This is an optimization exercise on Yosys and OpenROAD, whose aim is small area, not a production implementation.
Only simulation tests tie the RTL to the original design; equivalence was not proved.
The series may have gaps, and a smaller design here may also do less where the tests do not look.
No activity file was given, so power comes from the tool's default toggle rates.

===== config.mk =====
export PLATFORM = sky130hd
export DESIGN_NAME = RegisterFile
export DESIGN_NICKNAME = RegisterFile
export VERILOG_FILES = /design/flow/design.v
export SDC_FILE = /design/flow/constraint.sdc
export NUM_CORES = 4
export LEC_CHECK = 0
export CAP_MARGIN = 20
export CORE_MARGIN = 2
export CORE_UTILIZATION = 40
export SLEW_MARGIN = 20

===== constraint.sdc =====
create_clock -name core_clock -period 4.0 [get_ports {clk}]
set_input_delay 0.8000 -clock core_clock [delete_from_list [all_inputs] [get_ports {clk}]]
set_output_delay 0.8000 -clock core_clock [all_outputs]
set_load 0.01 [all_outputs]

===== design.v =====
module RegisterFile #(
    parameter DATA_WIDTH = 32,
    parameter NUM_REGISTERS = 32
)(
    input logic clk,
    input logic rst,
    input logic [4:0] readRegister1,
    input logic [4:0] readRegister2,
    input logic [4:0] writeRegister,
    input logic [DATA_WIDTH-1:0] writeData,
    input logic writeEnable,
    output logic [DATA_WIDTH-1:0] readData1,
    output logic [DATA_WIDTH-1:0] readData2
);
    logic [DATA_WIDTH-1:0] registers [0:NUM_REGISTERS-1];
    always_ff @(posedge clk or posedge rst) begin
        if (rst) begin
            for (int i = 0; i < NUM_REGISTERS; i++) begin
                registers[i] <= '0;
            end
            readData1 <= 32'h00000000;
            readData2 <= 32'h00000000;
        end else begin
            readData1 <= registers[readRegister1];
            readData2 <= registers[readRegister2];
            if (writeEnable) begin
                registers[writeRegister] <= writeData;
            end
        end
    end
endmodule

===== run.sh =====
#!/bin/bash
# synth_recipe.tcl (not shown) runs the flow's synth.tcl, then flattens the netlist and writes it again
# the make line also repeats each setting of config.mk as NAME=value (left out here)
make -C /OpenROAD-flow-scripts/flow DESIGN_CONFIG=/design/flow/config.mk WORK_HOME=/design/flow/orfs CLKGATE_MAP_FILE= SYNTH_SCRIPT=/design/flow/synth_recipe.tcl finish

Figure 1. Placement view (run 1).
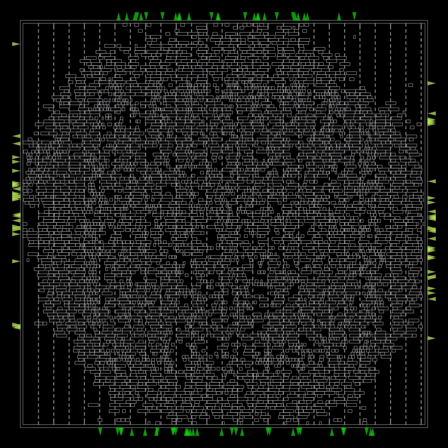
sequential cell count: 1088
Core Footprint: 131000 um^2
fillcell total: 11972
Final Non-Filler Cells: 6479

Figure 2. Met2 routing (run 1).
Cells faint in the background.
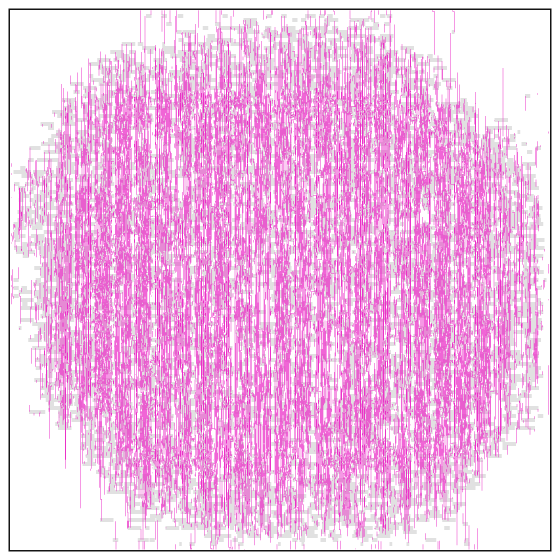
The layer holds 40% of the routed length. The layer carries 111 mm of wire.
DR vias: 46960
grt met2 use: 0.557

==> impl_metrics.csv, run 1 <==
group,metric,value,unit
grt,grt_overflow_total,0,
power,p_sw_frac,0.296,
yosys,synth_top_cell_by_area,"dfrtp_1",
setup_path,crit_fanout,14,
routing,viasPerCell,7.25,
clock_network,cts.sink_count,1088,
clock_network,cts_max_path_buffers,3,
clock_network,htreeDepth,3,
yosys,netlist_top_cells_count,"1088 x dfrtp_1, 1039 x mux2_2, 793 x a22oi_1",
setup_path,path_class,"input pin to register",
sta,slew_violations,0,
floorplanning,fp-row-count,133,
yosys,synth.net_count,4484,
setup_path,worstPathCellList,"clkdlybuf4s50_1 > or3b_1 > nor2_4 > buf_12 > nand2_1 > o21ai_0 > nor4_1 > a21oi_1",
clock_network,cts_made_buffers,119,
routing,drc,0,
yosys,yosysSeqAreaShare,0.516,
floorplanning,die_h,367,um
power,p_comb_frac,0.140,
yosys,synth_top_family_by_area,"multiplexers",
floorplanning,initial_core_util,0.402,
yosys,synthMuxAreaShare,0.227,
placed_design,hpwl,175000,um
sta,skew,0.0335,ns
sta,timing.setup.tns,0,ns
floorplanning,ios,114,
sta,rsz0062_at_grt,"no",
setup_path,arrival,3.92,ns
routing,drtAntennaViolNets,0,
yosys,synth.distinct_cells,63,
yosys,yosys.area_share.simple,0.0708,
clock_network,clockRootBuffer,"clkbuf_16",
power,power.internal,22400,uW
setup_path,cpLargestDelayFamily,"simple AND/OR/NAND/NOR gates",
yosys,synth_xor_area_frac,0,
setup_path,max_stage_delay,0.85,ns
power,p_leak,0.0274,uW
yosys,ys.flop_type,"dfrtp_1",
yosys,syn_inst,4434,
yosys,synth_top_cell_area_share,0.516,
clock_network,ctsResizeCount,0,
placed_design,io_buffer_count,113,
clock_network,cts_tree,"done",
worst_hold_path,hold_class,"register to register",
clock_network,post_cts_buffers,0,
status,status,"finished clean",
yosys,syn_area,52700,um^2
finish,layout_commonest_cell,"dfrtp_1",
placed_design,gp_congestion,1.03,
floorplanning,dieArea,135000,um^2
sta,hold_viol_final,0,
finish,drive_gt1_frac,0.368,
yosys,async_flop_share,1.00,
finish,num-nets-final,4659,
run,drv_cap,0,
routing,first_pass_iters,9,
clock_network,insertion_delay,0.79,ns
yosys,synth-adder-area-share,0,
sta,setup_viol,0,
clock_network,hold_buffers,0,
sta,relSlewSlack,0.220,
power,p_seq_frac,0.489,
power,power.switching,9400,uW
setup_path,start_kind,"input pin",
sta,worst_slew_pin_slew,1.17,ns
grt,antenna_found_initial,17,
yosys,avgSynthCellArea,11.9,um^2
routing,drt_iter0_drc,9146,
clock_network,clk_pin_slew,0.06,ns
sta,fmax,309,MHz
power,pwr-share-clk,0.371,
power,peakVddDrop,0.000340,V
finish,areaGrowthSynthToFinish,19.0,%
floorplanning,die_x,367,um
setup_path,cp_slowest_cell,"clkdlybuf4s50_1",
sta,worst_slack,0.765,ns
yosys,synth-edff-count,0,
setup_path,cp-end-kind,"register",
grt,grt_pass1_wl,378000,um
setup_path,cp_data_required_time,4.68,ns
yosys,yosysMostFrequentCell,"dfrtp_1",
power,powerDensity,506,nW/um^2
finish,layout_common_cells,"1088 x dfrtp_1, 1039 x mux2_2, 793 x a22oi_1, 278 x buf_4, 221 x nand2_1",
yosys,synth_compound_area_frac,0.152,
yosys,synth-seq-cells,1088,
grt,grt_max_degree,122,
yosys,yosysWarnings,2,
sta,fin_crit_sh,0.809,
yosys,yosys-top-cells-area,"dfrtp_1 52%, mux2_2 22%, a22oi_1 11%",
sta,fin_crit,3.23,ns
setup_path,critPathBufInv,2,
grt,grt_pass1_vias,45328,
placed_design,place_ws,0.152,ns
Figure 3. Signal routing as the flow saved it (run 1).
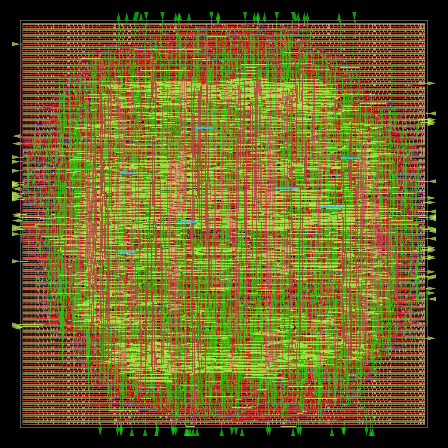
DR WL/cell: 42.9 um
Total GRT Usage: 0.402
routed wl met2: 111000 um
Routed WL: 278000 um
highest metal used: met5

[run 1: routing by layer]
layer,wire length (um),vias to the layer above,GRT usage
li1,-,17317,-
met2,111000,4380,0.557
met4,23000,14,0.259
met1,104000,23907,0.520
met3,39400,1342,0.155
met5,104,-,0
[run 1: metrics by stage]
stage | util | instance area (um^2) | cells | hold WS [ns] | power (uW)
2_1_floorplan | - | 52800 | 4434 | 0.488 | 17500
3_3_place_gp | 0.447 | 58700 | 6243 | 0.505 | 19800
3_5_place_dp | 0.447 | 58700 | 6243 | 0.513 | 19900
4_1_cts | 0.479 | 62800 | 6466 | 0.526 | 31600
5_1_grt | 0.479 | 62800 | 6468 | 0.542 | 32600
6_report | 0.479 | 62800 | 6479 | 0.530 | 31800
[run 1: layout make-up]
type	instances	area (um^2)
Antenna cell	13	32.5
Clock buffer	176	3600
Clock inverter	47	551
Fill cell	11972	68300
Inverter	6	26.3
Multi-Input combinational cell	2917	24300
Sequential cell	1088	27200
Tap cell	1755	2200
Timing Repair Buffer	477	4840
[run 1: worst register-to-register path, delay by kind of cell (launching register included)]
kind / cells / cell delay, ns
AO/OA/AOI/OAI: 4 / 1.16
AND/OR/NAND/NOR: 1 / 0.09
flip-flops: 1 / 0.40
buffers and inverters: 1 / 0.16
multiplexers: 1 / 0.26
[run 1: state kept, by name, summed over array words and instances (netlist names)]
register and flops:
registers 1024, readData1 32, readData2 32
[run 1: power groups by stage]
stage	registers (uW)	logic [uW]	clock network [uW]
after floorplan	14600	2840	0
after global placement	15500	4260	0
after detailed placement	15500	4370	0
after CTS	15400	4390	11800
after global routing	15600	4720	12300
final	15500	4460	11800
[run 1: path summary, 6_finish.rpt]
check | slack (ns) | from | to | cells after the start
setup / recovery | 0.77 | readRegister1[3] | readData1[4] | 8
max in group asynchronous | 2.23 | rst | registers[22][19] | 3
hold reg to reg | 0.53 | registers[16][18] | registers[16][18] | 1
min in group asynchronous | 0.56 | rst | registers[6][12] | 2
hold / removal | 0.53 | registers[16][18] | registers[16][18] | 1
setup reg to reg | 1.76 | registers[12][22] | readData2[22] | 7
[run 1: cells by family after synthesis]
group	after synthesis
compound gates	1082
flops	1088
buf+inv	429
mux	1064
simple gates	771
--- run 2 (diff from run 1) ---
==> design.v (replaced) <==
module rf_hold (
    input  logic ld,
    input  logic hold,
    input  logic d,
    input  logic q,
    output logic y
);
    assign y = (ld & d) | (hold & q);
endmodule
module rf_aoi222 (
    input  logic [2:0] s,
    input  logic [2:0] d,
    output logic y
);
    assign y = ~((s[0] & d[0]) | (s[1] & d[1]) | (s[2] & d[2]));
endmodule
module rf_rbit (
    input  logic [31:0] s,
    input  logic [31:0] d,
    output logic y
);
    logic [10:0] n;
    for (genvar g = 0; g < 10; g++) begin : g_aoi
        rf_aoi222 u (.s(s[3*g+2:3*g]), .d(d[3*g+2:3*g]), .y(n[g]));
    end
    rf_aoi222 u_last (.s({s[31], s[31:30]}), .d({d[31], d[31:30]}), .y(n[10]));
    assign y = ~&n;
endmodule
module RegisterFile #(
    parameter DATA_WIDTH = 32,
    parameter NUM_REGISTERS = 32
)(
    input logic clk,
    input logic rst,
    input logic [4:0] readRegister1,
    input logic [4:0] readRegister2,
    input logic [4:0] writeRegister,
    input logic [DATA_WIDTH-1:0] writeData,
    input logic writeEnable,
    output logic [DATA_WIDTH-1:0] readData1,
    output logic [DATA_WIDTH-1:0] readData2
);
    logic [DATA_WIDTH-1:0] registers [0:NUM_REGISTERS-1];
    logic [DATA_WIDTH-1:0] nextRegisters [0:NUM_REGISTERS-1];
    logic [NUM_REGISTERS-1:0] valid;
    logic [NUM_REGISTERS-1:0] sel1, sel2, wsel, hold;
    logic [DATA_WIDTH-1:0] rd1, rd2;
    logic [NUM_REGISTERS-1:0] col [0:DATA_WIDTH-1];
    always_comb begin
        for (int i = 0; i < NUM_REGISTERS; i++) begin
            sel1[i] = (readRegister1 == i) && valid[i];
            sel2[i] = (readRegister2 == i) && valid[i];
            wsel[i] = (writeRegister == i) && writeEnable;
            hold[i] = !wsel[i];
        end
        for (int b = 0; b < DATA_WIDTH; b++)
            for (int i = 0; i < NUM_REGISTERS; i++)
                col[b][i] = registers[i][b];
    end
    for (genvar i = 0; i < NUM_REGISTERS; i++) begin : g_row
        for (genvar b = 0; b < DATA_WIDTH; b++) begin : g_bit
            rf_hold u_hold (
                .ld(wsel[i]), .hold(hold[i]), .d(writeData[b]),
                .q(registers[i][b]), .y(nextRegisters[i][b])
            );
        end
    end
    for (genvar b = 0; b < DATA_WIDTH; b++) begin : g_rd
        rf_rbit u_rd1 (.s(sel1), .d(col[b]), .y(rd1[b]));
        rf_rbit u_rd2 (.s(sel2), .d(col[b]), .y(rd2[b]));
    end
    always_ff @(posedge clk) begin
        for (int i = 0; i < NUM_REGISTERS; i++) begin
            registers[i] <= nextRegisters[i];
        end
    end
    always_ff @(posedge clk or posedge rst) begin
        if (rst) begin
            valid <= '0;
            readData1 <= '0;
            readData2 <= '0;
        end else begin
            readData1 <= rd1;
            readData2 <= rd2;
            valid <= valid | wsel;
        end
    end
endmodule
==> flow/run.sh (new file) <==
#!/bin/bash
# The standard layout (standard.sh), with two changes passed to the ORFS
# scripts through their environment: the port buffers are the smallest
# buffer, and clock tree synthesis uses small clock buffers and adds no
# dummy loads.
export BUFFER_PORTS_ARGS="-buffer_cell sky130_fd_sc_hd__buf_1"
export CTS_ARGS="-sink_clustering_enable -repair_clock_nets -dont_use_dummy_load -buf_list {sky130_fd_sc_hd__clkbuf_4 sky130_fd_sc_hd__clkbuf_8}"
bash standard.sh > standard.log 2>&1
==> standard.sh (new file) <==
#!/bin/bash
# synth_recipe.tcl (not shown) runs the flow's synth.tcl, then flattens the netlist and writes it again
# the make line also repeats each setting of config.mk as NAME=value (left out here)
make -C /OpenROAD-flow-scripts/flow DESIGN_CONFIG=/design/flow/config.mk WORK_HOME=/design/flow/orfs CLKGATE_MAP_FILE= SYNTH_SCRIPT=/design/flow/synth_recipe.tcl "${@:-finish}"
--- a/config.mk
+++ b/config.mk
@@ -10,2 +10,3 @@
 export CORE_UTILIZATION = 40
 export SLEW_MARGIN = 20
+export SYNTH_HIERARCHICAL = 1
removed: run.sh
==> run 2 against run 1 <==
  * Still clean
  * Via count shrank 13%
  * First-iteration DRC count grew 8.2%
  * Largest power group unchanged
  * Fmax grew 11%
  * Critical path depth shrank 1
  * Highest routed layer unchanged
  * Synthesized cell count shrank 25%
  * Final cell count shrank 20%
  * Clock-buffer cell count grew 4
  * Power shrank 16%
==> impl_metrics.csv, run 2 <==
group,metric,value,unit
sta,setup_viol,0,
clock_network,clockRootBuffer,"clkbuf_8",
setup_path,max_stage_delay,0.55,ns
finish,drive_gt1_frac,0.130,
routing,drtAntennaViolNets,0,
floorplanning,die_x,327,um
yosys,syn_area,41800,um^2
sta,slew_violations,0,
finish,layout_common_cells,"1024 x a22o_1, 1024 x dfxtp_1, 704 x a222oi_1, 180 x clkbuf_8, 171 x buf_4",
finish,areaGrowthSynthToFinish,16.0,%
yosys,synth-edff-count,0,
sta,fmax,343,MHz
yosys,yosys-top-cells-area,"dfxtp_1 49%, a22o_1 21%, a222oi_1 17%",
sta,rsz0062_at_grt,"no",
finish,fin_cells,5188,
floorplanning,dieArea,107000,um^2
yosys,synth-seq-cells,1120,
routing,drc,0,
yosys,yosysSeqAreaShare,0.548,
routing,via_count,41047,
sta,hold_viol_final,0,
placed_design,gp_congestion,0.954,
yosys,netlist_top_cells_count,"1024 x a22o_1, 1024 x dfxtp_1, 704 x a222oi_1",
setup_path,setup.worst_path.end,"readData1[26]",
power,p_seq_frac,0.575,
setup_path,r2r-start,"valid[12]",
yosys,synthMuxAreaShare,0,
routing,first_pass_iters,14,
clock_network,htreeDepth,4,
finish,top_register,"registers",
clock_network,insertion_delay,0.88,ns
yosys,synth_top_cell_area_share,0.490,
yosys,synth.net_count,3384,
yosys,async_flop_share,0.0857,
floorplanning,die_h,327,um
floorplanning,initial_core_util,0.404,
setup_path,cp_slowest_cell,"a222oi_1",
power,power.internal,19000,uW
setup_path,r2r_cells,5,
grt,grt_overflow_total,0,
setup_path,cp_data_required_time,4.72,ns
yosys,avgSynthCellArea,12.5,um^2
power,pwr-share-clk,0.308,
floorplanning,fp-row-count,118,
yosys,synth.distinct_cells,33,
grt,grt_max_degree,65,
finish,largest_register_ffs,1024,
clock_network,clk_pin_slew,0.06,ns
yosys,synth_compound_area_frac,0.389,
setup_path,cp-end-kind,"register",
setup_path,arrival,3.63,ns
clock_network,cts.sink_count,1120,
routing,drt-wirelength-per-cell,39.2,um
sta,relSlewSlack,0.188,
power,p_comb_frac,0.117,
routing,viasPerCell,7.91,
routing,drt_iter0_drc,9900,
yosys,synth-adder-area-share,0,
yosys,yosys.area_share.simple,0.0613,
grt,grt_pass1_wl,284000,um
setup_path,crit_start,"readRegister1[4]",
sta,fin_crit,2.91,ns
status,status,"finished clean",
routing,wl,203000,um
clock_network,cts_max_path_buffers,3,
setup_path,reg2reg_to,"readData1[26]",
power,p_sw_frac,0.284,
placed_design,io_buffer_count,113,
grt,grt_pass1_vias,38818,
sta,worst_slew_pin_slew,1.22,ns
power,peakVddDrop,0.000287,V
finish,num-nets-final,3855,
floorplanning,ios,114,
yosys,syn_inst,3334,
placed_design,hpwl,117000,um
grt,grt_use_total,0.362,
worst_hold_path,hold_class,"register to register",
clock_network,cts_made_buffers,180,
run,drv_cap,0,
yosys,synth_top_family_by_area,"compound AO/OA/AOI/OAI gates",
yosys,synth_xor_area_frac,0,
## run 2: worst max-delay path: cells and delay by family
kind            cells  cell delay, ns
compound gates      1            0.55
buf+inv             2            0.53
simple gates        4            1.71
## run 2: repair_timing
| action | 4_1_cts | 5_1_grt |
|---|---|---|
| hold endpoints to repair | 30 | 0 |
| buffers inserted | 0 | 0 |
| hold buffers | 1 | 0 |
## run 2: per-layer routing
layer,share of wire,track usage,vias up
met5,0.00017,0,-
li1,-,-,16425
met1,0.38,0.490,19849
met4,0.075,0.239,6
met2,0.40,0.493,4006
met3,0.15,0.111,761
## run 2: logic make-up after synthesis
| family | Yosys count |
|---|---|
| AOI/OAI and AO/OA | 1760 |
| DFF | 1120 |
| buffers and inverters | 22 |
| and+or+nand+nor | 432 |
## run 2: how the worst min path moves through the flow
| stage | slack [ns] | cells after the start | end | from |
|---|---|---|---|---|
| floorplan | 0.43 | 1 | valid[0] | valid[0] |
| global placement | 0.45 | 1 | valid[16] | valid[16] |
| CTS | 0.46 | 1 | valid[16] | valid[16] |
| global route | 0.47 | 1 | valid[16] | valid[16] |
| finish | 0.46 | 1 | valid[4] | valid[4] |
| detailed placement | 0.45 | 1 | valid[16] | valid[16] |
## run 2: modules after synthesis, one instance, submodules excluded
module | cells | area (um^2) | copies in the design
rf_rbit | 4 | 23.8 | 64
rf_hold | 1 | 8.76 | 1024
rf_aoi222 | 1 | 10.0 | 704
RegisterFile | 1350 | 24300 | 1
## run 2: cell type report
type,instances,area [um^2]
diodes,5,12.5
clock buffers,180,2480
fillers,9578,55100
inverters,1,6.26
multi-input cells,2192,19200
flip-flops and latches,1120,22900
well taps,1380,1730
repair buffers,310,2220
## run 2: per-stage QoR
step | worst slack [ns] | cell area (um^2) | hold WS (ns) | total power [uW]
2_1_floorplan | 0.695 | 41800 | 0.433 | 16900
3_3_place_gp | 0.459 | 46000 | 0.450 | 18300
3_5_place_dp | 0.467 | 46000 | 0.452 | 18400
4_1_cts | 1.38 | 48500 | 0.465 | 26400
5_1_grt | 1.23 | 48500 | 0.474 | 27500
6_report | 1.09 | 48500 | 0.464 | 26600
## run 2: power by group through the flow
stage | Combinational (uW) | Sequential, uW | Clock [uW]
after floorplan | 2010 | 14900 | 0
after global placement | 2940 | 15400 | 0
after global routing | 3310 | 15500 | 8680
after detailed placement | 3050 | 15400 | 0
after CTS | 3040 | 15200 | 8190
final | 3110 | 15300 | 8190
Figure 4. Placement view (run 2).
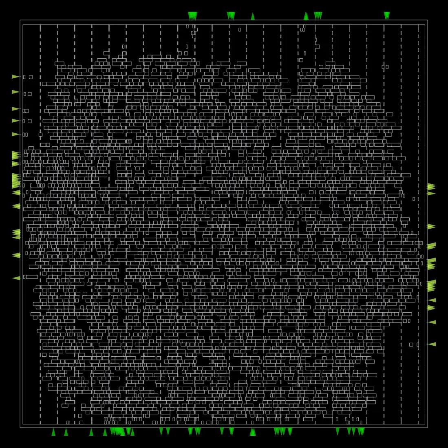
fillcell total: 9578
Core Util, Final: 0.468
Core Footprint: 104000 um^2
sequential cell count: 1120

Figure 5. Wires at chosen ports, followed through buffers (run 2).
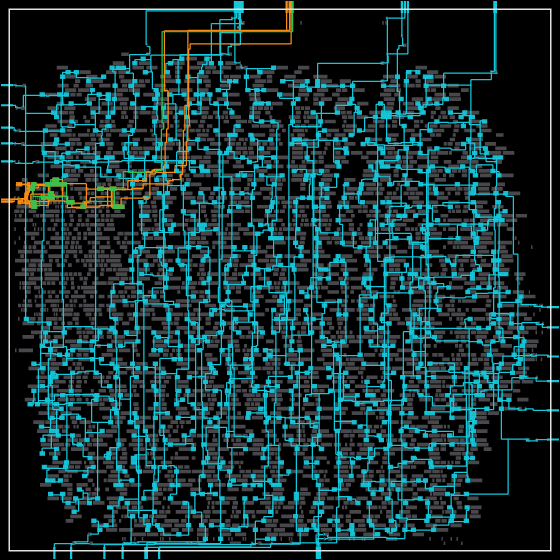
Green stands for writeEnable, bits 1, direction input, end cells 16, wire 340 um. Cyan stands for writeData, bits 32, direction input, end cells 1024, wire 16200 um. Orange stands for writeRegister, bits 5, direction input, end cells 24, wire 1130 um.

Figure 6. Cell density map (run 2).
Scale bar: 100 um. 33 x 33 tiles, from white (low) to dark blue (high), 0 to 100% covered.
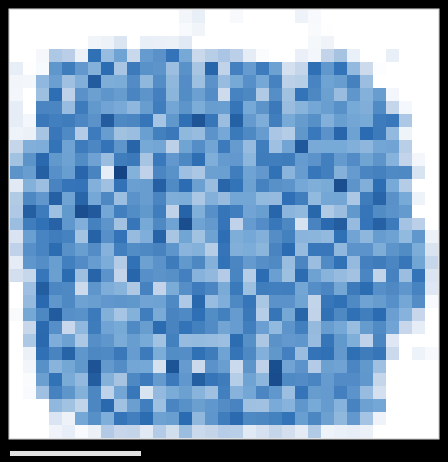
16% of the tiles are nearly empty. 6.0% of the tiles are over 75% full. The fullest tile reaches 92%. The mean over all tiles is 44%. The emptiest ninth of the die: north-east.

--- run 3 (diff from run 2) ---
--- a/design.v
+++ b/design.v
@@ -15,4 +15,11 @@
     assign y = ~((s[0] & d[0]) | (s[1] & d[1]) | (s[2] & d[2]));
 endmodule
+module rf_aoi22 (
+    input  logic [1:0] s,
+    input  logic [1:0] d,
+    output logic y
+);
+    assign y = ~((s[0] & d[0]) | (s[1] & d[1]));
+endmodule
 module rf_rbit (
     input  logic [31:0] s,
@@ -24,5 +31,5 @@
         rf_aoi222 u (.s(s[3*g+2:3*g]), .d(d[3*g+2:3*g]), .y(n[g]));
     end
-    rf_aoi222 u_last (.s({s[31], s[31:30]}), .d({d[31], d[31:30]}), .y(n[10]));
+    rf_aoi22 u_last (.s(s[31:30]), .d(d[31:30]), .y(n[10]));
     assign y = ~&n;
 endmodule
==> run.sh (new file) <==
#!/bin/bash
# synth_recipe.tcl (not shown) runs the flow's synth.tcl, then flattens the netlist and writes it again
# the make line also repeats each setting of config.mk as NAME=value (left out here)
make -C /OpenROAD-flow-scripts/flow DESIGN_CONFIG=/design/flow/config.mk WORK_HOME=/design/flow/orfs CLKGATE_MAP_FILE= SYNTH_SCRIPT=/design/flow/synth_recipe.tcl finish
removed: flow/run.sh
removed: standard.sh
==> run 3 against run 2 <==
  * Still clean on timing, DRC and antenna
  * Critical path depth did not move
  * Utilization rose by 2.7 points
  * Non-clock buffer count rose by 14
  * Final cell count grew 0.98%
  * Sequential share of layout area decreased by 2.6 points
  * Die area grew 0.38%
  * Combinational power grew 6.8%
  * Sequential power is essentially flat
  * Power is 12% higher
  * Clock skew shrank 0.042 ns
  * Critical path type unchanged
==> impl_metrics.csv, run 3 <==
group,metric,value,unit
floorplanning,dieArea,108000,um^2
power,p_seq_frac,0.510,
finish,final-seq-area,22900,um^2
setup_path,cpLargestDelayFamily,"simple AND/OR/NAND/NOR gates",
grt,grt_pass1_vias,38808,
power,pg_comb,3320,uW
power,p_leak,0.0208,uW
worst_hold_path,hold_class,"register to register",
sta,hold_viol_final,0,
clock_network,clk_pin_slew,0.06,ns
yosys,synth-edff-count,0,
setup_path,cp_data_required_time,4.59,ns
placed_design,gp_congestion,0.925,
sta,fin_hold_ws,0.465,ns
sta,fin_crit,3.55,ns
yosys,synth_top_cell_area_share,0.488,
yosys,avgSynthCellArea,12.6,um^2
routing,drc,0,
finish,drive_gt1_frac,0.151,
sta,timing.setup.tns,0,ns
setup_path,max_stage_delay,0.67,ns
run,drv_cap,0,
yosys,yosysSeqAreaShare,0.545,
floorplanning,ios,114,
sta,setup_viol,0,
yosys,syn_area,42000,um^2
finish,nFillCells,9141,
floorplanning,coreArea,104000,um^2
clock_network,hold_buffers,0,
power,pwr-share-clk,0.379,
power,powerDensity,583,nW/um^2
finish,multi_input_area,19300,um^2
yosys,netlist_top_cells_count,"1024 x a22o_1, 1024 x dfxtp_1, 640 x a222oi_1",
sta,fin_crit_sh,0.887,
setup_path,cp-end-kind,"register",
power,power.switching,8080,uW
grt,grt_overflow_total,0,
power,peakVddDrop,0.000397,V
power,p_sw_frac,0.270,
sta,skew,0.0240,ns
setup_path,path_class,"input pin to register",
floorplanning,initial_core_util,0.405,
yosys,yosys-top-cells-area,"dfxtp_1 49%, a22o_1 21%, a222oi_1 15%",
clock_network,cts_tree,"done",
setup_path,critPathBufInv,2,
clock_network,cts.sink_count,1120,
routing,first_pass_iters,15,
sta,worst_slew_pin_slew,1.19,ns
yosys,synth.net_count,3384,
power,p_seq,15200,uW
yosys,yosysWarnings,12,
routing,drtAntennaViolNets,0,
setup_path,cp_slowest_cell,"a222oi_1",
placed_design,hpwl,117000,um
setup_path,worstPathCellList,"clkdlybuf4s50_1 > and3b_1 > and3_2 > buf_4 > a222oi_1 > nand4_1 > or3_1",
power,p_comb_frac,0.111,
yosys,synth_top_cell_by_area,"dfxtp_1",
finish,largest_register_ffs,1024,
clock_network,clockRootBuffer,"clkbuf_16",
clock_network,ctsResizeCount,0,
yosys,async_flop_share,0.0857,
setup_path,arrival,4.14,ns
floorplanning,die_h,328,um
grt,antenna_found_initial,11,
sta,relSlewSlack,0.206,
routing,drt_iter0_drc,9257,
yosys,syn_inst,3334,
sta,slew_violations,0,
status,status,"finished clean",
yosys,synth.distinct_cells,34,
grt,grt_max_degree,52,
power,power.clock.total,11400,uW
grt,grt_pass1_wl,282000,um
routing,viasPerCell,7.76,
finish,areaGrowthSynthToFinish,22.3,%
floorplanning,die_x,328,um
finish,layout_common_cells,"1024 x a22o_1, 1024 x dfxtp_1, 640 x a222oi_1, 155 x buf_4, 129 x nand4_1",
clock_network,post_cts_buffers,0,
finish,top_register,"registers",
setup_path,crit_fanout,23,
power,power_leader,"registers",
setup_path,start_kind,"input pin",
placed_design,io_buffer_count,113,
sta,rsz0062_at_grt,"no",
clock_network,htreeDepth,3,
sta,fmax,282,MHz
power,power.internal,21800,uW
floorplanning,fp-row-count,118,
finish,num-nets-final,3804,
clock_network,cts_max_path_buffers,3,
yosys,ys.flop_type,"dfxtp_1",
yosys,synth-seq-cells,1120,
clock_network,cts_made_buffers,115,
clock_network,insertion_delay,0.72,ns
run 3: changes by cell type in the layout (fill, tap and decap cells not counted), sizes merged, moves of 10 or more:
cell	before	now
bufinv	0	10
clkbuf	182	168
buf	307	211
a22oi	0	64
a222oi	704	640
clkdlybuf4s50	0	113
clkinv	0	27
run 3: cells by family (layout without fill, tap and decap cells):
family	after synthesis	after routing	synth area share
AND/OR/NAND/NOR	432	432	0.0610
other	0	6	0
flip-flops	1120	1120	0.545
AO/OA/AOI/OAI	1760	1760	0.391
buffers and inverters	22	541	0.00259
run 3: final timing paths:
path                                       start             to  slack, ns  cells past startpoint
worst max-delay path            readRegister1[4]  readData1[10]       0.45                      7
worst min-delay path                   valid[16]      valid[16]       0.47                      1
worst max register to register         valid[12]  readData1[10]       1.03                      5
worst min register to register         valid[16]      valid[16]       0.47                      1
max in group asynchronous                    rst  readData2[12]       2.32                      3
min in group asynchronous                    rst      valid[15]       0.63                      2
run 3: layer usage:
| metal | wire, um | GRT usage |
|---|---|---|
| met1 | 74500 | 0.470 |
| met2 | 81200 | 0.496 |
| met3 | 30000 | 0.109 |
| met4 | 15300 | 0.246 |
| met5 | 59 | 0 |
run 3: final cells by class:
class | count | area share
Multi-Input combinational cell | 2192 | 0.376
Antenna cell | 6 | 0.000292
Tap cell | 1380 | 0.0336
Clock inverter | 48 | 0.0107
Sequential cell | 1120 | 0.446
Inverter | 1 | 0.000122
Timing Repair Buffer | 324 | 0.0665
Clock buffer | 168 | 0.0665
run 3: Yosys stat by module, one instance, submodules excluded:
| module | area (um^2) | cells |
|---|---|---|
| RegisterFile | 24300 | 1350 |
| rf_rbit | 23.8 | 4 |
| rf_aoi22 | 12.5 | 1 |
| rf_aoi222 | 10.0 | 1 |
| rf_hold | 8.76 | 1 |
run 3: stage by stage:
| stage | setup slack (ns) | cells | util | instance area, um^2 | total power (uW) |
|---|---|---|---|---|---|
| 2_1_floorplan | 0.695 | 3334 | - | 42000 | 16900 |
| 5_1_grt | 0.580 | 5235 | 0.495 | 51300 | 30800 |
| 3_3_place_gp | 0.0487 | 5017 | 0.456 | 47400 | 18500 |
| 6_report | 0.454 | 5239 | 0.495 | 51300 | 29900 |
| 4_1_cts | 0.779 | 5233 | 0.495 | 51300 | 29800 |
| 3_5_place_dp | 0.0269 | 5017 | 0.456 | 47400 | 18600 |
Figure 7. Met2 routing (run 3).
Cells faint in the background.
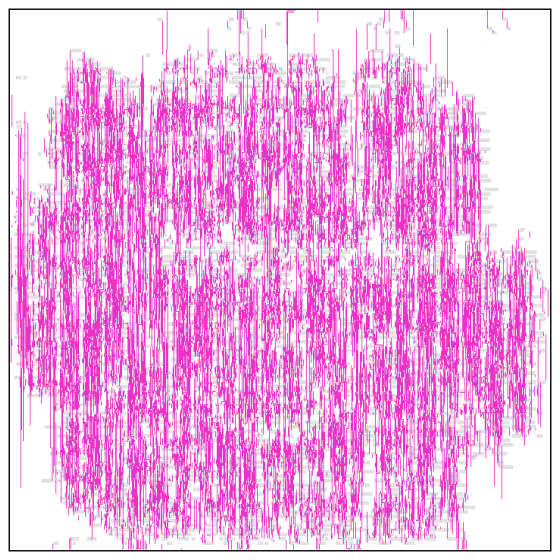
The layer holds 40% of the routed length. The wires run mostly vertical. The layer carries 81.2 mm of wire. The longest straight run is 190 um. 3262 nets have wire on it.
grt met2 use: 0.496
Routed WL: 201000 um
DR vias: 40664

Figure 8. Gate families picked out (run 3).
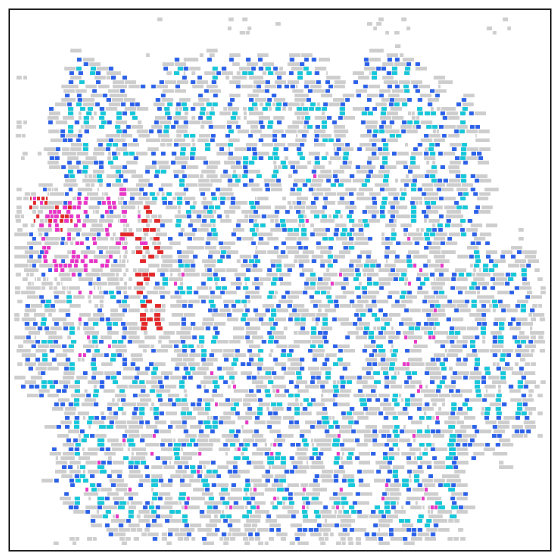
Cyan stands for inverting AOI/OAI gates, cells 704, where widely spread. Magenta stands for AND and OR gates, cells 148. Blue stands for AND-OR and OR-AND gates, cells 1056, where widely spread. Red stands for NOR gates, cells 50, where west.

Figure 9. Signal routing as the flow saved it (run 3).
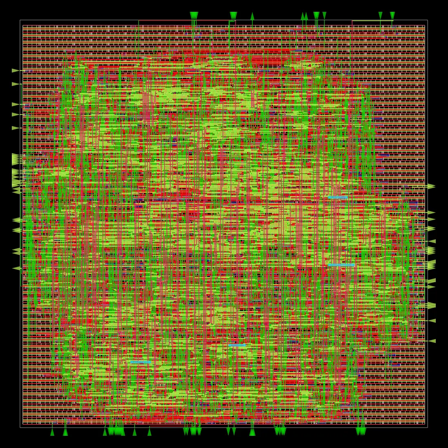
DR WL/cell: 38.4 um
DR WL met3: 30000 um
Total GRT Usage: 0.357
routed wl met2: 81200 um
Met1 Routed Length: 74500 um

--- run 4 (diff from run 3) ---
--- a/design.v
+++ b/design.v
@@ -15,10 +15,25 @@
     assign y = ~((s[0] & d[0]) | (s[1] & d[1]) | (s[2] & d[2]));
 endmodule
-module rf_aoi22 (
-    input  logic [1:0] s,
-    input  logic [1:0] d,
+module rf_and3 (
+    input  logic a,
+    input  logic b,
+    input  logic c,
     output logic y
 );
-    assign y = ~((s[0] & d[0]) | (s[1] & d[1]));
+    assign y = a & b & c;
+endmodule
+module rf_and2 (
+    input  logic a,
+    input  logic b,
+    output logic y
+);
+    assign y = a & b;
+endmodule
+module rf_nand2 (
+    input  logic a,
+    input  logic b,
+    output logic y
+);
+    assign y = ~(a & b);
 endmodule
 module rf_rbit (
@@ -31,5 +46,5 @@
         rf_aoi222 u (.s(s[3*g+2:3*g]), .d(d[3*g+2:3*g]), .y(n[g]));
     end
-    rf_aoi22 u_last (.s(s[31:30]), .d(d[31:30]), .y(n[10]));
+    rf_aoi222 u_last (.s({s[31], s[31:30]}), .d({d[31], d[31:30]}), .y(n[10]));
     assign y = ~&n;
 endmodule
@@ -51,22 +66,42 @@
     logic [DATA_WIDTH-1:0] nextRegisters [0:NUM_REGISTERS-1];
     logic [NUM_REGISTERS-1:0] valid;
-    logic [NUM_REGISTERS-1:0] sel1, sel2, wsel, hold;
+    logic [NUM_REGISTERS-1:0] wsel;
+    logic [NUM_REGISTERS-1:0] sel1 [0:1];
+    logic [NUM_REGISTERS-1:0] sel2 [0:1];
+    logic [NUM_REGISTERS-1:0] ld   [0:1];
+    logic [NUM_REGISTERS-1:0] hold [0:1];
     logic [DATA_WIDTH-1:0] rd1, rd2;
     logic [NUM_REGISTERS-1:0] col [0:DATA_WIDTH-1];
+    logic [3:0] r1_lo, r2_lo, w_lo;
+    logic [7:0] r1_hi, r2_hi, w_hi;
     always_comb begin
-        for (int i = 0; i < NUM_REGISTERS; i++) begin
-            sel1[i] = (readRegister1 == i) && valid[i];
-            sel2[i] = (readRegister2 == i) && valid[i];
-            wsel[i] = (writeRegister == i) && writeEnable;
-            hold[i] = !wsel[i];
+        for (int k = 0; k < 4; k++) begin
+            r1_lo[k] = (readRegister1[1:0] == k);
+            r2_lo[k] = (readRegister2[1:0] == k);
+            w_lo[k]  = (writeRegister[1:0] == k) && writeEnable;
         end
+        for (int k = 0; k < 8; k++) begin
+            r1_hi[k] = (readRegister1[4:2] == k);
+            r2_hi[k] = (readRegister2[4:2] == k);
+            w_hi[k]  = (writeRegister[4:2] == k);
+        end
+        for (int i = 0; i < NUM_REGISTERS; i++)
+            wsel[i] = w_lo[i % 4] && w_hi[i / 4];
         for (int b = 0; b < DATA_WIDTH; b++)
             for (int i = 0; i < NUM_REGISTERS; i++)
                 col[b][i] = registers[i][b];
     end
+    for (genvar h = 0; h < 2; h++) begin : g_half
+        for (genvar i = 0; i < NUM_REGISTERS; i++) begin : g_dec
+            rf_and3  u_sel1 (.a(r1_lo[i % 4]), .b(r1_hi[i / 4]), .c(valid[i]), .y(sel1[h][i]));
+            rf_and3  u_sel2 (.a(r2_lo[i % 4]), .b(r2_hi[i / 4]), .c(valid[i]), .y(sel2[h][i]));
+            rf_and2  u_ld   (.a(w_lo[i % 4]),  .b(w_hi[i / 4]), .y(ld[h][i]));
+            rf_nand2 u_hold (.a(w_lo[i % 4]),  .b(w_hi[i / 4]), .y(hold[h][i]));
+        end
+    end
     for (genvar i = 0; i < NUM_REGISTERS; i++) begin : g_row
         for (genvar b = 0; b < DATA_WIDTH; b++) begin : g_bit
             rf_hold u_hold (
-                .ld(wsel[i]), .hold(hold[i]), .d(writeData[b]),
+                .ld(ld[b / 16][i]), .hold(hold[b / 16][i]), .d(writeData[b]),
                 .q(registers[i][b]), .y(nextRegisters[i][b])
             );
@@ -74,6 +109,6 @@
     end
     for (genvar b = 0; b < DATA_WIDTH; b++) begin : g_rd
-        rf_rbit u_rd1 (.s(sel1), .d(col[b]), .y(rd1[b]));
-        rf_rbit u_rd2 (.s(sel2), .d(col[b]), .y(rd2[b]));
+        rf_rbit u_rd1 (.s(sel1[b / 16]), .d(col[b]), .y(rd1[b]));
+        rf_rbit u_rd2 (.s(sel2[b / 16]), .d(col[b]), .y(rd2[b]));
     end
     always_ff @(posedge clk) begin
--- a/config.mk
+++ b/config.mk
@@ -9,4 +9,7 @@
 export CORE_MARGIN = 2
 export CORE_UTILIZATION = 40
+export CTS_BUF_LIST = sky130_fd_sc_hd__clkbuf_16
+export CTS_CLUSTER_DIAMETER = 80
+export CTS_CLUSTER_SIZE = 25
 export SLEW_MARGIN = 20
 export SYNTH_HIERARCHICAL = 1
==> run 4 against run 3 <==
  * Still clean on timing, DRC and antenna
  * Clock-buffer cell count down 113
  * Worst hold slack better by 0.038 ns
  * Combinational power up 2%
  * Global-route usage down 2.1 points
  * Flip-flop and latch count unchanged
  * Synthesized area up 1.0%
  * Wire length down 4.6%
  * Power down 15%
  * Register-to-register slack about the same
  * Critical path depth up 1
  * Sequential power about the same
  * Clock skew up 0.029 ns
  * Critical endpoint is now readData2[24]
==> impl_metrics.csv, run 4 <==
group,metric,value,unit
worst_hold_path,hold_class,"register to register",
routing,drt_iter0_drc,9729,
power,p_comb_frac,0.134,
floorplanning,ios,114,
floorplanning,die_x,330,um
finish,areaGrowthSynthToFinish,17.2,%
setup_path,rrSetupSlack,1.03,ns
power,pwr-share-clk,0.261,
power,pg_comb,3400,uW
grt,grtUsageMet2,0.500,
sta,timing.setup.tns,0,ns
yosys,syn_inst,3439,
routing,first_pass_iters,13,
yosys,async_flop_share,0.0857,
yosys,netlist_top_cells_count,"1024 x a22o_1, 1024 x dfxtp_1, 704 x a222oi_1",
yosys,yosysWarnings,16,
routing,drt-wirelength-per-cell,35.6,um
status,status,"finished clean",
clock_network,cts_tree,"done",
routing,viasPerCell,7.64,
floorplanning,dieArea,109000,um^2
sta,fin_crit_sh,0.915,
setup_path,path_class,"input pin to register",
sta,setup_viol,0,
clock_network,cts_made_buffers,54,
sta,worst_slew_pin_slew,1.15,ns
grt,grtUsageMet3,0.0643,
setup_path,start_kind,"input pin",
grt,grt_pass1_wl,270000,um
grt,grt_pass1_vias,36390,
power,power_leader,"registers",
setup_path,max_stage_delay,0.63,ns
floorplanning,die_h,330,um
placed_design,hpwl,124000,um
clock_network,clk_pin_slew,0.10,ns
finish,top_register,"registers",
sta,slew_violations,0,
yosys,avgSynthCellArea,12.3,um^2
grt,grt_max_degree,50,
sta,fin_hold_ws,0.503,ns
grt,grt_use_total,0.335,
finish,layout_common_cells,"1024 x a22o_1, 1024 x dfxtp_1, 704 x a222oi_1, 316 x buf_4, 130 x and3_1",
grt,grt_overflow_total,0,
setup_path,crit_start,"readRegister2[0]",
setup_path,cp-end-kind,"register",
sta,fin_crit,3.66,ns
power,powerDensity,510,nW/um^2
yosys,synth_top_cell_by_area,"dfxtp_1",
clock_network,cts.sink_count,1120,
finish,final-seq-area,22900,um^2
finish,multi_input_area,19500,um^2
setup_path,cp_slowest_cell,"nand4_1",
power,peakVddDrop,0.000486,V
power,p_sw_frac,0.290,
clock_network,htreeDepth,2,
sta,skew,0.0532,ns
clock_network,cts_max_path_buffers,3,
routing,wl,192000,um
placed_design,io_buffer_count,113,
grt,antenna_found_initial,17,
power,power.internal,18000,uW
power,p_seq_frac,0.605,
clock_network,post_cts_buffers,0,
yosys,yosysSeqAreaShare,0.540,
run,drv_cap,0,
sta,rsz0062_at_grt,"no",
yosys,syn_area,42400,um^2
yosys,synth-edff-count,0,
placed_design,gp_congestion,1.02,
routing,drc,0,
yosys,synth-seq-cells,1120,
finish,largest_register_ffs,1024,
worst_hold_path,min_from,"registers[7][28]",
power,p_seq,15300,uW
grt,grtUsageMet1,0.469,
setup_path,crit_fanout,11,
sta,relSlewSlack,0.230,
power,p_leak,0.0207,uW
yosys,synth.net_count,3489,
clock_network,ctsResizeCount,0,
clock_network,hold_buffers,0,
sta,hold_viol_final,0,
power,power.clock.total,6620,uW
yosys,synth.distinct_cells,22,
grt,top_usage_layer,"met2",
routing,via_count,41107,
sta,fmax,273,MHz
power,total_power,25300,uW
setup_path,r2r-start,"valid[14]",
yosys,ys.flop_type,"dfxtp_1",
routing,drtAntennaViolNets,0,
finish,num-nets-final,3994,
power,power.switching,7360,uW
setup_path,cp_data_required_time,4.61,ns
setup_path,worstPathCellList,"clkdlybuf4s50_1 > and2_1 > buf_12 > and3_1 > buf_4 > a222oi_1 > nand4_1 > or3_1",
yosys,synth_top_cell_area_share,0.483,
clock_network,clockRootBuffer,"clkbuf_16",
yosys,yosys-top-cells-area,"dfxtp_1 48%, a22o_1 21%, a222oi_1 17%",
finish,drive_gt1_frac,0.108,
setup_path,arrival,4.27,ns
clock_network,insertion_delay,0.72,ns
run 4: cell count changes in the layout (fill, tap and decap cells not counted), moves of 28 or more:
cell / change
buf_4: +161
and3_1: +128
and2_1: +65
a222oi_1: +64
a22oi_2: -64
and3_2: -64
clkbuf_16: -64
nand2_1: +44
buf_12: -36
nor2_4: -32
inv_1: +28
run 4: per-module statistics from Yosys (local to each module, per instance):
module	cells inside	cell area, um^2
rf_and3	1	6.26
rf_rbit	4	23.8
rf_nand2	1	3.75
rf_aoi222	1	10.0
rf_hold	1	8.76
RegisterFile	1199	23400
rf_and2	1	6.26
run 4: through the flow:
step | cells | setup slack (ns) | instance area (um^2)
3_3_place_gp | 5278 | -0.241 | 48000
2_1_floorplan | 3439 | 0.695 | 42400
6_report | 5381 | 0.340 | 49700
5_1_grt | 5375 | 0.531 | 49700
3_5_place_dp | 5279 | -0.292 | 48000
4_1_cts | 5375 | 0.436 | 49700
run 4: final cells by class:
class                   instances  share of cell area
flip-flops and latches       1120               0.461
clock buffers                  55              0.0277
multi-input cells            2310               0.392
diodes                          6            0.000302
inverters                       9            0.000730
well taps                    1391              0.0350
repair buffers                449              0.0772
clock inverters                41             0.00609
run 4: cell families (layout without fill, tap and decap cells):
logic type,count (synthesis),count (layout),share of synthesized area
simple gates,550,550,0.0760
other cells,0,6,0
buf+inv,9,554,0.000796
compound gates,1760,1760,0.383
flops,1120,1120,0.540
run 4: layer usage:
| layer | wire (um) | vias up |
|---|---|---|
| met1 | 75400 | 20247 |
| met5 | 119 | - |
| met4 | 11200 | 16 |
| met3 | 24100 | 527 |
| met2 | 81000 | 3412 |
| li1 | - | 16905 |
run 4: worst paths after layout:
| path | to | cells after the start |
|---|---|---|
| min reg2reg | registers[7][28] | 1 |
| max | readData2[24] | 8 |
| min | registers[7][28] | 1 |
| max in group asynchronous | readData1[20] | 3 |
| min in group asynchronous | valid[4] | 2 |
| max reg2reg | readData2[24] | 4 |
run 4: worst max-delay path: cells and delay by family:
kind	cells	cell delay, ns
AOI/OAI and AO/OA	1	0.51
buffers and inverters	3	0.98
and+or+nand+nor	4	1.96
Figure 10. Gate families picked out (run 4).
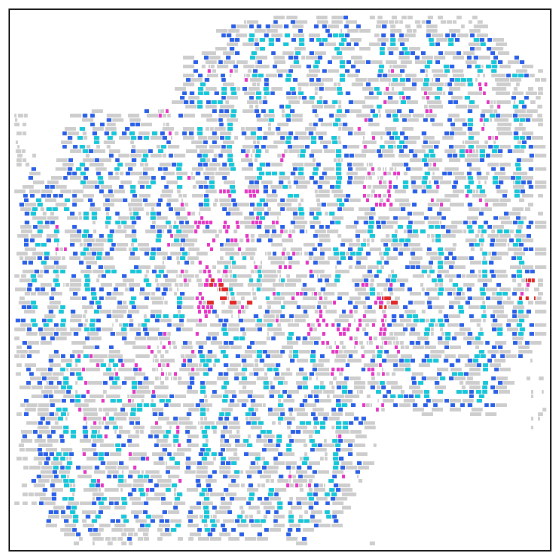
Blue stands for AND-OR and OR-AND gates, cells 1040, where widely spread. Cyan stands for inverting AOI/OAI gates, cells 720, where widely spread. Magenta stands for AND and OR gates, cells 265. Red stands for NOR gates, cells 20.
Final Non-Filler Cells: 5381
multi-input combinational area share: 0.392

Figure 11. Cell density map (run 4).
Scale bar: 100 um. 33 x 33 tiles, from white (low) to dark blue (high), 0 to 100% covered.
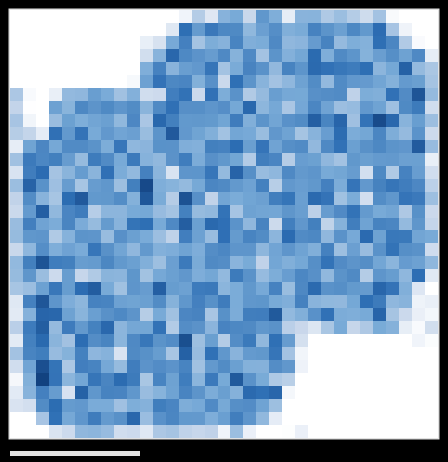
15% of the tiles are nearly empty. The mean over all tiles is 44%. The emptiest ninth of the die: south-east.
Core Util, Final: 0.472
Core Footprint: 105000 um^2
initial cell density of the core: 0.403

Figure 12. Placement view (run 4).
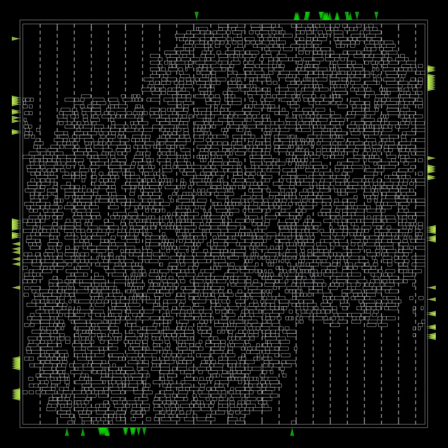
# rows: 119
tap cells: 1391
sequential cell area share: 0.461
fillcell total: 9601

--- run 5 (diff from run 4) ---
==> flow/run.sh (new file) <==
#!/bin/bash
# The standard layout (standard.sh) with these changes, passed to the
# ORFS scripts through make variables and their environment:
# - synthesis is the standard one, run unchanged;
# - the port buffers are the smallest buffer (buf_1);
# - clock tree synthesis uses clkbuf_8 only, clusters of up to 16 sinks
#   within 60 um, and adds no dummy loads;
# - after synthesis the large buffers and inverters are don't-use, so that
#   repair_design buffers the wide select nets with small cells.
# Each step's output goes to its own log file here (synth.log, layout.log);
# ORFS's per-step logs are under orfs/logs/.
set -e
PLATFORM_DONT_USE="sky130_fd_sc_hd__probe_p_8 sky130_fd_sc_hd__probec_p_8 sky130_fd_sc_hd__lpflow_bleeder_1 sky130_fd_sc_hd__lpflow_clkbufkapwr_1 sky130_fd_sc_hd__lpflow_clkbufkapwr_16 sky130_fd_sc_hd__lpflow_clkbufkapwr_2 sky130_fd_sc_hd__lpflow_clkbufkapwr_4 sky130_fd_sc_hd__lpflow_clkbufkapwr_8 sky130_fd_sc_hd__lpflow_clkinvkapwr_1 sky130_fd_sc_hd__lpflow_clkinvkapwr_16 sky130_fd_sc_hd__lpflow_clkinvkapwr_2 sky130_fd_sc_hd__lpflow_clkinvkapwr_4 sky130_fd_sc_hd__lpflow_clkinvkapwr_8 sky130_fd_sc_hd__lpflow_decapkapwr_12 sky130_fd_sc_hd__lpflow_decapkapwr_3 sky130_fd_sc_hd__lpflow_decapkapwr_4 sky130_fd_sc_hd__lpflow_decapkapwr_6 sky130_fd_sc_hd__lpflow_decapkapwr_8 sky130_fd_sc_hd__lpflow_inputiso0n_1 sky130_fd_sc_hd__lpflow_inputiso0p_1 sky130_fd_sc_hd__lpflow_inputiso1n_1 sky130_fd_sc_hd__lpflow_inputiso1p_1 sky130_fd_sc_hd__lpflow_inputisolatch_1 sky130_fd_sc_hd__lpflow_isobufsrc_1 sky130_fd_sc_hd__lpflow_isobufsrc_16 sky130_fd_sc_hd__lpflow_isobufsrc_2 sky130_fd_sc_hd__lpflow_isobufsrc_4 sky130_fd_sc_hd__lpflow_isobufsrc_8 sky130_fd_sc_hd__lpflow_isobufsrckapwr_16 sky130_fd_sc_hd__lpflow_lsbuf_lh_hl_isowell_tap_1 sky130_fd_sc_hd__lpflow_lsbuf_lh_hl_isowell_tap_2 sky130_fd_sc_hd__lpflow_lsbuf_lh_hl_isowell_tap_4 sky130_fd_sc_hd__lpflow_lsbuf_lh_isowell_4 sky130_fd_sc_hd__lpflow_lsbuf_lh_isowell_tap_1 sky130_fd_sc_hd__lpflow_lsbuf_lh_isowell_tap_2 sky130_fd_sc_hd__lpflow_lsbuf_lh_isowell_tap_4"
EXTRA_DONT_USE="sky130_fd_sc_hd__buf_6 sky130_fd_sc_hd__buf_8 sky130_fd_sc_hd__buf_12 sky130_fd_sc_hd__buf_16 sky130_fd_sc_hd__bufbuf_8 sky130_fd_sc_hd__bufbuf_16 sky130_fd_sc_hd__bufinv_8 sky130_fd_sc_hd__bufinv_16 sky130_fd_sc_hd__inv_8 sky130_fd_sc_hd__inv_12 sky130_fd_sc_hd__inv_16 sky130_fd_sc_hd__clkinv_8 sky130_fd_sc_hd__clkinv_16"
export BUFFER_PORTS_ARGS="-buffer_cell sky130_fd_sc_hd__buf_1"
export CTS_ARGS="-sink_clustering_enable -repair_clock_nets -dont_use_dummy_load -buf_list {sky130_fd_sc_hd__clkbuf_8} -sink_clustering_size 16 -sink_clustering_max_diameter 60"
bash standard.sh synth > synth.log 2>&1
bash standard.sh "DONT_USE_CELLS=$PLATFORM_DONT_USE $EXTRA_DONT_USE" finish > layout.log 2>&1
==> standard.sh (new file) <==
#!/bin/bash
# synth_recipe.tcl (not shown) runs the flow's synth.tcl, then flattens the netlist and writes it again
# the make line also repeats each setting of config.mk as NAME=value (left out here)
make -C /OpenROAD-flow-scripts/flow DESIGN_CONFIG=/design/flow/config.mk WORK_HOME=/design/flow/orfs CLKGATE_MAP_FILE= SYNTH_SCRIPT=/design/flow/synth_recipe.tcl "${@:-finish}"
--- a/config.mk
+++ b/config.mk
@@ -9,7 +9,5 @@
 export CORE_MARGIN = 2
 export CORE_UTILIZATION = 40
-export CTS_BUF_LIST = sky130_fd_sc_hd__clkbuf_16
-export CTS_CLUSTER_DIAMETER = 80
-export CTS_CLUSTER_SIZE = 25
+export GPL_TIMING_DRIVEN = 0
 export SLEW_MARGIN = 20
 export SYNTH_HIERARCHICAL = 1
removed: run.sh
==> run 5 against run 4 <==
  * Synthesized area unchanged
  * Combinational power down 9.4%
  * Fmax up 15%
  * Design area down 6.9%
  * Clock-buffer cell count up 44
  * Critical path type unchanged
  * Critical path depth down 2
  * Highest routed layer unchanged
  * Still clean on timing, DRC and antenna
  * Clock power down about 10%
  * Via count down 4.8%
==> impl_metrics.csv, run 5 <==
group,metric,value,unit
floorplanning,dieArea,109000,um^2
placed_design,place_inst,4973,
clock_network,clk_pin_slew,0.10,ns
clock_network,cts_made_buffers,99,
sta,setup_viol,0,
clock_network,cts_tree,"done",
clock_network,hold_buffers,1,
run,drv_cap,0,
yosys,synth_top_cell_by_area,"dfxtp_1",
sta,slew_violations,0,
power,powerDensity,523,nW/um^2
sta,rsz0062_at_grt,"no",
routing,first_pass_iters,14,
yosys,syn_area,42400,um^2
finish,num-nets-final,3734,
routing,drt_iter0_drc,8545,
yosys,async_flop_share,0.0857,
worst_hold_path,hold_class,"input pin to register",
routing,drc,0,
power,peakVddDrop,0.000324,V
sta,fmax,314,MHz
worst_hold_path,hold_depth,2,
yosys,netlist_top_cells_count,"1024 x a22o_1, 1024 x dfxtp_1, 704 x a222oi_1",
placed_design,io_buffer_count,113,
clock_network,cts_max_path_buffers,3,
clock_network,insertion_delay,0.81,ns
sta,fin_hold_ws,0.245,ns
sta,worst_slew_pin_slew,1.13,ns
sta,hold_viol_final,0,
floorplanning,coreArea,105000,um^2
grt,antenna_found_initial,25,
setup_path,crit_fanout,16,
sta,fin_crit_sh,0.796,
yosys,avgSynthCellArea,12.3,um^2
floorplanning,initial_core_util,0.403,
setup_path,cp_slowest_cell,"a222oi_1",
yosys,yosysWarnings,16,
placed_design,placed_cell_area,44900,um^2
setup_path,cp_data_required_time,4.63,ns
finish,layout_common_cells,"1024 x a22o_1, 1024 x dfxtp_1, 704 x a222oi_1, 128 x nand4_1, 126 x and3_1",
placed_design,place_ws,0.317,ns
grt,grt_max_degree,60,
yosys,synth_top_cell_area_share,0.483,
routing,viasPerCell,7.69,
routing,drtAntennaViolNets,0,
floorplanning,fp-row-count,119,
finish,drive_gt1_frac,0.0494,
floorplanning,ios,114,
sta,skew,0.0711,ns
placed_design,hpwl,111000,um
clock_network,htreeDepth,3,
clock_network,clockRootBuffer,"clkbuf_8",
yosys,syn_inst,3439,
yosys,synth.net_count,3489,
setup_path,start_kind,"input pin",
setup_path,r2r_cells,4,
clock_network,cts.sink_count,1120,
finish,areaGrowthSynthToFinish,9.15,%
setup_path,arrival,3.82,ns
setup_path,worstPathCellList,"buf_1 > nor2_2 > and3_1 > a222oi_1 > nand4_1 > or3_1",
status,status,"finished clean",
setup_path,cp-end-kind,"register",
yosys,yosys-top-cells-area,"dfxtp_1 48%, a22o_1 21%, a222oi_1 17%",
grt,grt_pass1_vias,35603,
floorplanning,die_h,330,um
clock_network,ctsResizeCount,0,
yosys,synth.distinct_cells,22,
clock_network,post_cts_buffers,0,
finish,largest_register_ffs,1024,
grt,grt_overflow_total,0,
placed_design,gp_congestion,0.963,
floorplanning,die_x,330,um
yosys,ys.flop_type,"dfxtp_1",
finish,top_register,"registers",
sta,relSlewSlack,0.244,
yosys,synth-seq-cells,1120,
yosys,synth-edff-count,0,
power,p_leak,0.0188,uW
yosys,yosysSeqAreaShare,0.540,
setup_path,max_stage_delay,0.83,ns
sta,worst_slack,0.817,ns
sta,fin_crit,3.18,ns
finish,fin_area,46300,um^2
grt,grt_pass1_wl,250000,um
setup_path,path_class,"input pin to register",
[run 5: through the flow]
| step | TNS (ns) | power, uW |
|---|---|---|
| after floorplan | 0 | 16900 |
| after global routing | 0 | 25100 |
| after detailed placement | 0 | 18300 |
| after CTS | 0 | 24100 |
| final | 0 | 24200 |
| after global placement | -134.82 | 18100 |
[run 5: cell type report]
cell class	count	area, um^2
inverters	9	38.8
diodes	13	32.5
flip-flops and latches	1120	22900
clock buffers	99	1360
multi-input cells	2310	19500
fillers	9873	59000
well taps	1391	1740
repair buffers	144	687
[run 5: logic make-up (layout without fill, tap and decap cells)]
group | after synthesis | after routing | synth area share
AO/OA/AOI/OAI | 1760 | 1760 | 0.383
flip-flops | 1120 | 1120 | 0.540
other | 0 | 13 | 0
AND/OR/NAND/NOR | 550 | 550 | 0.0760
buffers and inverters | 9 | 252 | 0.000796
[run 5: path summary, 6_finish.rpt]
| kind | start | to | slack, ns |
|---|---|---|---|
| worst min-delay path | writeData[29] | registers[12][29] | 0.25 |
| worst min register to register | registers[22][13] | registers[22][13] | 0.50 |
| worst max register to register | valid[12] | readData1[19] | 1.12 |
| max in group asynchronous | rst | readData1[6] | 2.16 |
| worst max-delay path | readRegister1[1] | readData1[19] | 0.82 |
| min in group asynchronous | rst | valid[2] | 0.56 |
[run 5: metal layers]
layer / up-vias / GRT usage / wire (um)
met3: 364 / 0.0722 / 21400
met2: 2841 / 0.450 / 73800
li1: 16343 / - / -
met4: 24 / 0.109 / 7020
met5: - / 0 / 131
met1: 19560 / 0.427 / 70600
[run 5: worst max-delay path, delay by kind of cell]
family,cells,cell delay (ns)
buffers and inverters,1,0.38
AND/OR/NAND/NOR,4,1.78
AO/OA/AOI/OAI,1,0.83
[run 5: per-module statistics from Yosys (local to each module, per instance)]
module | flops+latches | cells inside | copies in the design
RegisterFile | 1120 | 1199 | 1
rf_hold | 0 | 1 | 1024
rf_and3 | 0 | 1 | 128
rf_nand2 | 0 | 1 | 64
rf_and2 | 0 | 1 | 64
rf_rbit | 0 | 4 | 64
rf_aoi222 | 0 | 1 | 704
[run 5: report_power, final]
group / total, uW / internal [uW] / switching (uW)
logic: 3080 / 1630 / 1450
registers: 15200 / 13400 / 1790
clock network: 5960 / 2200 / 3760
total: 24200 / 17200 / 7000
Figure 13. Wires at chosen ports, followed through buffers (run 5).
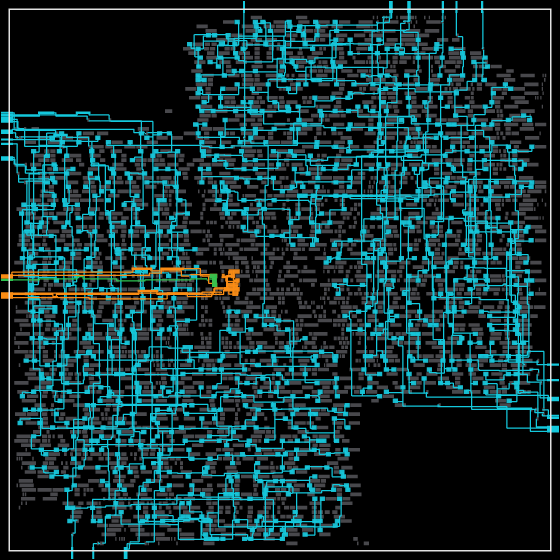
Orange stands for writeRegister, bits 5, direction input, end cells 12, wire 833 um. Cyan stands for writeData, bits 32, direction input, end cells 1024, wire 18200 um. Green stands for writeEnable, bits 1, direction input, end cells 4, wire 144 um.

Figure 14. Placement view (run 5).
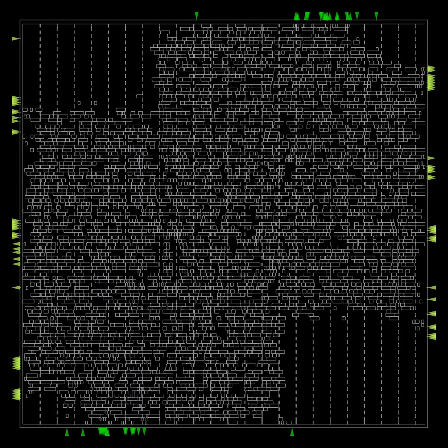
fillcell total: 9873
sequential cell area share: 0.495
Final Non-Filler Cells: 5086
Core Util, Final: 0.440

Figure 15. Signal routing as the flow saved it (run 5).
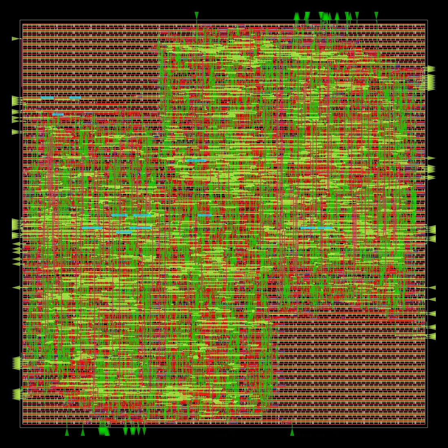
DR WL/cell: 34.0 um
Met1 Routed Length: 70600 um
Routed WL: 173000 um
DR vias: 39132
Total GRT Usage: 0.303

--- run 6 (diff from run 5) ---
--- a/flow/run.sh
+++ b/flow/run.sh
@@ -4,6 +4,6 @@
 # - synthesis is the standard one, run unchanged;
 # - the port buffers are the smallest buffer (buf_1);
-# - clock tree synthesis uses clkbuf_8 only, clusters of up to 16 sinks
-#   within 60 um, and adds no dummy loads;
+# - clock tree synthesis uses clkbuf_16 only, clusters of up to 25 sinks
+#   within 80 um, and adds no dummy loads;
 # - after synthesis the large buffers and inverters are don't-use, so that
 #   repair_design buffers the wide select nets with small cells.
@@ -14,5 +14,5 @@
 EXTRA_DONT_USE="sky130_fd_sc_hd__buf_6 sky130_fd_sc_hd__buf_8 sky130_fd_sc_hd__buf_12 sky130_fd_sc_hd__buf_16 sky130_fd_sc_hd__bufbuf_8 sky130_fd_sc_hd__bufbuf_16 sky130_fd_sc_hd__bufinv_8 sky130_fd_sc_hd__bufinv_16 sky130_fd_sc_hd__inv_8 sky130_fd_sc_hd__inv_12 sky130_fd_sc_hd__inv_16 sky130_fd_sc_hd__clkinv_8 sky130_fd_sc_hd__clkinv_16"
 export BUFFER_PORTS_ARGS="-buffer_cell sky130_fd_sc_hd__buf_1"
-export CTS_ARGS="-sink_clustering_enable -repair_clock_nets -dont_use_dummy_load -buf_list {sky130_fd_sc_hd__clkbuf_8} -sink_clustering_size 16 -sink_clustering_max_diameter 60"
+export CTS_ARGS="-sink_clustering_enable -repair_clock_nets -dont_use_dummy_load -buf_list {sky130_fd_sc_hd__clkbuf_16} -sink_clustering_size 25 -sink_clustering_max_diameter 80"
 bash standard.sh synth > synth.log 2>&1
 bash standard.sh "DONT_USE_CELLS=$PLATFORM_DONT_USE $EXTRA_DONT_USE" finish > layout.log 2>&1
--- a/config.mk
+++ b/config.mk
@@ -8,5 +8,5 @@
 export CAP_MARGIN = 20
 export CORE_MARGIN = 2
-export CORE_UTILIZATION = 40
+export CORE_UTILIZATION = 55
 export GPL_TIMING_DRIVEN = 0
 export SLEW_MARGIN = 20
==> run 6 against run 5 <==
  * Via count grew 3.3%
  * Register-to-register slack lost 0.12 ns
  * Clock skew shrank 0.025 ns
  * Synthesized area is the same
  * Still clean on timing, DRC and antenna
  * Synthesized cell count is the same
  * Sequential share of layout area grew 0.67 points
  * Setup slack lost 0.22 ns
  * Combinational power grew 4%
  * Clock-buffer cell count shrank 48
  * Design area shrank 1.3%
==> impl_metrics.csv, run 6 <==
group,metric,value,unit
grt,grt_pass1_wl,256000,um
clock_network,cts.sink_count,1120,
yosys,synth.distinct_cells,22,
sta,worst_slack,0.600,ns
yosys,syn_area,42400,um^2
setup_path,arrival,3.96,ns
clock_network,clk_pin_slew,0.10,ns
routing,drtAntennaViolNets,0,
placed_design,place_ws,0.201,ns
routing,drc,0,
setup_path,r2r-start,"valid[27]",
finish,layout_common_cells,"1024 x a22o_1, 1024 x dfxtp_1, 704 x a222oi_1, 128 x nand4_1, 126 x and3_1",
yosys,synth.net_count,3489,
clock_network,cts_tree,"done",
setup_path,reg2reg_to,"readData2[26]",
sta,fin_crit,3.40,ns
sta,slew_violations,0,
yosys,synth_top_cell_area_share,0.483,
setup_path,max_stage_delay,1.02,ns
setup_path,r2r_cells,4,
yosys,synth-seq-cells,1120,
finish,finalCoreUtilization,0.599,
placed_design,gp_congestion,0.999,
sta,hold_viol_final,0,
grt,grt_overflow_total,0,
finish,drive_gt1_frac,0.0350,
grt,antenna_found_initial,20,
routing,drt_iter0_drc,9922,
status,status,"finished clean",
clock_network,htreeDepth,2,
finish,areaGrowthSynthToFinish,7.70,%
yosys,synth-edff-count,0,
floorplanning,die_h,282,um
routing,drt-wirelength-per-cell,38.5,um
setup_path,cp_slowest_cell,"a222oi_1",
power,peakVddDrop,0.000388,V
routing,dr_wl_met2,72600,um
sta,rsz0062_at_grt,"no",
setup_path,path_class,"input pin to register",
clock_network,post_cts_buffers,0,
grt,grt_pass1_vias,36325,
floorplanning,dieArea,79400,um^2
routing,wirelength_met1,65500,um
finish,largest_register_ffs,1024,
placed_design,hpwl,113000,um
clock_network,hold_buffers,0,
sta,worst_slew_pin_slew,1.13,ns
setup_path,worstPathCellList,"buf_1 > and2_1 > and3_1 > a222oi_1 > nand4_1 > or3_1",
yosys,async_flop_share,0.0857,
yosys,yosysWarnings,16,
sta,fin_crit_sh,0.850,
yosys,netlist_top_cells_count,"1024 x a22o_1, 1024 x dfxtp_1, 704 x a222oi_1",
clock_network,cts_made_buffers,51,
yosys,synth_top_cell_by_area,"dfxtp_1",
routing,top_layer_used,"met5",
setup_path,crit_fanout,16,
routing,viasPerCell,8.67,
yosys,syn_inst,3439,
clock_network,clockRootBuffer,"clkbuf_16",
routing,first_pass_iters,12,
yosys,yosysSeqAreaShare,0.540,
floorplanning,die_x,282,um
run,drv_cap,0,
floorplanning,initial_core_util,0.557,
sta,setup_viol,0,
yosys,ys.flop_type,"dfxtp_1",
floorplanning,coreArea,76200,um^2
floorplanning,fp-row-count,101,
clock_network,cts_max_path_buffers,3,
clock_network,ctsResizeCount,0,
yosys,avgSynthCellArea,12.3,um^2
power,p_leak,0.0187,uW
routing,via_count,40408,
finish,nFillCells,6171,
finish,top_register,"registers",
grt,grt_max_degree,64,
setup_path,cp_data_required_time,4.56,ns
sta,skew,0.0465,ns
yosys,yosys-top-cells-area,"dfxtp_1 48%, a22o_1 21%, a222oi_1 17%",
sta,relSlewSlack,0.247,
-- run 6: worst max path at each step --
stage	from	endpoint	cells past startpoint
after floorplan	rst	readData1[0]	1
after global placement	writeRegister[3]	registers[3][30]	4
after detailed placement	readRegister1[2]	readData1[17]	6
after CTS	readRegister1[4]	readData1[1]	6
after global routing	readRegister2[0]	readData2[26]	6
final	readRegister1[0]	readData1[26]	6
-- run 6: modules after synthesis (local to each module, per instance) --
module | flip-flops and latches | area (um^2)
rf_rbit | 0 | 23.8
RegisterFile | 1120 | 23400
rf_nand2 | 0 | 3.75
rf_and2 | 0 | 6.26
rf_and3 | 0 | 6.26
rf_hold | 0 | 8.76
rf_aoi222 | 0 | 10.0
-- run 6: cell type report --
cell class / count / area [um^2] / area share
inverter: 9 / 38.8 / 0.000849
tap: 1030 / 1290 / 0.0282
multi-input combinational: 2310 / 19500 / 0.428
sequential: 1120 / 22900 / 0.501
timing repair buffer: 134 / 617 / 0.0135
clock buffer: 51 / 1280 / 0.0279
antenna: 6 / 15.0 / 0.000329
-- run 6: power breakdown --
part           switching (uW)  leakage (uW)  internal, uW
logic                    1560       0.00831          1630
clock network            3580      0.000629          2280
registers                1810       0.00975         13400
total                    6950        0.0187         17300
-- run 6: critical path: cells and delay by family --
| kind | cells | cell delay [ns] |
|---|---|---|
| buffers and inverters | 1 | 0.15 |
| and+or+nand+nor | 4 | 1.97 |
| AOI/OAI and AO/OA | 1 | 1.02 |
-- run 6: cell families after synthesis --
kind of cell           synth area share
and+or+nand+nor                  0.0760
DFF                               0.540
buffers and inverters          0.000796
AOI/OAI and AO/OA                 0.383
-- run 6: per-stage QoR --
step / total power [uW] / instance area [um^2] / std cells / TNS [ns]
6_report: 24300 / 45700 / 4660 / 0
5_1_grt: 25000 / 45700 / 4656 / 0
4_1_cts: 24000 / 45600 / 4654 / 0
3_5_place_dp: 18400 / 44400 / 4603 / 0
3_3_place_gp: 18000 / 44100 / 4582 / -85.67
2_1_floorplan: 16900 / 42400 / 3439 / 0
-- run 6: routing by layer --
metal  global-route usage  vias to the layer above
li1                     -                    16227
met4                0.240                       20
met3                0.126                      577
met5                    0                        -
met2                0.611                     3799
met1                0.590                    19785
Figure 16. Signal routing as the flow saved it (run 6).
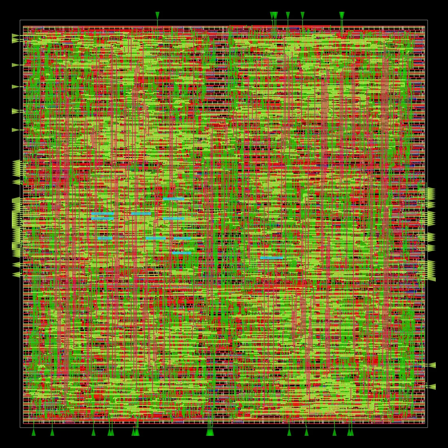
Routed WL: 179000 um
DR WL met3: 28500 um
Total GRT Usage: 0.432

Figure 17. Wires at chosen ports, followed through buffers (run 6).
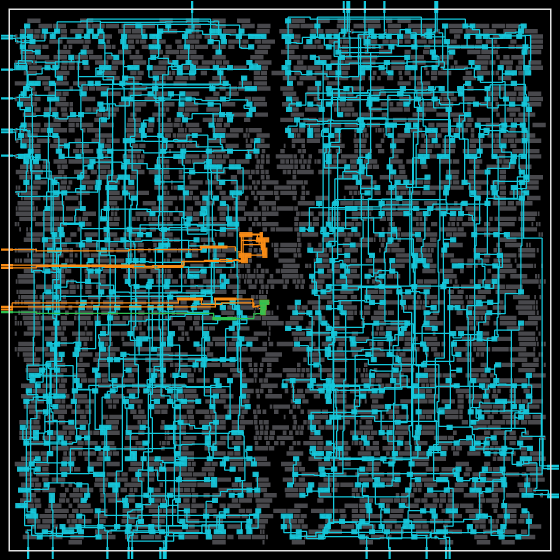
Orange stands for writeRegister, bits 5, direction input, end cells 12, wire 805 um. Cyan stands for writeData, bits 32, direction input, end cells 1024, wire 19200 um. Green stands for writeEnable, bits 1, direction input, end cells 4, wire 149 um.
I/O Pins: 114
port bufs: 113

Figure 18. Gate families picked out (run 6).
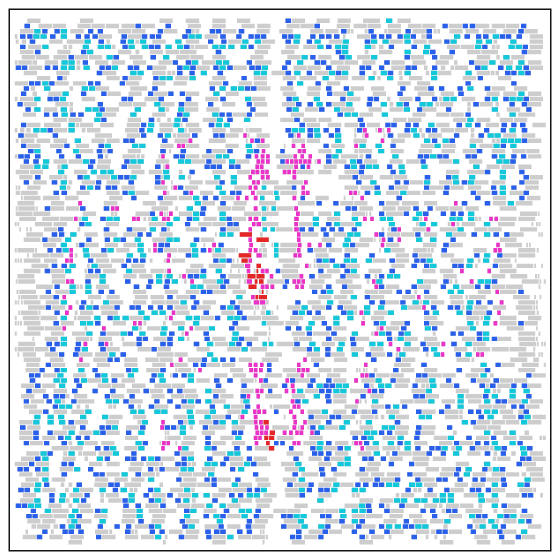
Magenta stands for AND and OR gates, cells 265. Blue stands for AND-OR and OR-AND gates, cells 1040, where widely spread. Red stands for NOR gates, cells 20, where centre. Cyan stands for inverting AOI/OAI gates, cells 720, where widely spread.

--- run 7 (diff from run 6) ---
--- a/design.v
+++ b/design.v
@@ -14,4 +14,11 @@
 );
     assign y = ~((s[0] & d[0]) | (s[1] & d[1]) | (s[2] & d[2]));
+endmodule
+module rf_aoi22 (
+    input  logic [1:0] s,
+    input  logic [1:0] d,
+    output logic y
+);
+    assign y = ~((s[0] & d[0]) | (s[1] & d[1]));
 endmodule
 module rf_and3 (
@@ -46,5 +53,5 @@
         rf_aoi222 u (.s(s[3*g+2:3*g]), .d(d[3*g+2:3*g]), .y(n[g]));
     end
-    rf_aoi222 u_last (.s({s[31], s[31:30]}), .d({d[31], d[31:30]}), .y(n[10]));
+    rf_aoi22 u_last (.s(s[31:30]), .d(d[31:30]), .y(n[10]));
     assign y = ~&n;
 endmodule
==> run 7 against run 6 <==
  * Sequential power barely moved
  * Die area rose by 0.37%
  * Clock skew fell by 0.0031 ns
  * Setup slack got worse by 0.098 ns
  * Utilization fell by 0.44 points
  * Highest routed layer unchanged
  * Design area rose by 0.42%
  * Power barely moved
  * Worst hold slack improved by 0.0039 ns
  * Combinational power barely moved
  * Via count fell by 0.68%
  * Global-route usage fell by 0.70 points
  * First-iteration DRC count fell by 16%
==> impl_metrics.csv, run 7 <==
group,metric,value,unit
yosys,synthMuxAreaShare,0,
sta,skew,0.0434,ns
yosys,async_flop_share,0.0857,
yosys,yosysSeqAreaShare,0.538,
yosys,synth-seq-cells,1120,
yosys,synth_top_family_by_area,"compound AO/OA/AOI/OAI gates",
finish,num-nets-final,3674,
setup_path,cpLargestDelayFamily,"simple AND/OR/NAND/NOR gates",
placed_design,gp_congestion,1.01,
floorplanning,ios,114,
clock_network,htreeDepth,2,
grt,grtUsageMet1,0.563,
worst_hold_path,hold_class,"input pin to asynchronous set/reset pin",
grt,grt_pass1_wl,253000,um
grt,grtUsageMet3,0.124,
clock_network,cts_tree,"done",
run,drv_cap,0,
clock_network,cts.sink_count,1120,
yosys,synth-edff-count,0,
sta,relSlewSlack,0.196,
finish,top_register,"registers",
clock_network,clockRootBuffer,"clkbuf_16",
finish,largest_register_ffs,1024,
clock_network,cts_max_path_buffers,3,
power,powerDensity,529,nW/um^2
clock_network,clk_pin_slew,0.10,ns
sta,rsz0062_at_grt,"no",
finish,drive_gt1_frac,0.0530,
placed_design,io_buffer_count,113,
setup_path,crit_fanout,16,
routing,wl,178000,um
yosys,synth.distinct_cells,23,
yosys,synth_compound_area_frac,0.386,
placed_design,hpwl,114000,um
finish,fin_cells,4672,
finish,areaGrowthSynthToFinish,7.75,%
clock_network,insertion_delay,0.67,ns
clock_network,ctsResizeCount,0,
grt,grt_overflow_total,0,
status,status,"finished clean",
floorplanning,initial_core_util,0.552,
setup_path,cp_slowest_cell,"a222oi_1",
yosys,yosysWarnings,16,
setup_path,worstPathCellList,"buf_1 > and2_1 > and3_1 > a222oi_1 > nand4_1 > or3_1",
power,peakVddDrop,0.000417,V
setup_path,path_class,"input pin to register",
finish,fin_area,45900,um^2
setup_path,arrival,4.02,ns
routing,drt-wirelength-per-cell,38.1,um
grt,grt_max_degree,64,
setup_path,cp-end-kind,"register",
placed_design,placed_cell_area,44500,um^2
yosys,synth.net_count,3489,
clock_network,cts_made_buffers,52,
routing,drtAntennaViolNets,0,
sta,fin_crit,3.50,ns
sta,slew_violations,0,
finish,layout_common_cells,"1024 x a22o_1, 1024 x dfxtp_1, 640 x a222oi_1, 128 x nand4_1, 124 x and3_1",
setup_path,start_kind,"input pin",
sta,timing.setup.tns,0,ns
yosys,ys.flop_type,"dfxtp_1",
setup_path,cp_data_required_time,4.52,ns
grt,grt_pass1_vias,36732,
sta,worst_slew_pin_slew,1.21,ns
sta,fin_crit_sh,0.874,
yosys,syn_inst,3439,
setup_path,critPathBufInv,1,
grt,grt_use_total,0.425,
floorplanning,die_x,282,um
floorplanning,dieArea,79700,um^2
routing,drc,0,
routing,viasPerCell,8.59,
floorplanning,die_h,282,um
sta,setup_viol,0,
finish,finalCoreUtilization,0.595,
yosys,avgSynthCellArea,12.4,um^2
clock_network,hold_buffers,0,
yosys,synth-adder-area-share,0,
clock_network,post_cts_buffers,0,
placed_design,place_inst,4610,
grt,antenna_found_initial,18,
grt,grtUsageMet2,0.615,
yosys,synth_xor_area_frac,0,
sta,fmax,286,MHz
yosys,yosys-top-cells-area,"dfxtp_1 48%, a22o_1 21%, a222oi_1 15%",
floorplanning,fp-row-count,102,
routing,first_pass_iters,14,
grt,top_usage_layer,"met2",
routing,drt_iter0_drc,8297,
sta,fin_hold_ws,0.114,ns
yosys,netlist_top_cells_count,"1024 x a22o_1, 1024 x dfxtp_1, 640 x a222oi_1",
setup_path,max_stage_delay,1.01,ns
yosys,synth_top_cell_by_area,"dfxtp_1",
yosys,synth_top_cell_area_share,0.481,
power,p_leak,0.0187,uW
sta,hold_viol_final,0,
yosys,syn_area,42600,um^2
yosys,yosys.area_share.simple,0.0757,
[run 7: cell count changes after synthesis, sizes merged]
cell    before  now
a222oi     704  640
a22oi        0   64
[run 7: final cells by class]
| type | count | area, um^2 |
|---|---|---|
| inverter | 9 | 38.8 |
| antenna | 10 | 25.0 |
| tap | 1040 | 1300 |
| fill | 6356 | 31200 |
| clock buffer | 52 | 1300 |
| sequential | 1120 | 22900 |
| timing repair buffer | 131 | 594 |
| multi-input combinational | 2310 | 19700 |
[run 7: kinds of logic after synthesis]
group                  after synthesis
AND/OR/NAND/NOR                    550
flip-flops                        1120
buffers and inverters                9
AO/OA/AOI/OAI                     1760
[run 7: Yosys stat by module (local to each module, per instance)]
| module | copies in the design | cells | flip-flops and latches |
|---|---|---|---|
| rf_nand2 | 64 | 1 | 0 |
| RegisterFile | 1 | 1199 | 1120 |
| rf_hold | 1024 | 1 | 0 |
| rf_rbit | 64 | 4 | 0 |
| rf_and3 | 128 | 1 | 0 |
| rf_aoi222 | 640 | 1 | 0 |
| rf_aoi22 | 64 | 1 | 0 |
| rf_and2 | 64 | 1 | 0 |
[run 7: final timing paths]
| check | from | endpoint | slack (ns) | cells after the start |
|---|---|---|---|---|
| worst max-delay path | readRegister2[0] | readData2[5] | 0.50 | 6 |
| worst min-delay path | rst | readData1[13] | 0.11 | 2 |
| worst max register to register | valid[3] | readData2[5] | 0.93 | 4 |
| worst min register to register | registers[7][0] | registers[7][0] | 0.50 | 1 |
| max in group asynchronous | rst | readData1[18] | 2.69 | 3 |
| min in group core_clock | writeData[22] | registers[14][22] | 0.40 | 2 |
[run 7: metal layers]
metal / wire [um] / part of all wire
met5: 129 / 0.00072
met4: 13400 / 0.075
met3: 26400 / 0.15
met2: 73400 / 0.41
met1: 64800 / 0.36
[run 7: power by group]
group	leakage (uW)	total (uW)	switching (uW)	internal, uW
clock network	0.000641	5870	3550	2320
registers	0.00975	15200	1810	13400
logic	0.00829	3190	1560	1640
total	0.0187	24300	6910	17300
[run 7: through the flow]
| step | setup slack (ns) | power (uW) |
|---|---|---|
| 3_5_place_dp | 0.146 | 18400 |
| 6_report | 0.502 | 24300 |
| 4_1_cts | 0.799 | 24000 |
| 5_1_grt | 0.623 | 25000 |
| 2_1_floorplan | 0.695 | 16900 |
| 3_3_place_gp | -0.425 | 18000 |
Figure 19. Wires at chosen ports, followed through buffers (run 7).
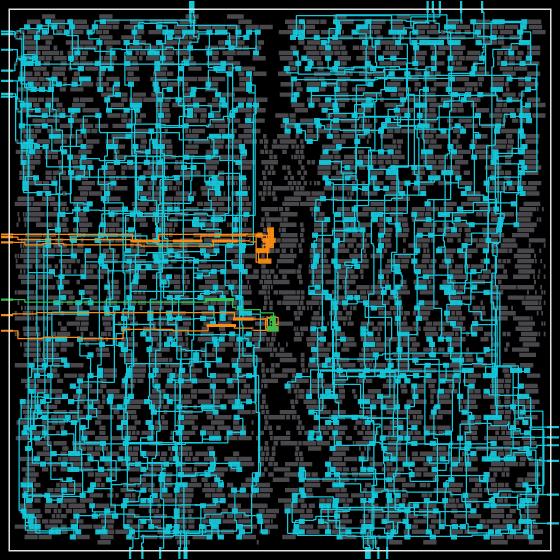
Orange stands for writeRegister, bits 5, direction input, end cells 12, wire 845 um. Cyan stands for writeData, bits 32, direction input, end cells 1024, wire 18900 um. Green stands for writeEnable, bits 1, direction input, end cells 4, wire 161 um.

Figure 20. Signal routing as the flow saved it (run 7).
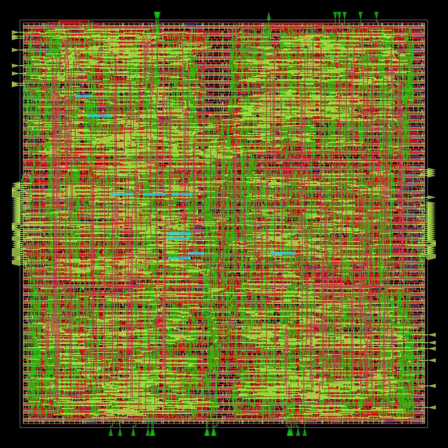
DR WL met3: 26400 um
Met1 Routed Length: 64800 um
DR vias: 40132

Figure 21. Placement view (run 7).
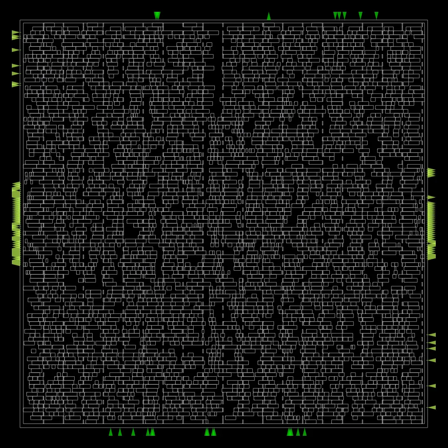
Core Footprint: 77100 um^2
tap cells: 1040


==> screenshots <==
Cell density map.
shot_01.png
Scale bar: 100 um. 37 x 37 tiles, from white (low) to dark blue (high), 0 to 100% covered.
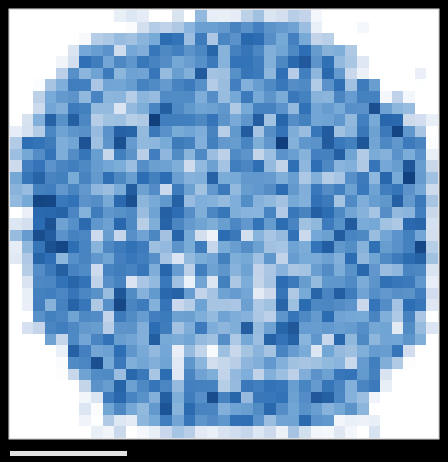
shot_02.png
Scale bar: 100 um. 28 x 28 tiles, from white (low) to dark blue (high), 0 to 100% covered.
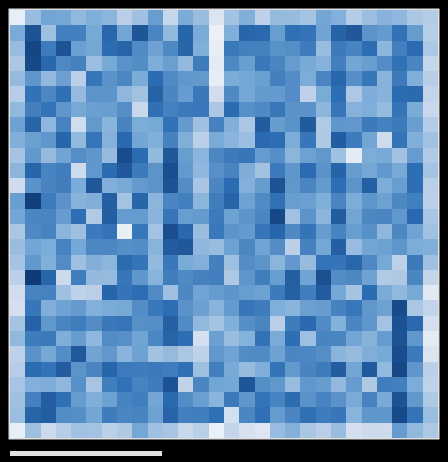
shot_03.png
Scale bar: 100 um. 33 x 33 tiles, from white (low) to dark blue (high), 0 to 100% covered.
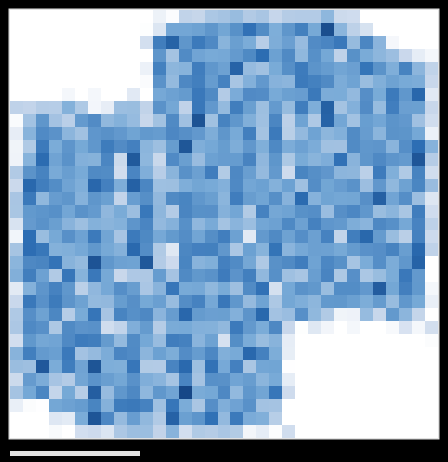
shot_04.png
Scale bar: 100 um. 33 x 33 tiles, from white (low) to dark blue (high), 0 to 100% covered.
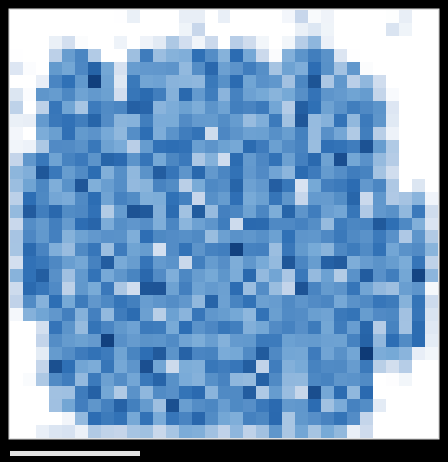
shot_05.png
Scale bar: 100 um. 28 x 28 tiles, from white (low) to dark blue (high), 0 to 100% covered.
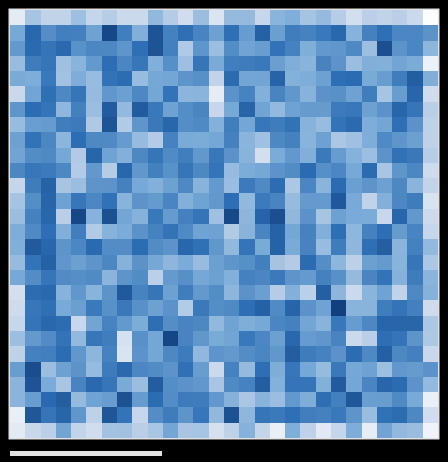
shot_01.png is run 1.
shot_03.png is run 5.
shot_05.png is run 6.
shot_04.png is run 3.
shot_02.png is run 7.
Of these, largest die: shot_01.png


==> screenshots <==
Gate families picked out.
image #1
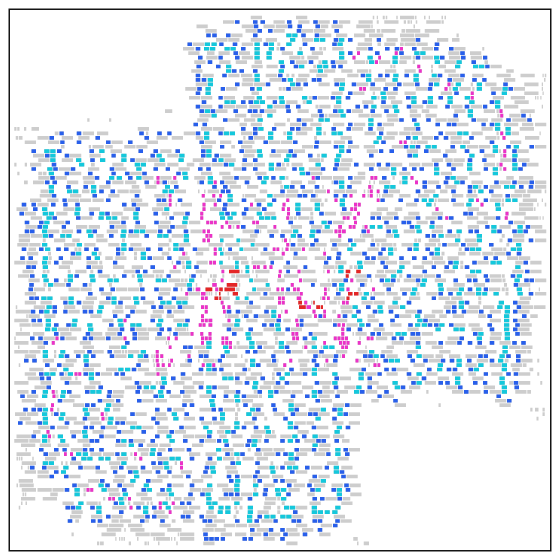
image #2
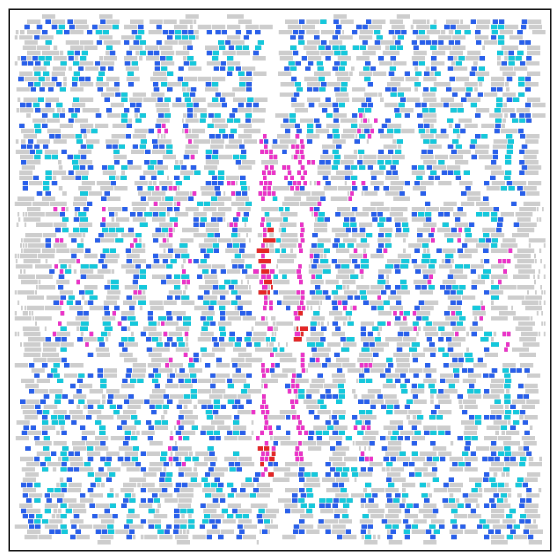
image #3
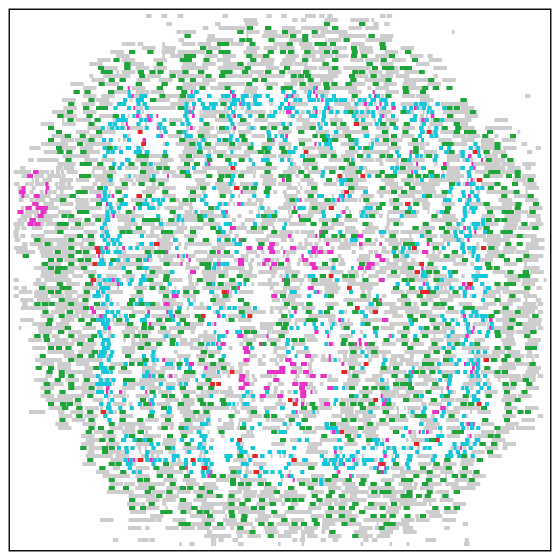
image #4
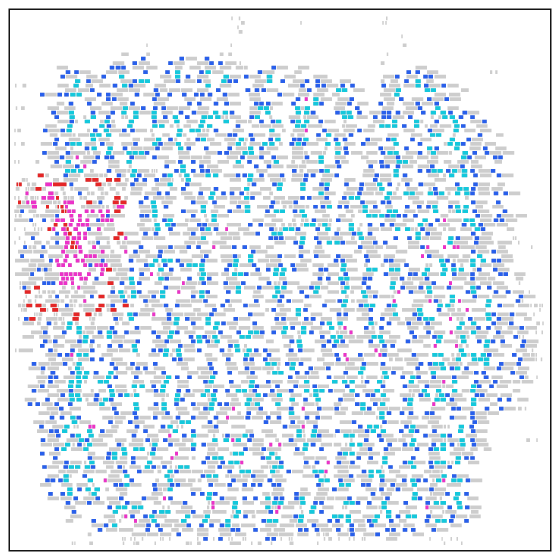
image #1: run 5
image #2: run 7
image #4: run 2
image #3: run 1

Key to image #2:
Magenta stands for AND and OR gates, cells 265. Cyan stands for inverting AOI/OAI gates, cells 720, where widely spread. Blue stands for AND-OR and OR-AND gates, cells 1040, where widely spread. Red stands for NOR gates, cells 20.

==> static timing again, ports no longer ideal <==
How much do the figures lean on ideal ports? The routed layouts below were timed once more, with nothing changed but the port constraints.
Step 1 assumes that a clkbuf_16 drives the clock port and a buf_2 every other input.
Step 2 moves the port delays by t, midway between the first and last clock arrival at a register: inputs arrive t later, outputs are due t later. That takes back most of the time a late clock gives input paths.
a / b / c = no drivers / after step 1 / after step 2; a / b = the first two.
| run | t (ns) | slack for setup (ns) | hold WS [ns] | worst register clock-pin slew, ns | worst slew at a driven data input, ns |
|---|---|---|---|---|---|
| run 1 | 0.849 | 0.765 / 0.818 / -0.032 | 0.530 / 0.509 / 0.530 | 0.07 / 0.07 | 0.20 |
| run 2 | 0.915 | 1.088 / 1.125 / 0.210 | 0.464 / 0.464 / 0.464 | 0.07 / 0.07 | 0.17 |
| run 3 | 0.786 | 0.454 / 0.496 / -0.290 | 0.465 / 0.465 / 0.465 | 0.07 / 0.07 | 0.16 |
| run 4 | 0.768 | 0.340 / 0.386 / -0.381 | 0.503 / 0.503 / 0.503 | 0.11 / 0.11 | 0.15 |
| run 5 | 0.848 | 0.817 / 0.863 / 0.015 | 0.245 / 0.207 / 0.498 | 0.11 / 0.11 | 0.16 |
| run 6 | 0.724 | 0.600 / 0.651 / -0.073 | 0.110 / 0.058 / 0.503 | 0.11 / 0.11 | 0.18 |
| run 7 | 0.721 | 0.502 / 0.549 / -0.172 | 0.114 / 0.061 / 0.504 | 0.10 / 0.10 | 0.16 |
Met with ideal ports but missed after step 2: setup timing in 5 of these runs. The setup slack of run 2, which loses most, moves by +0.037 ns with the drivers and by -0.878 ns with both steps.
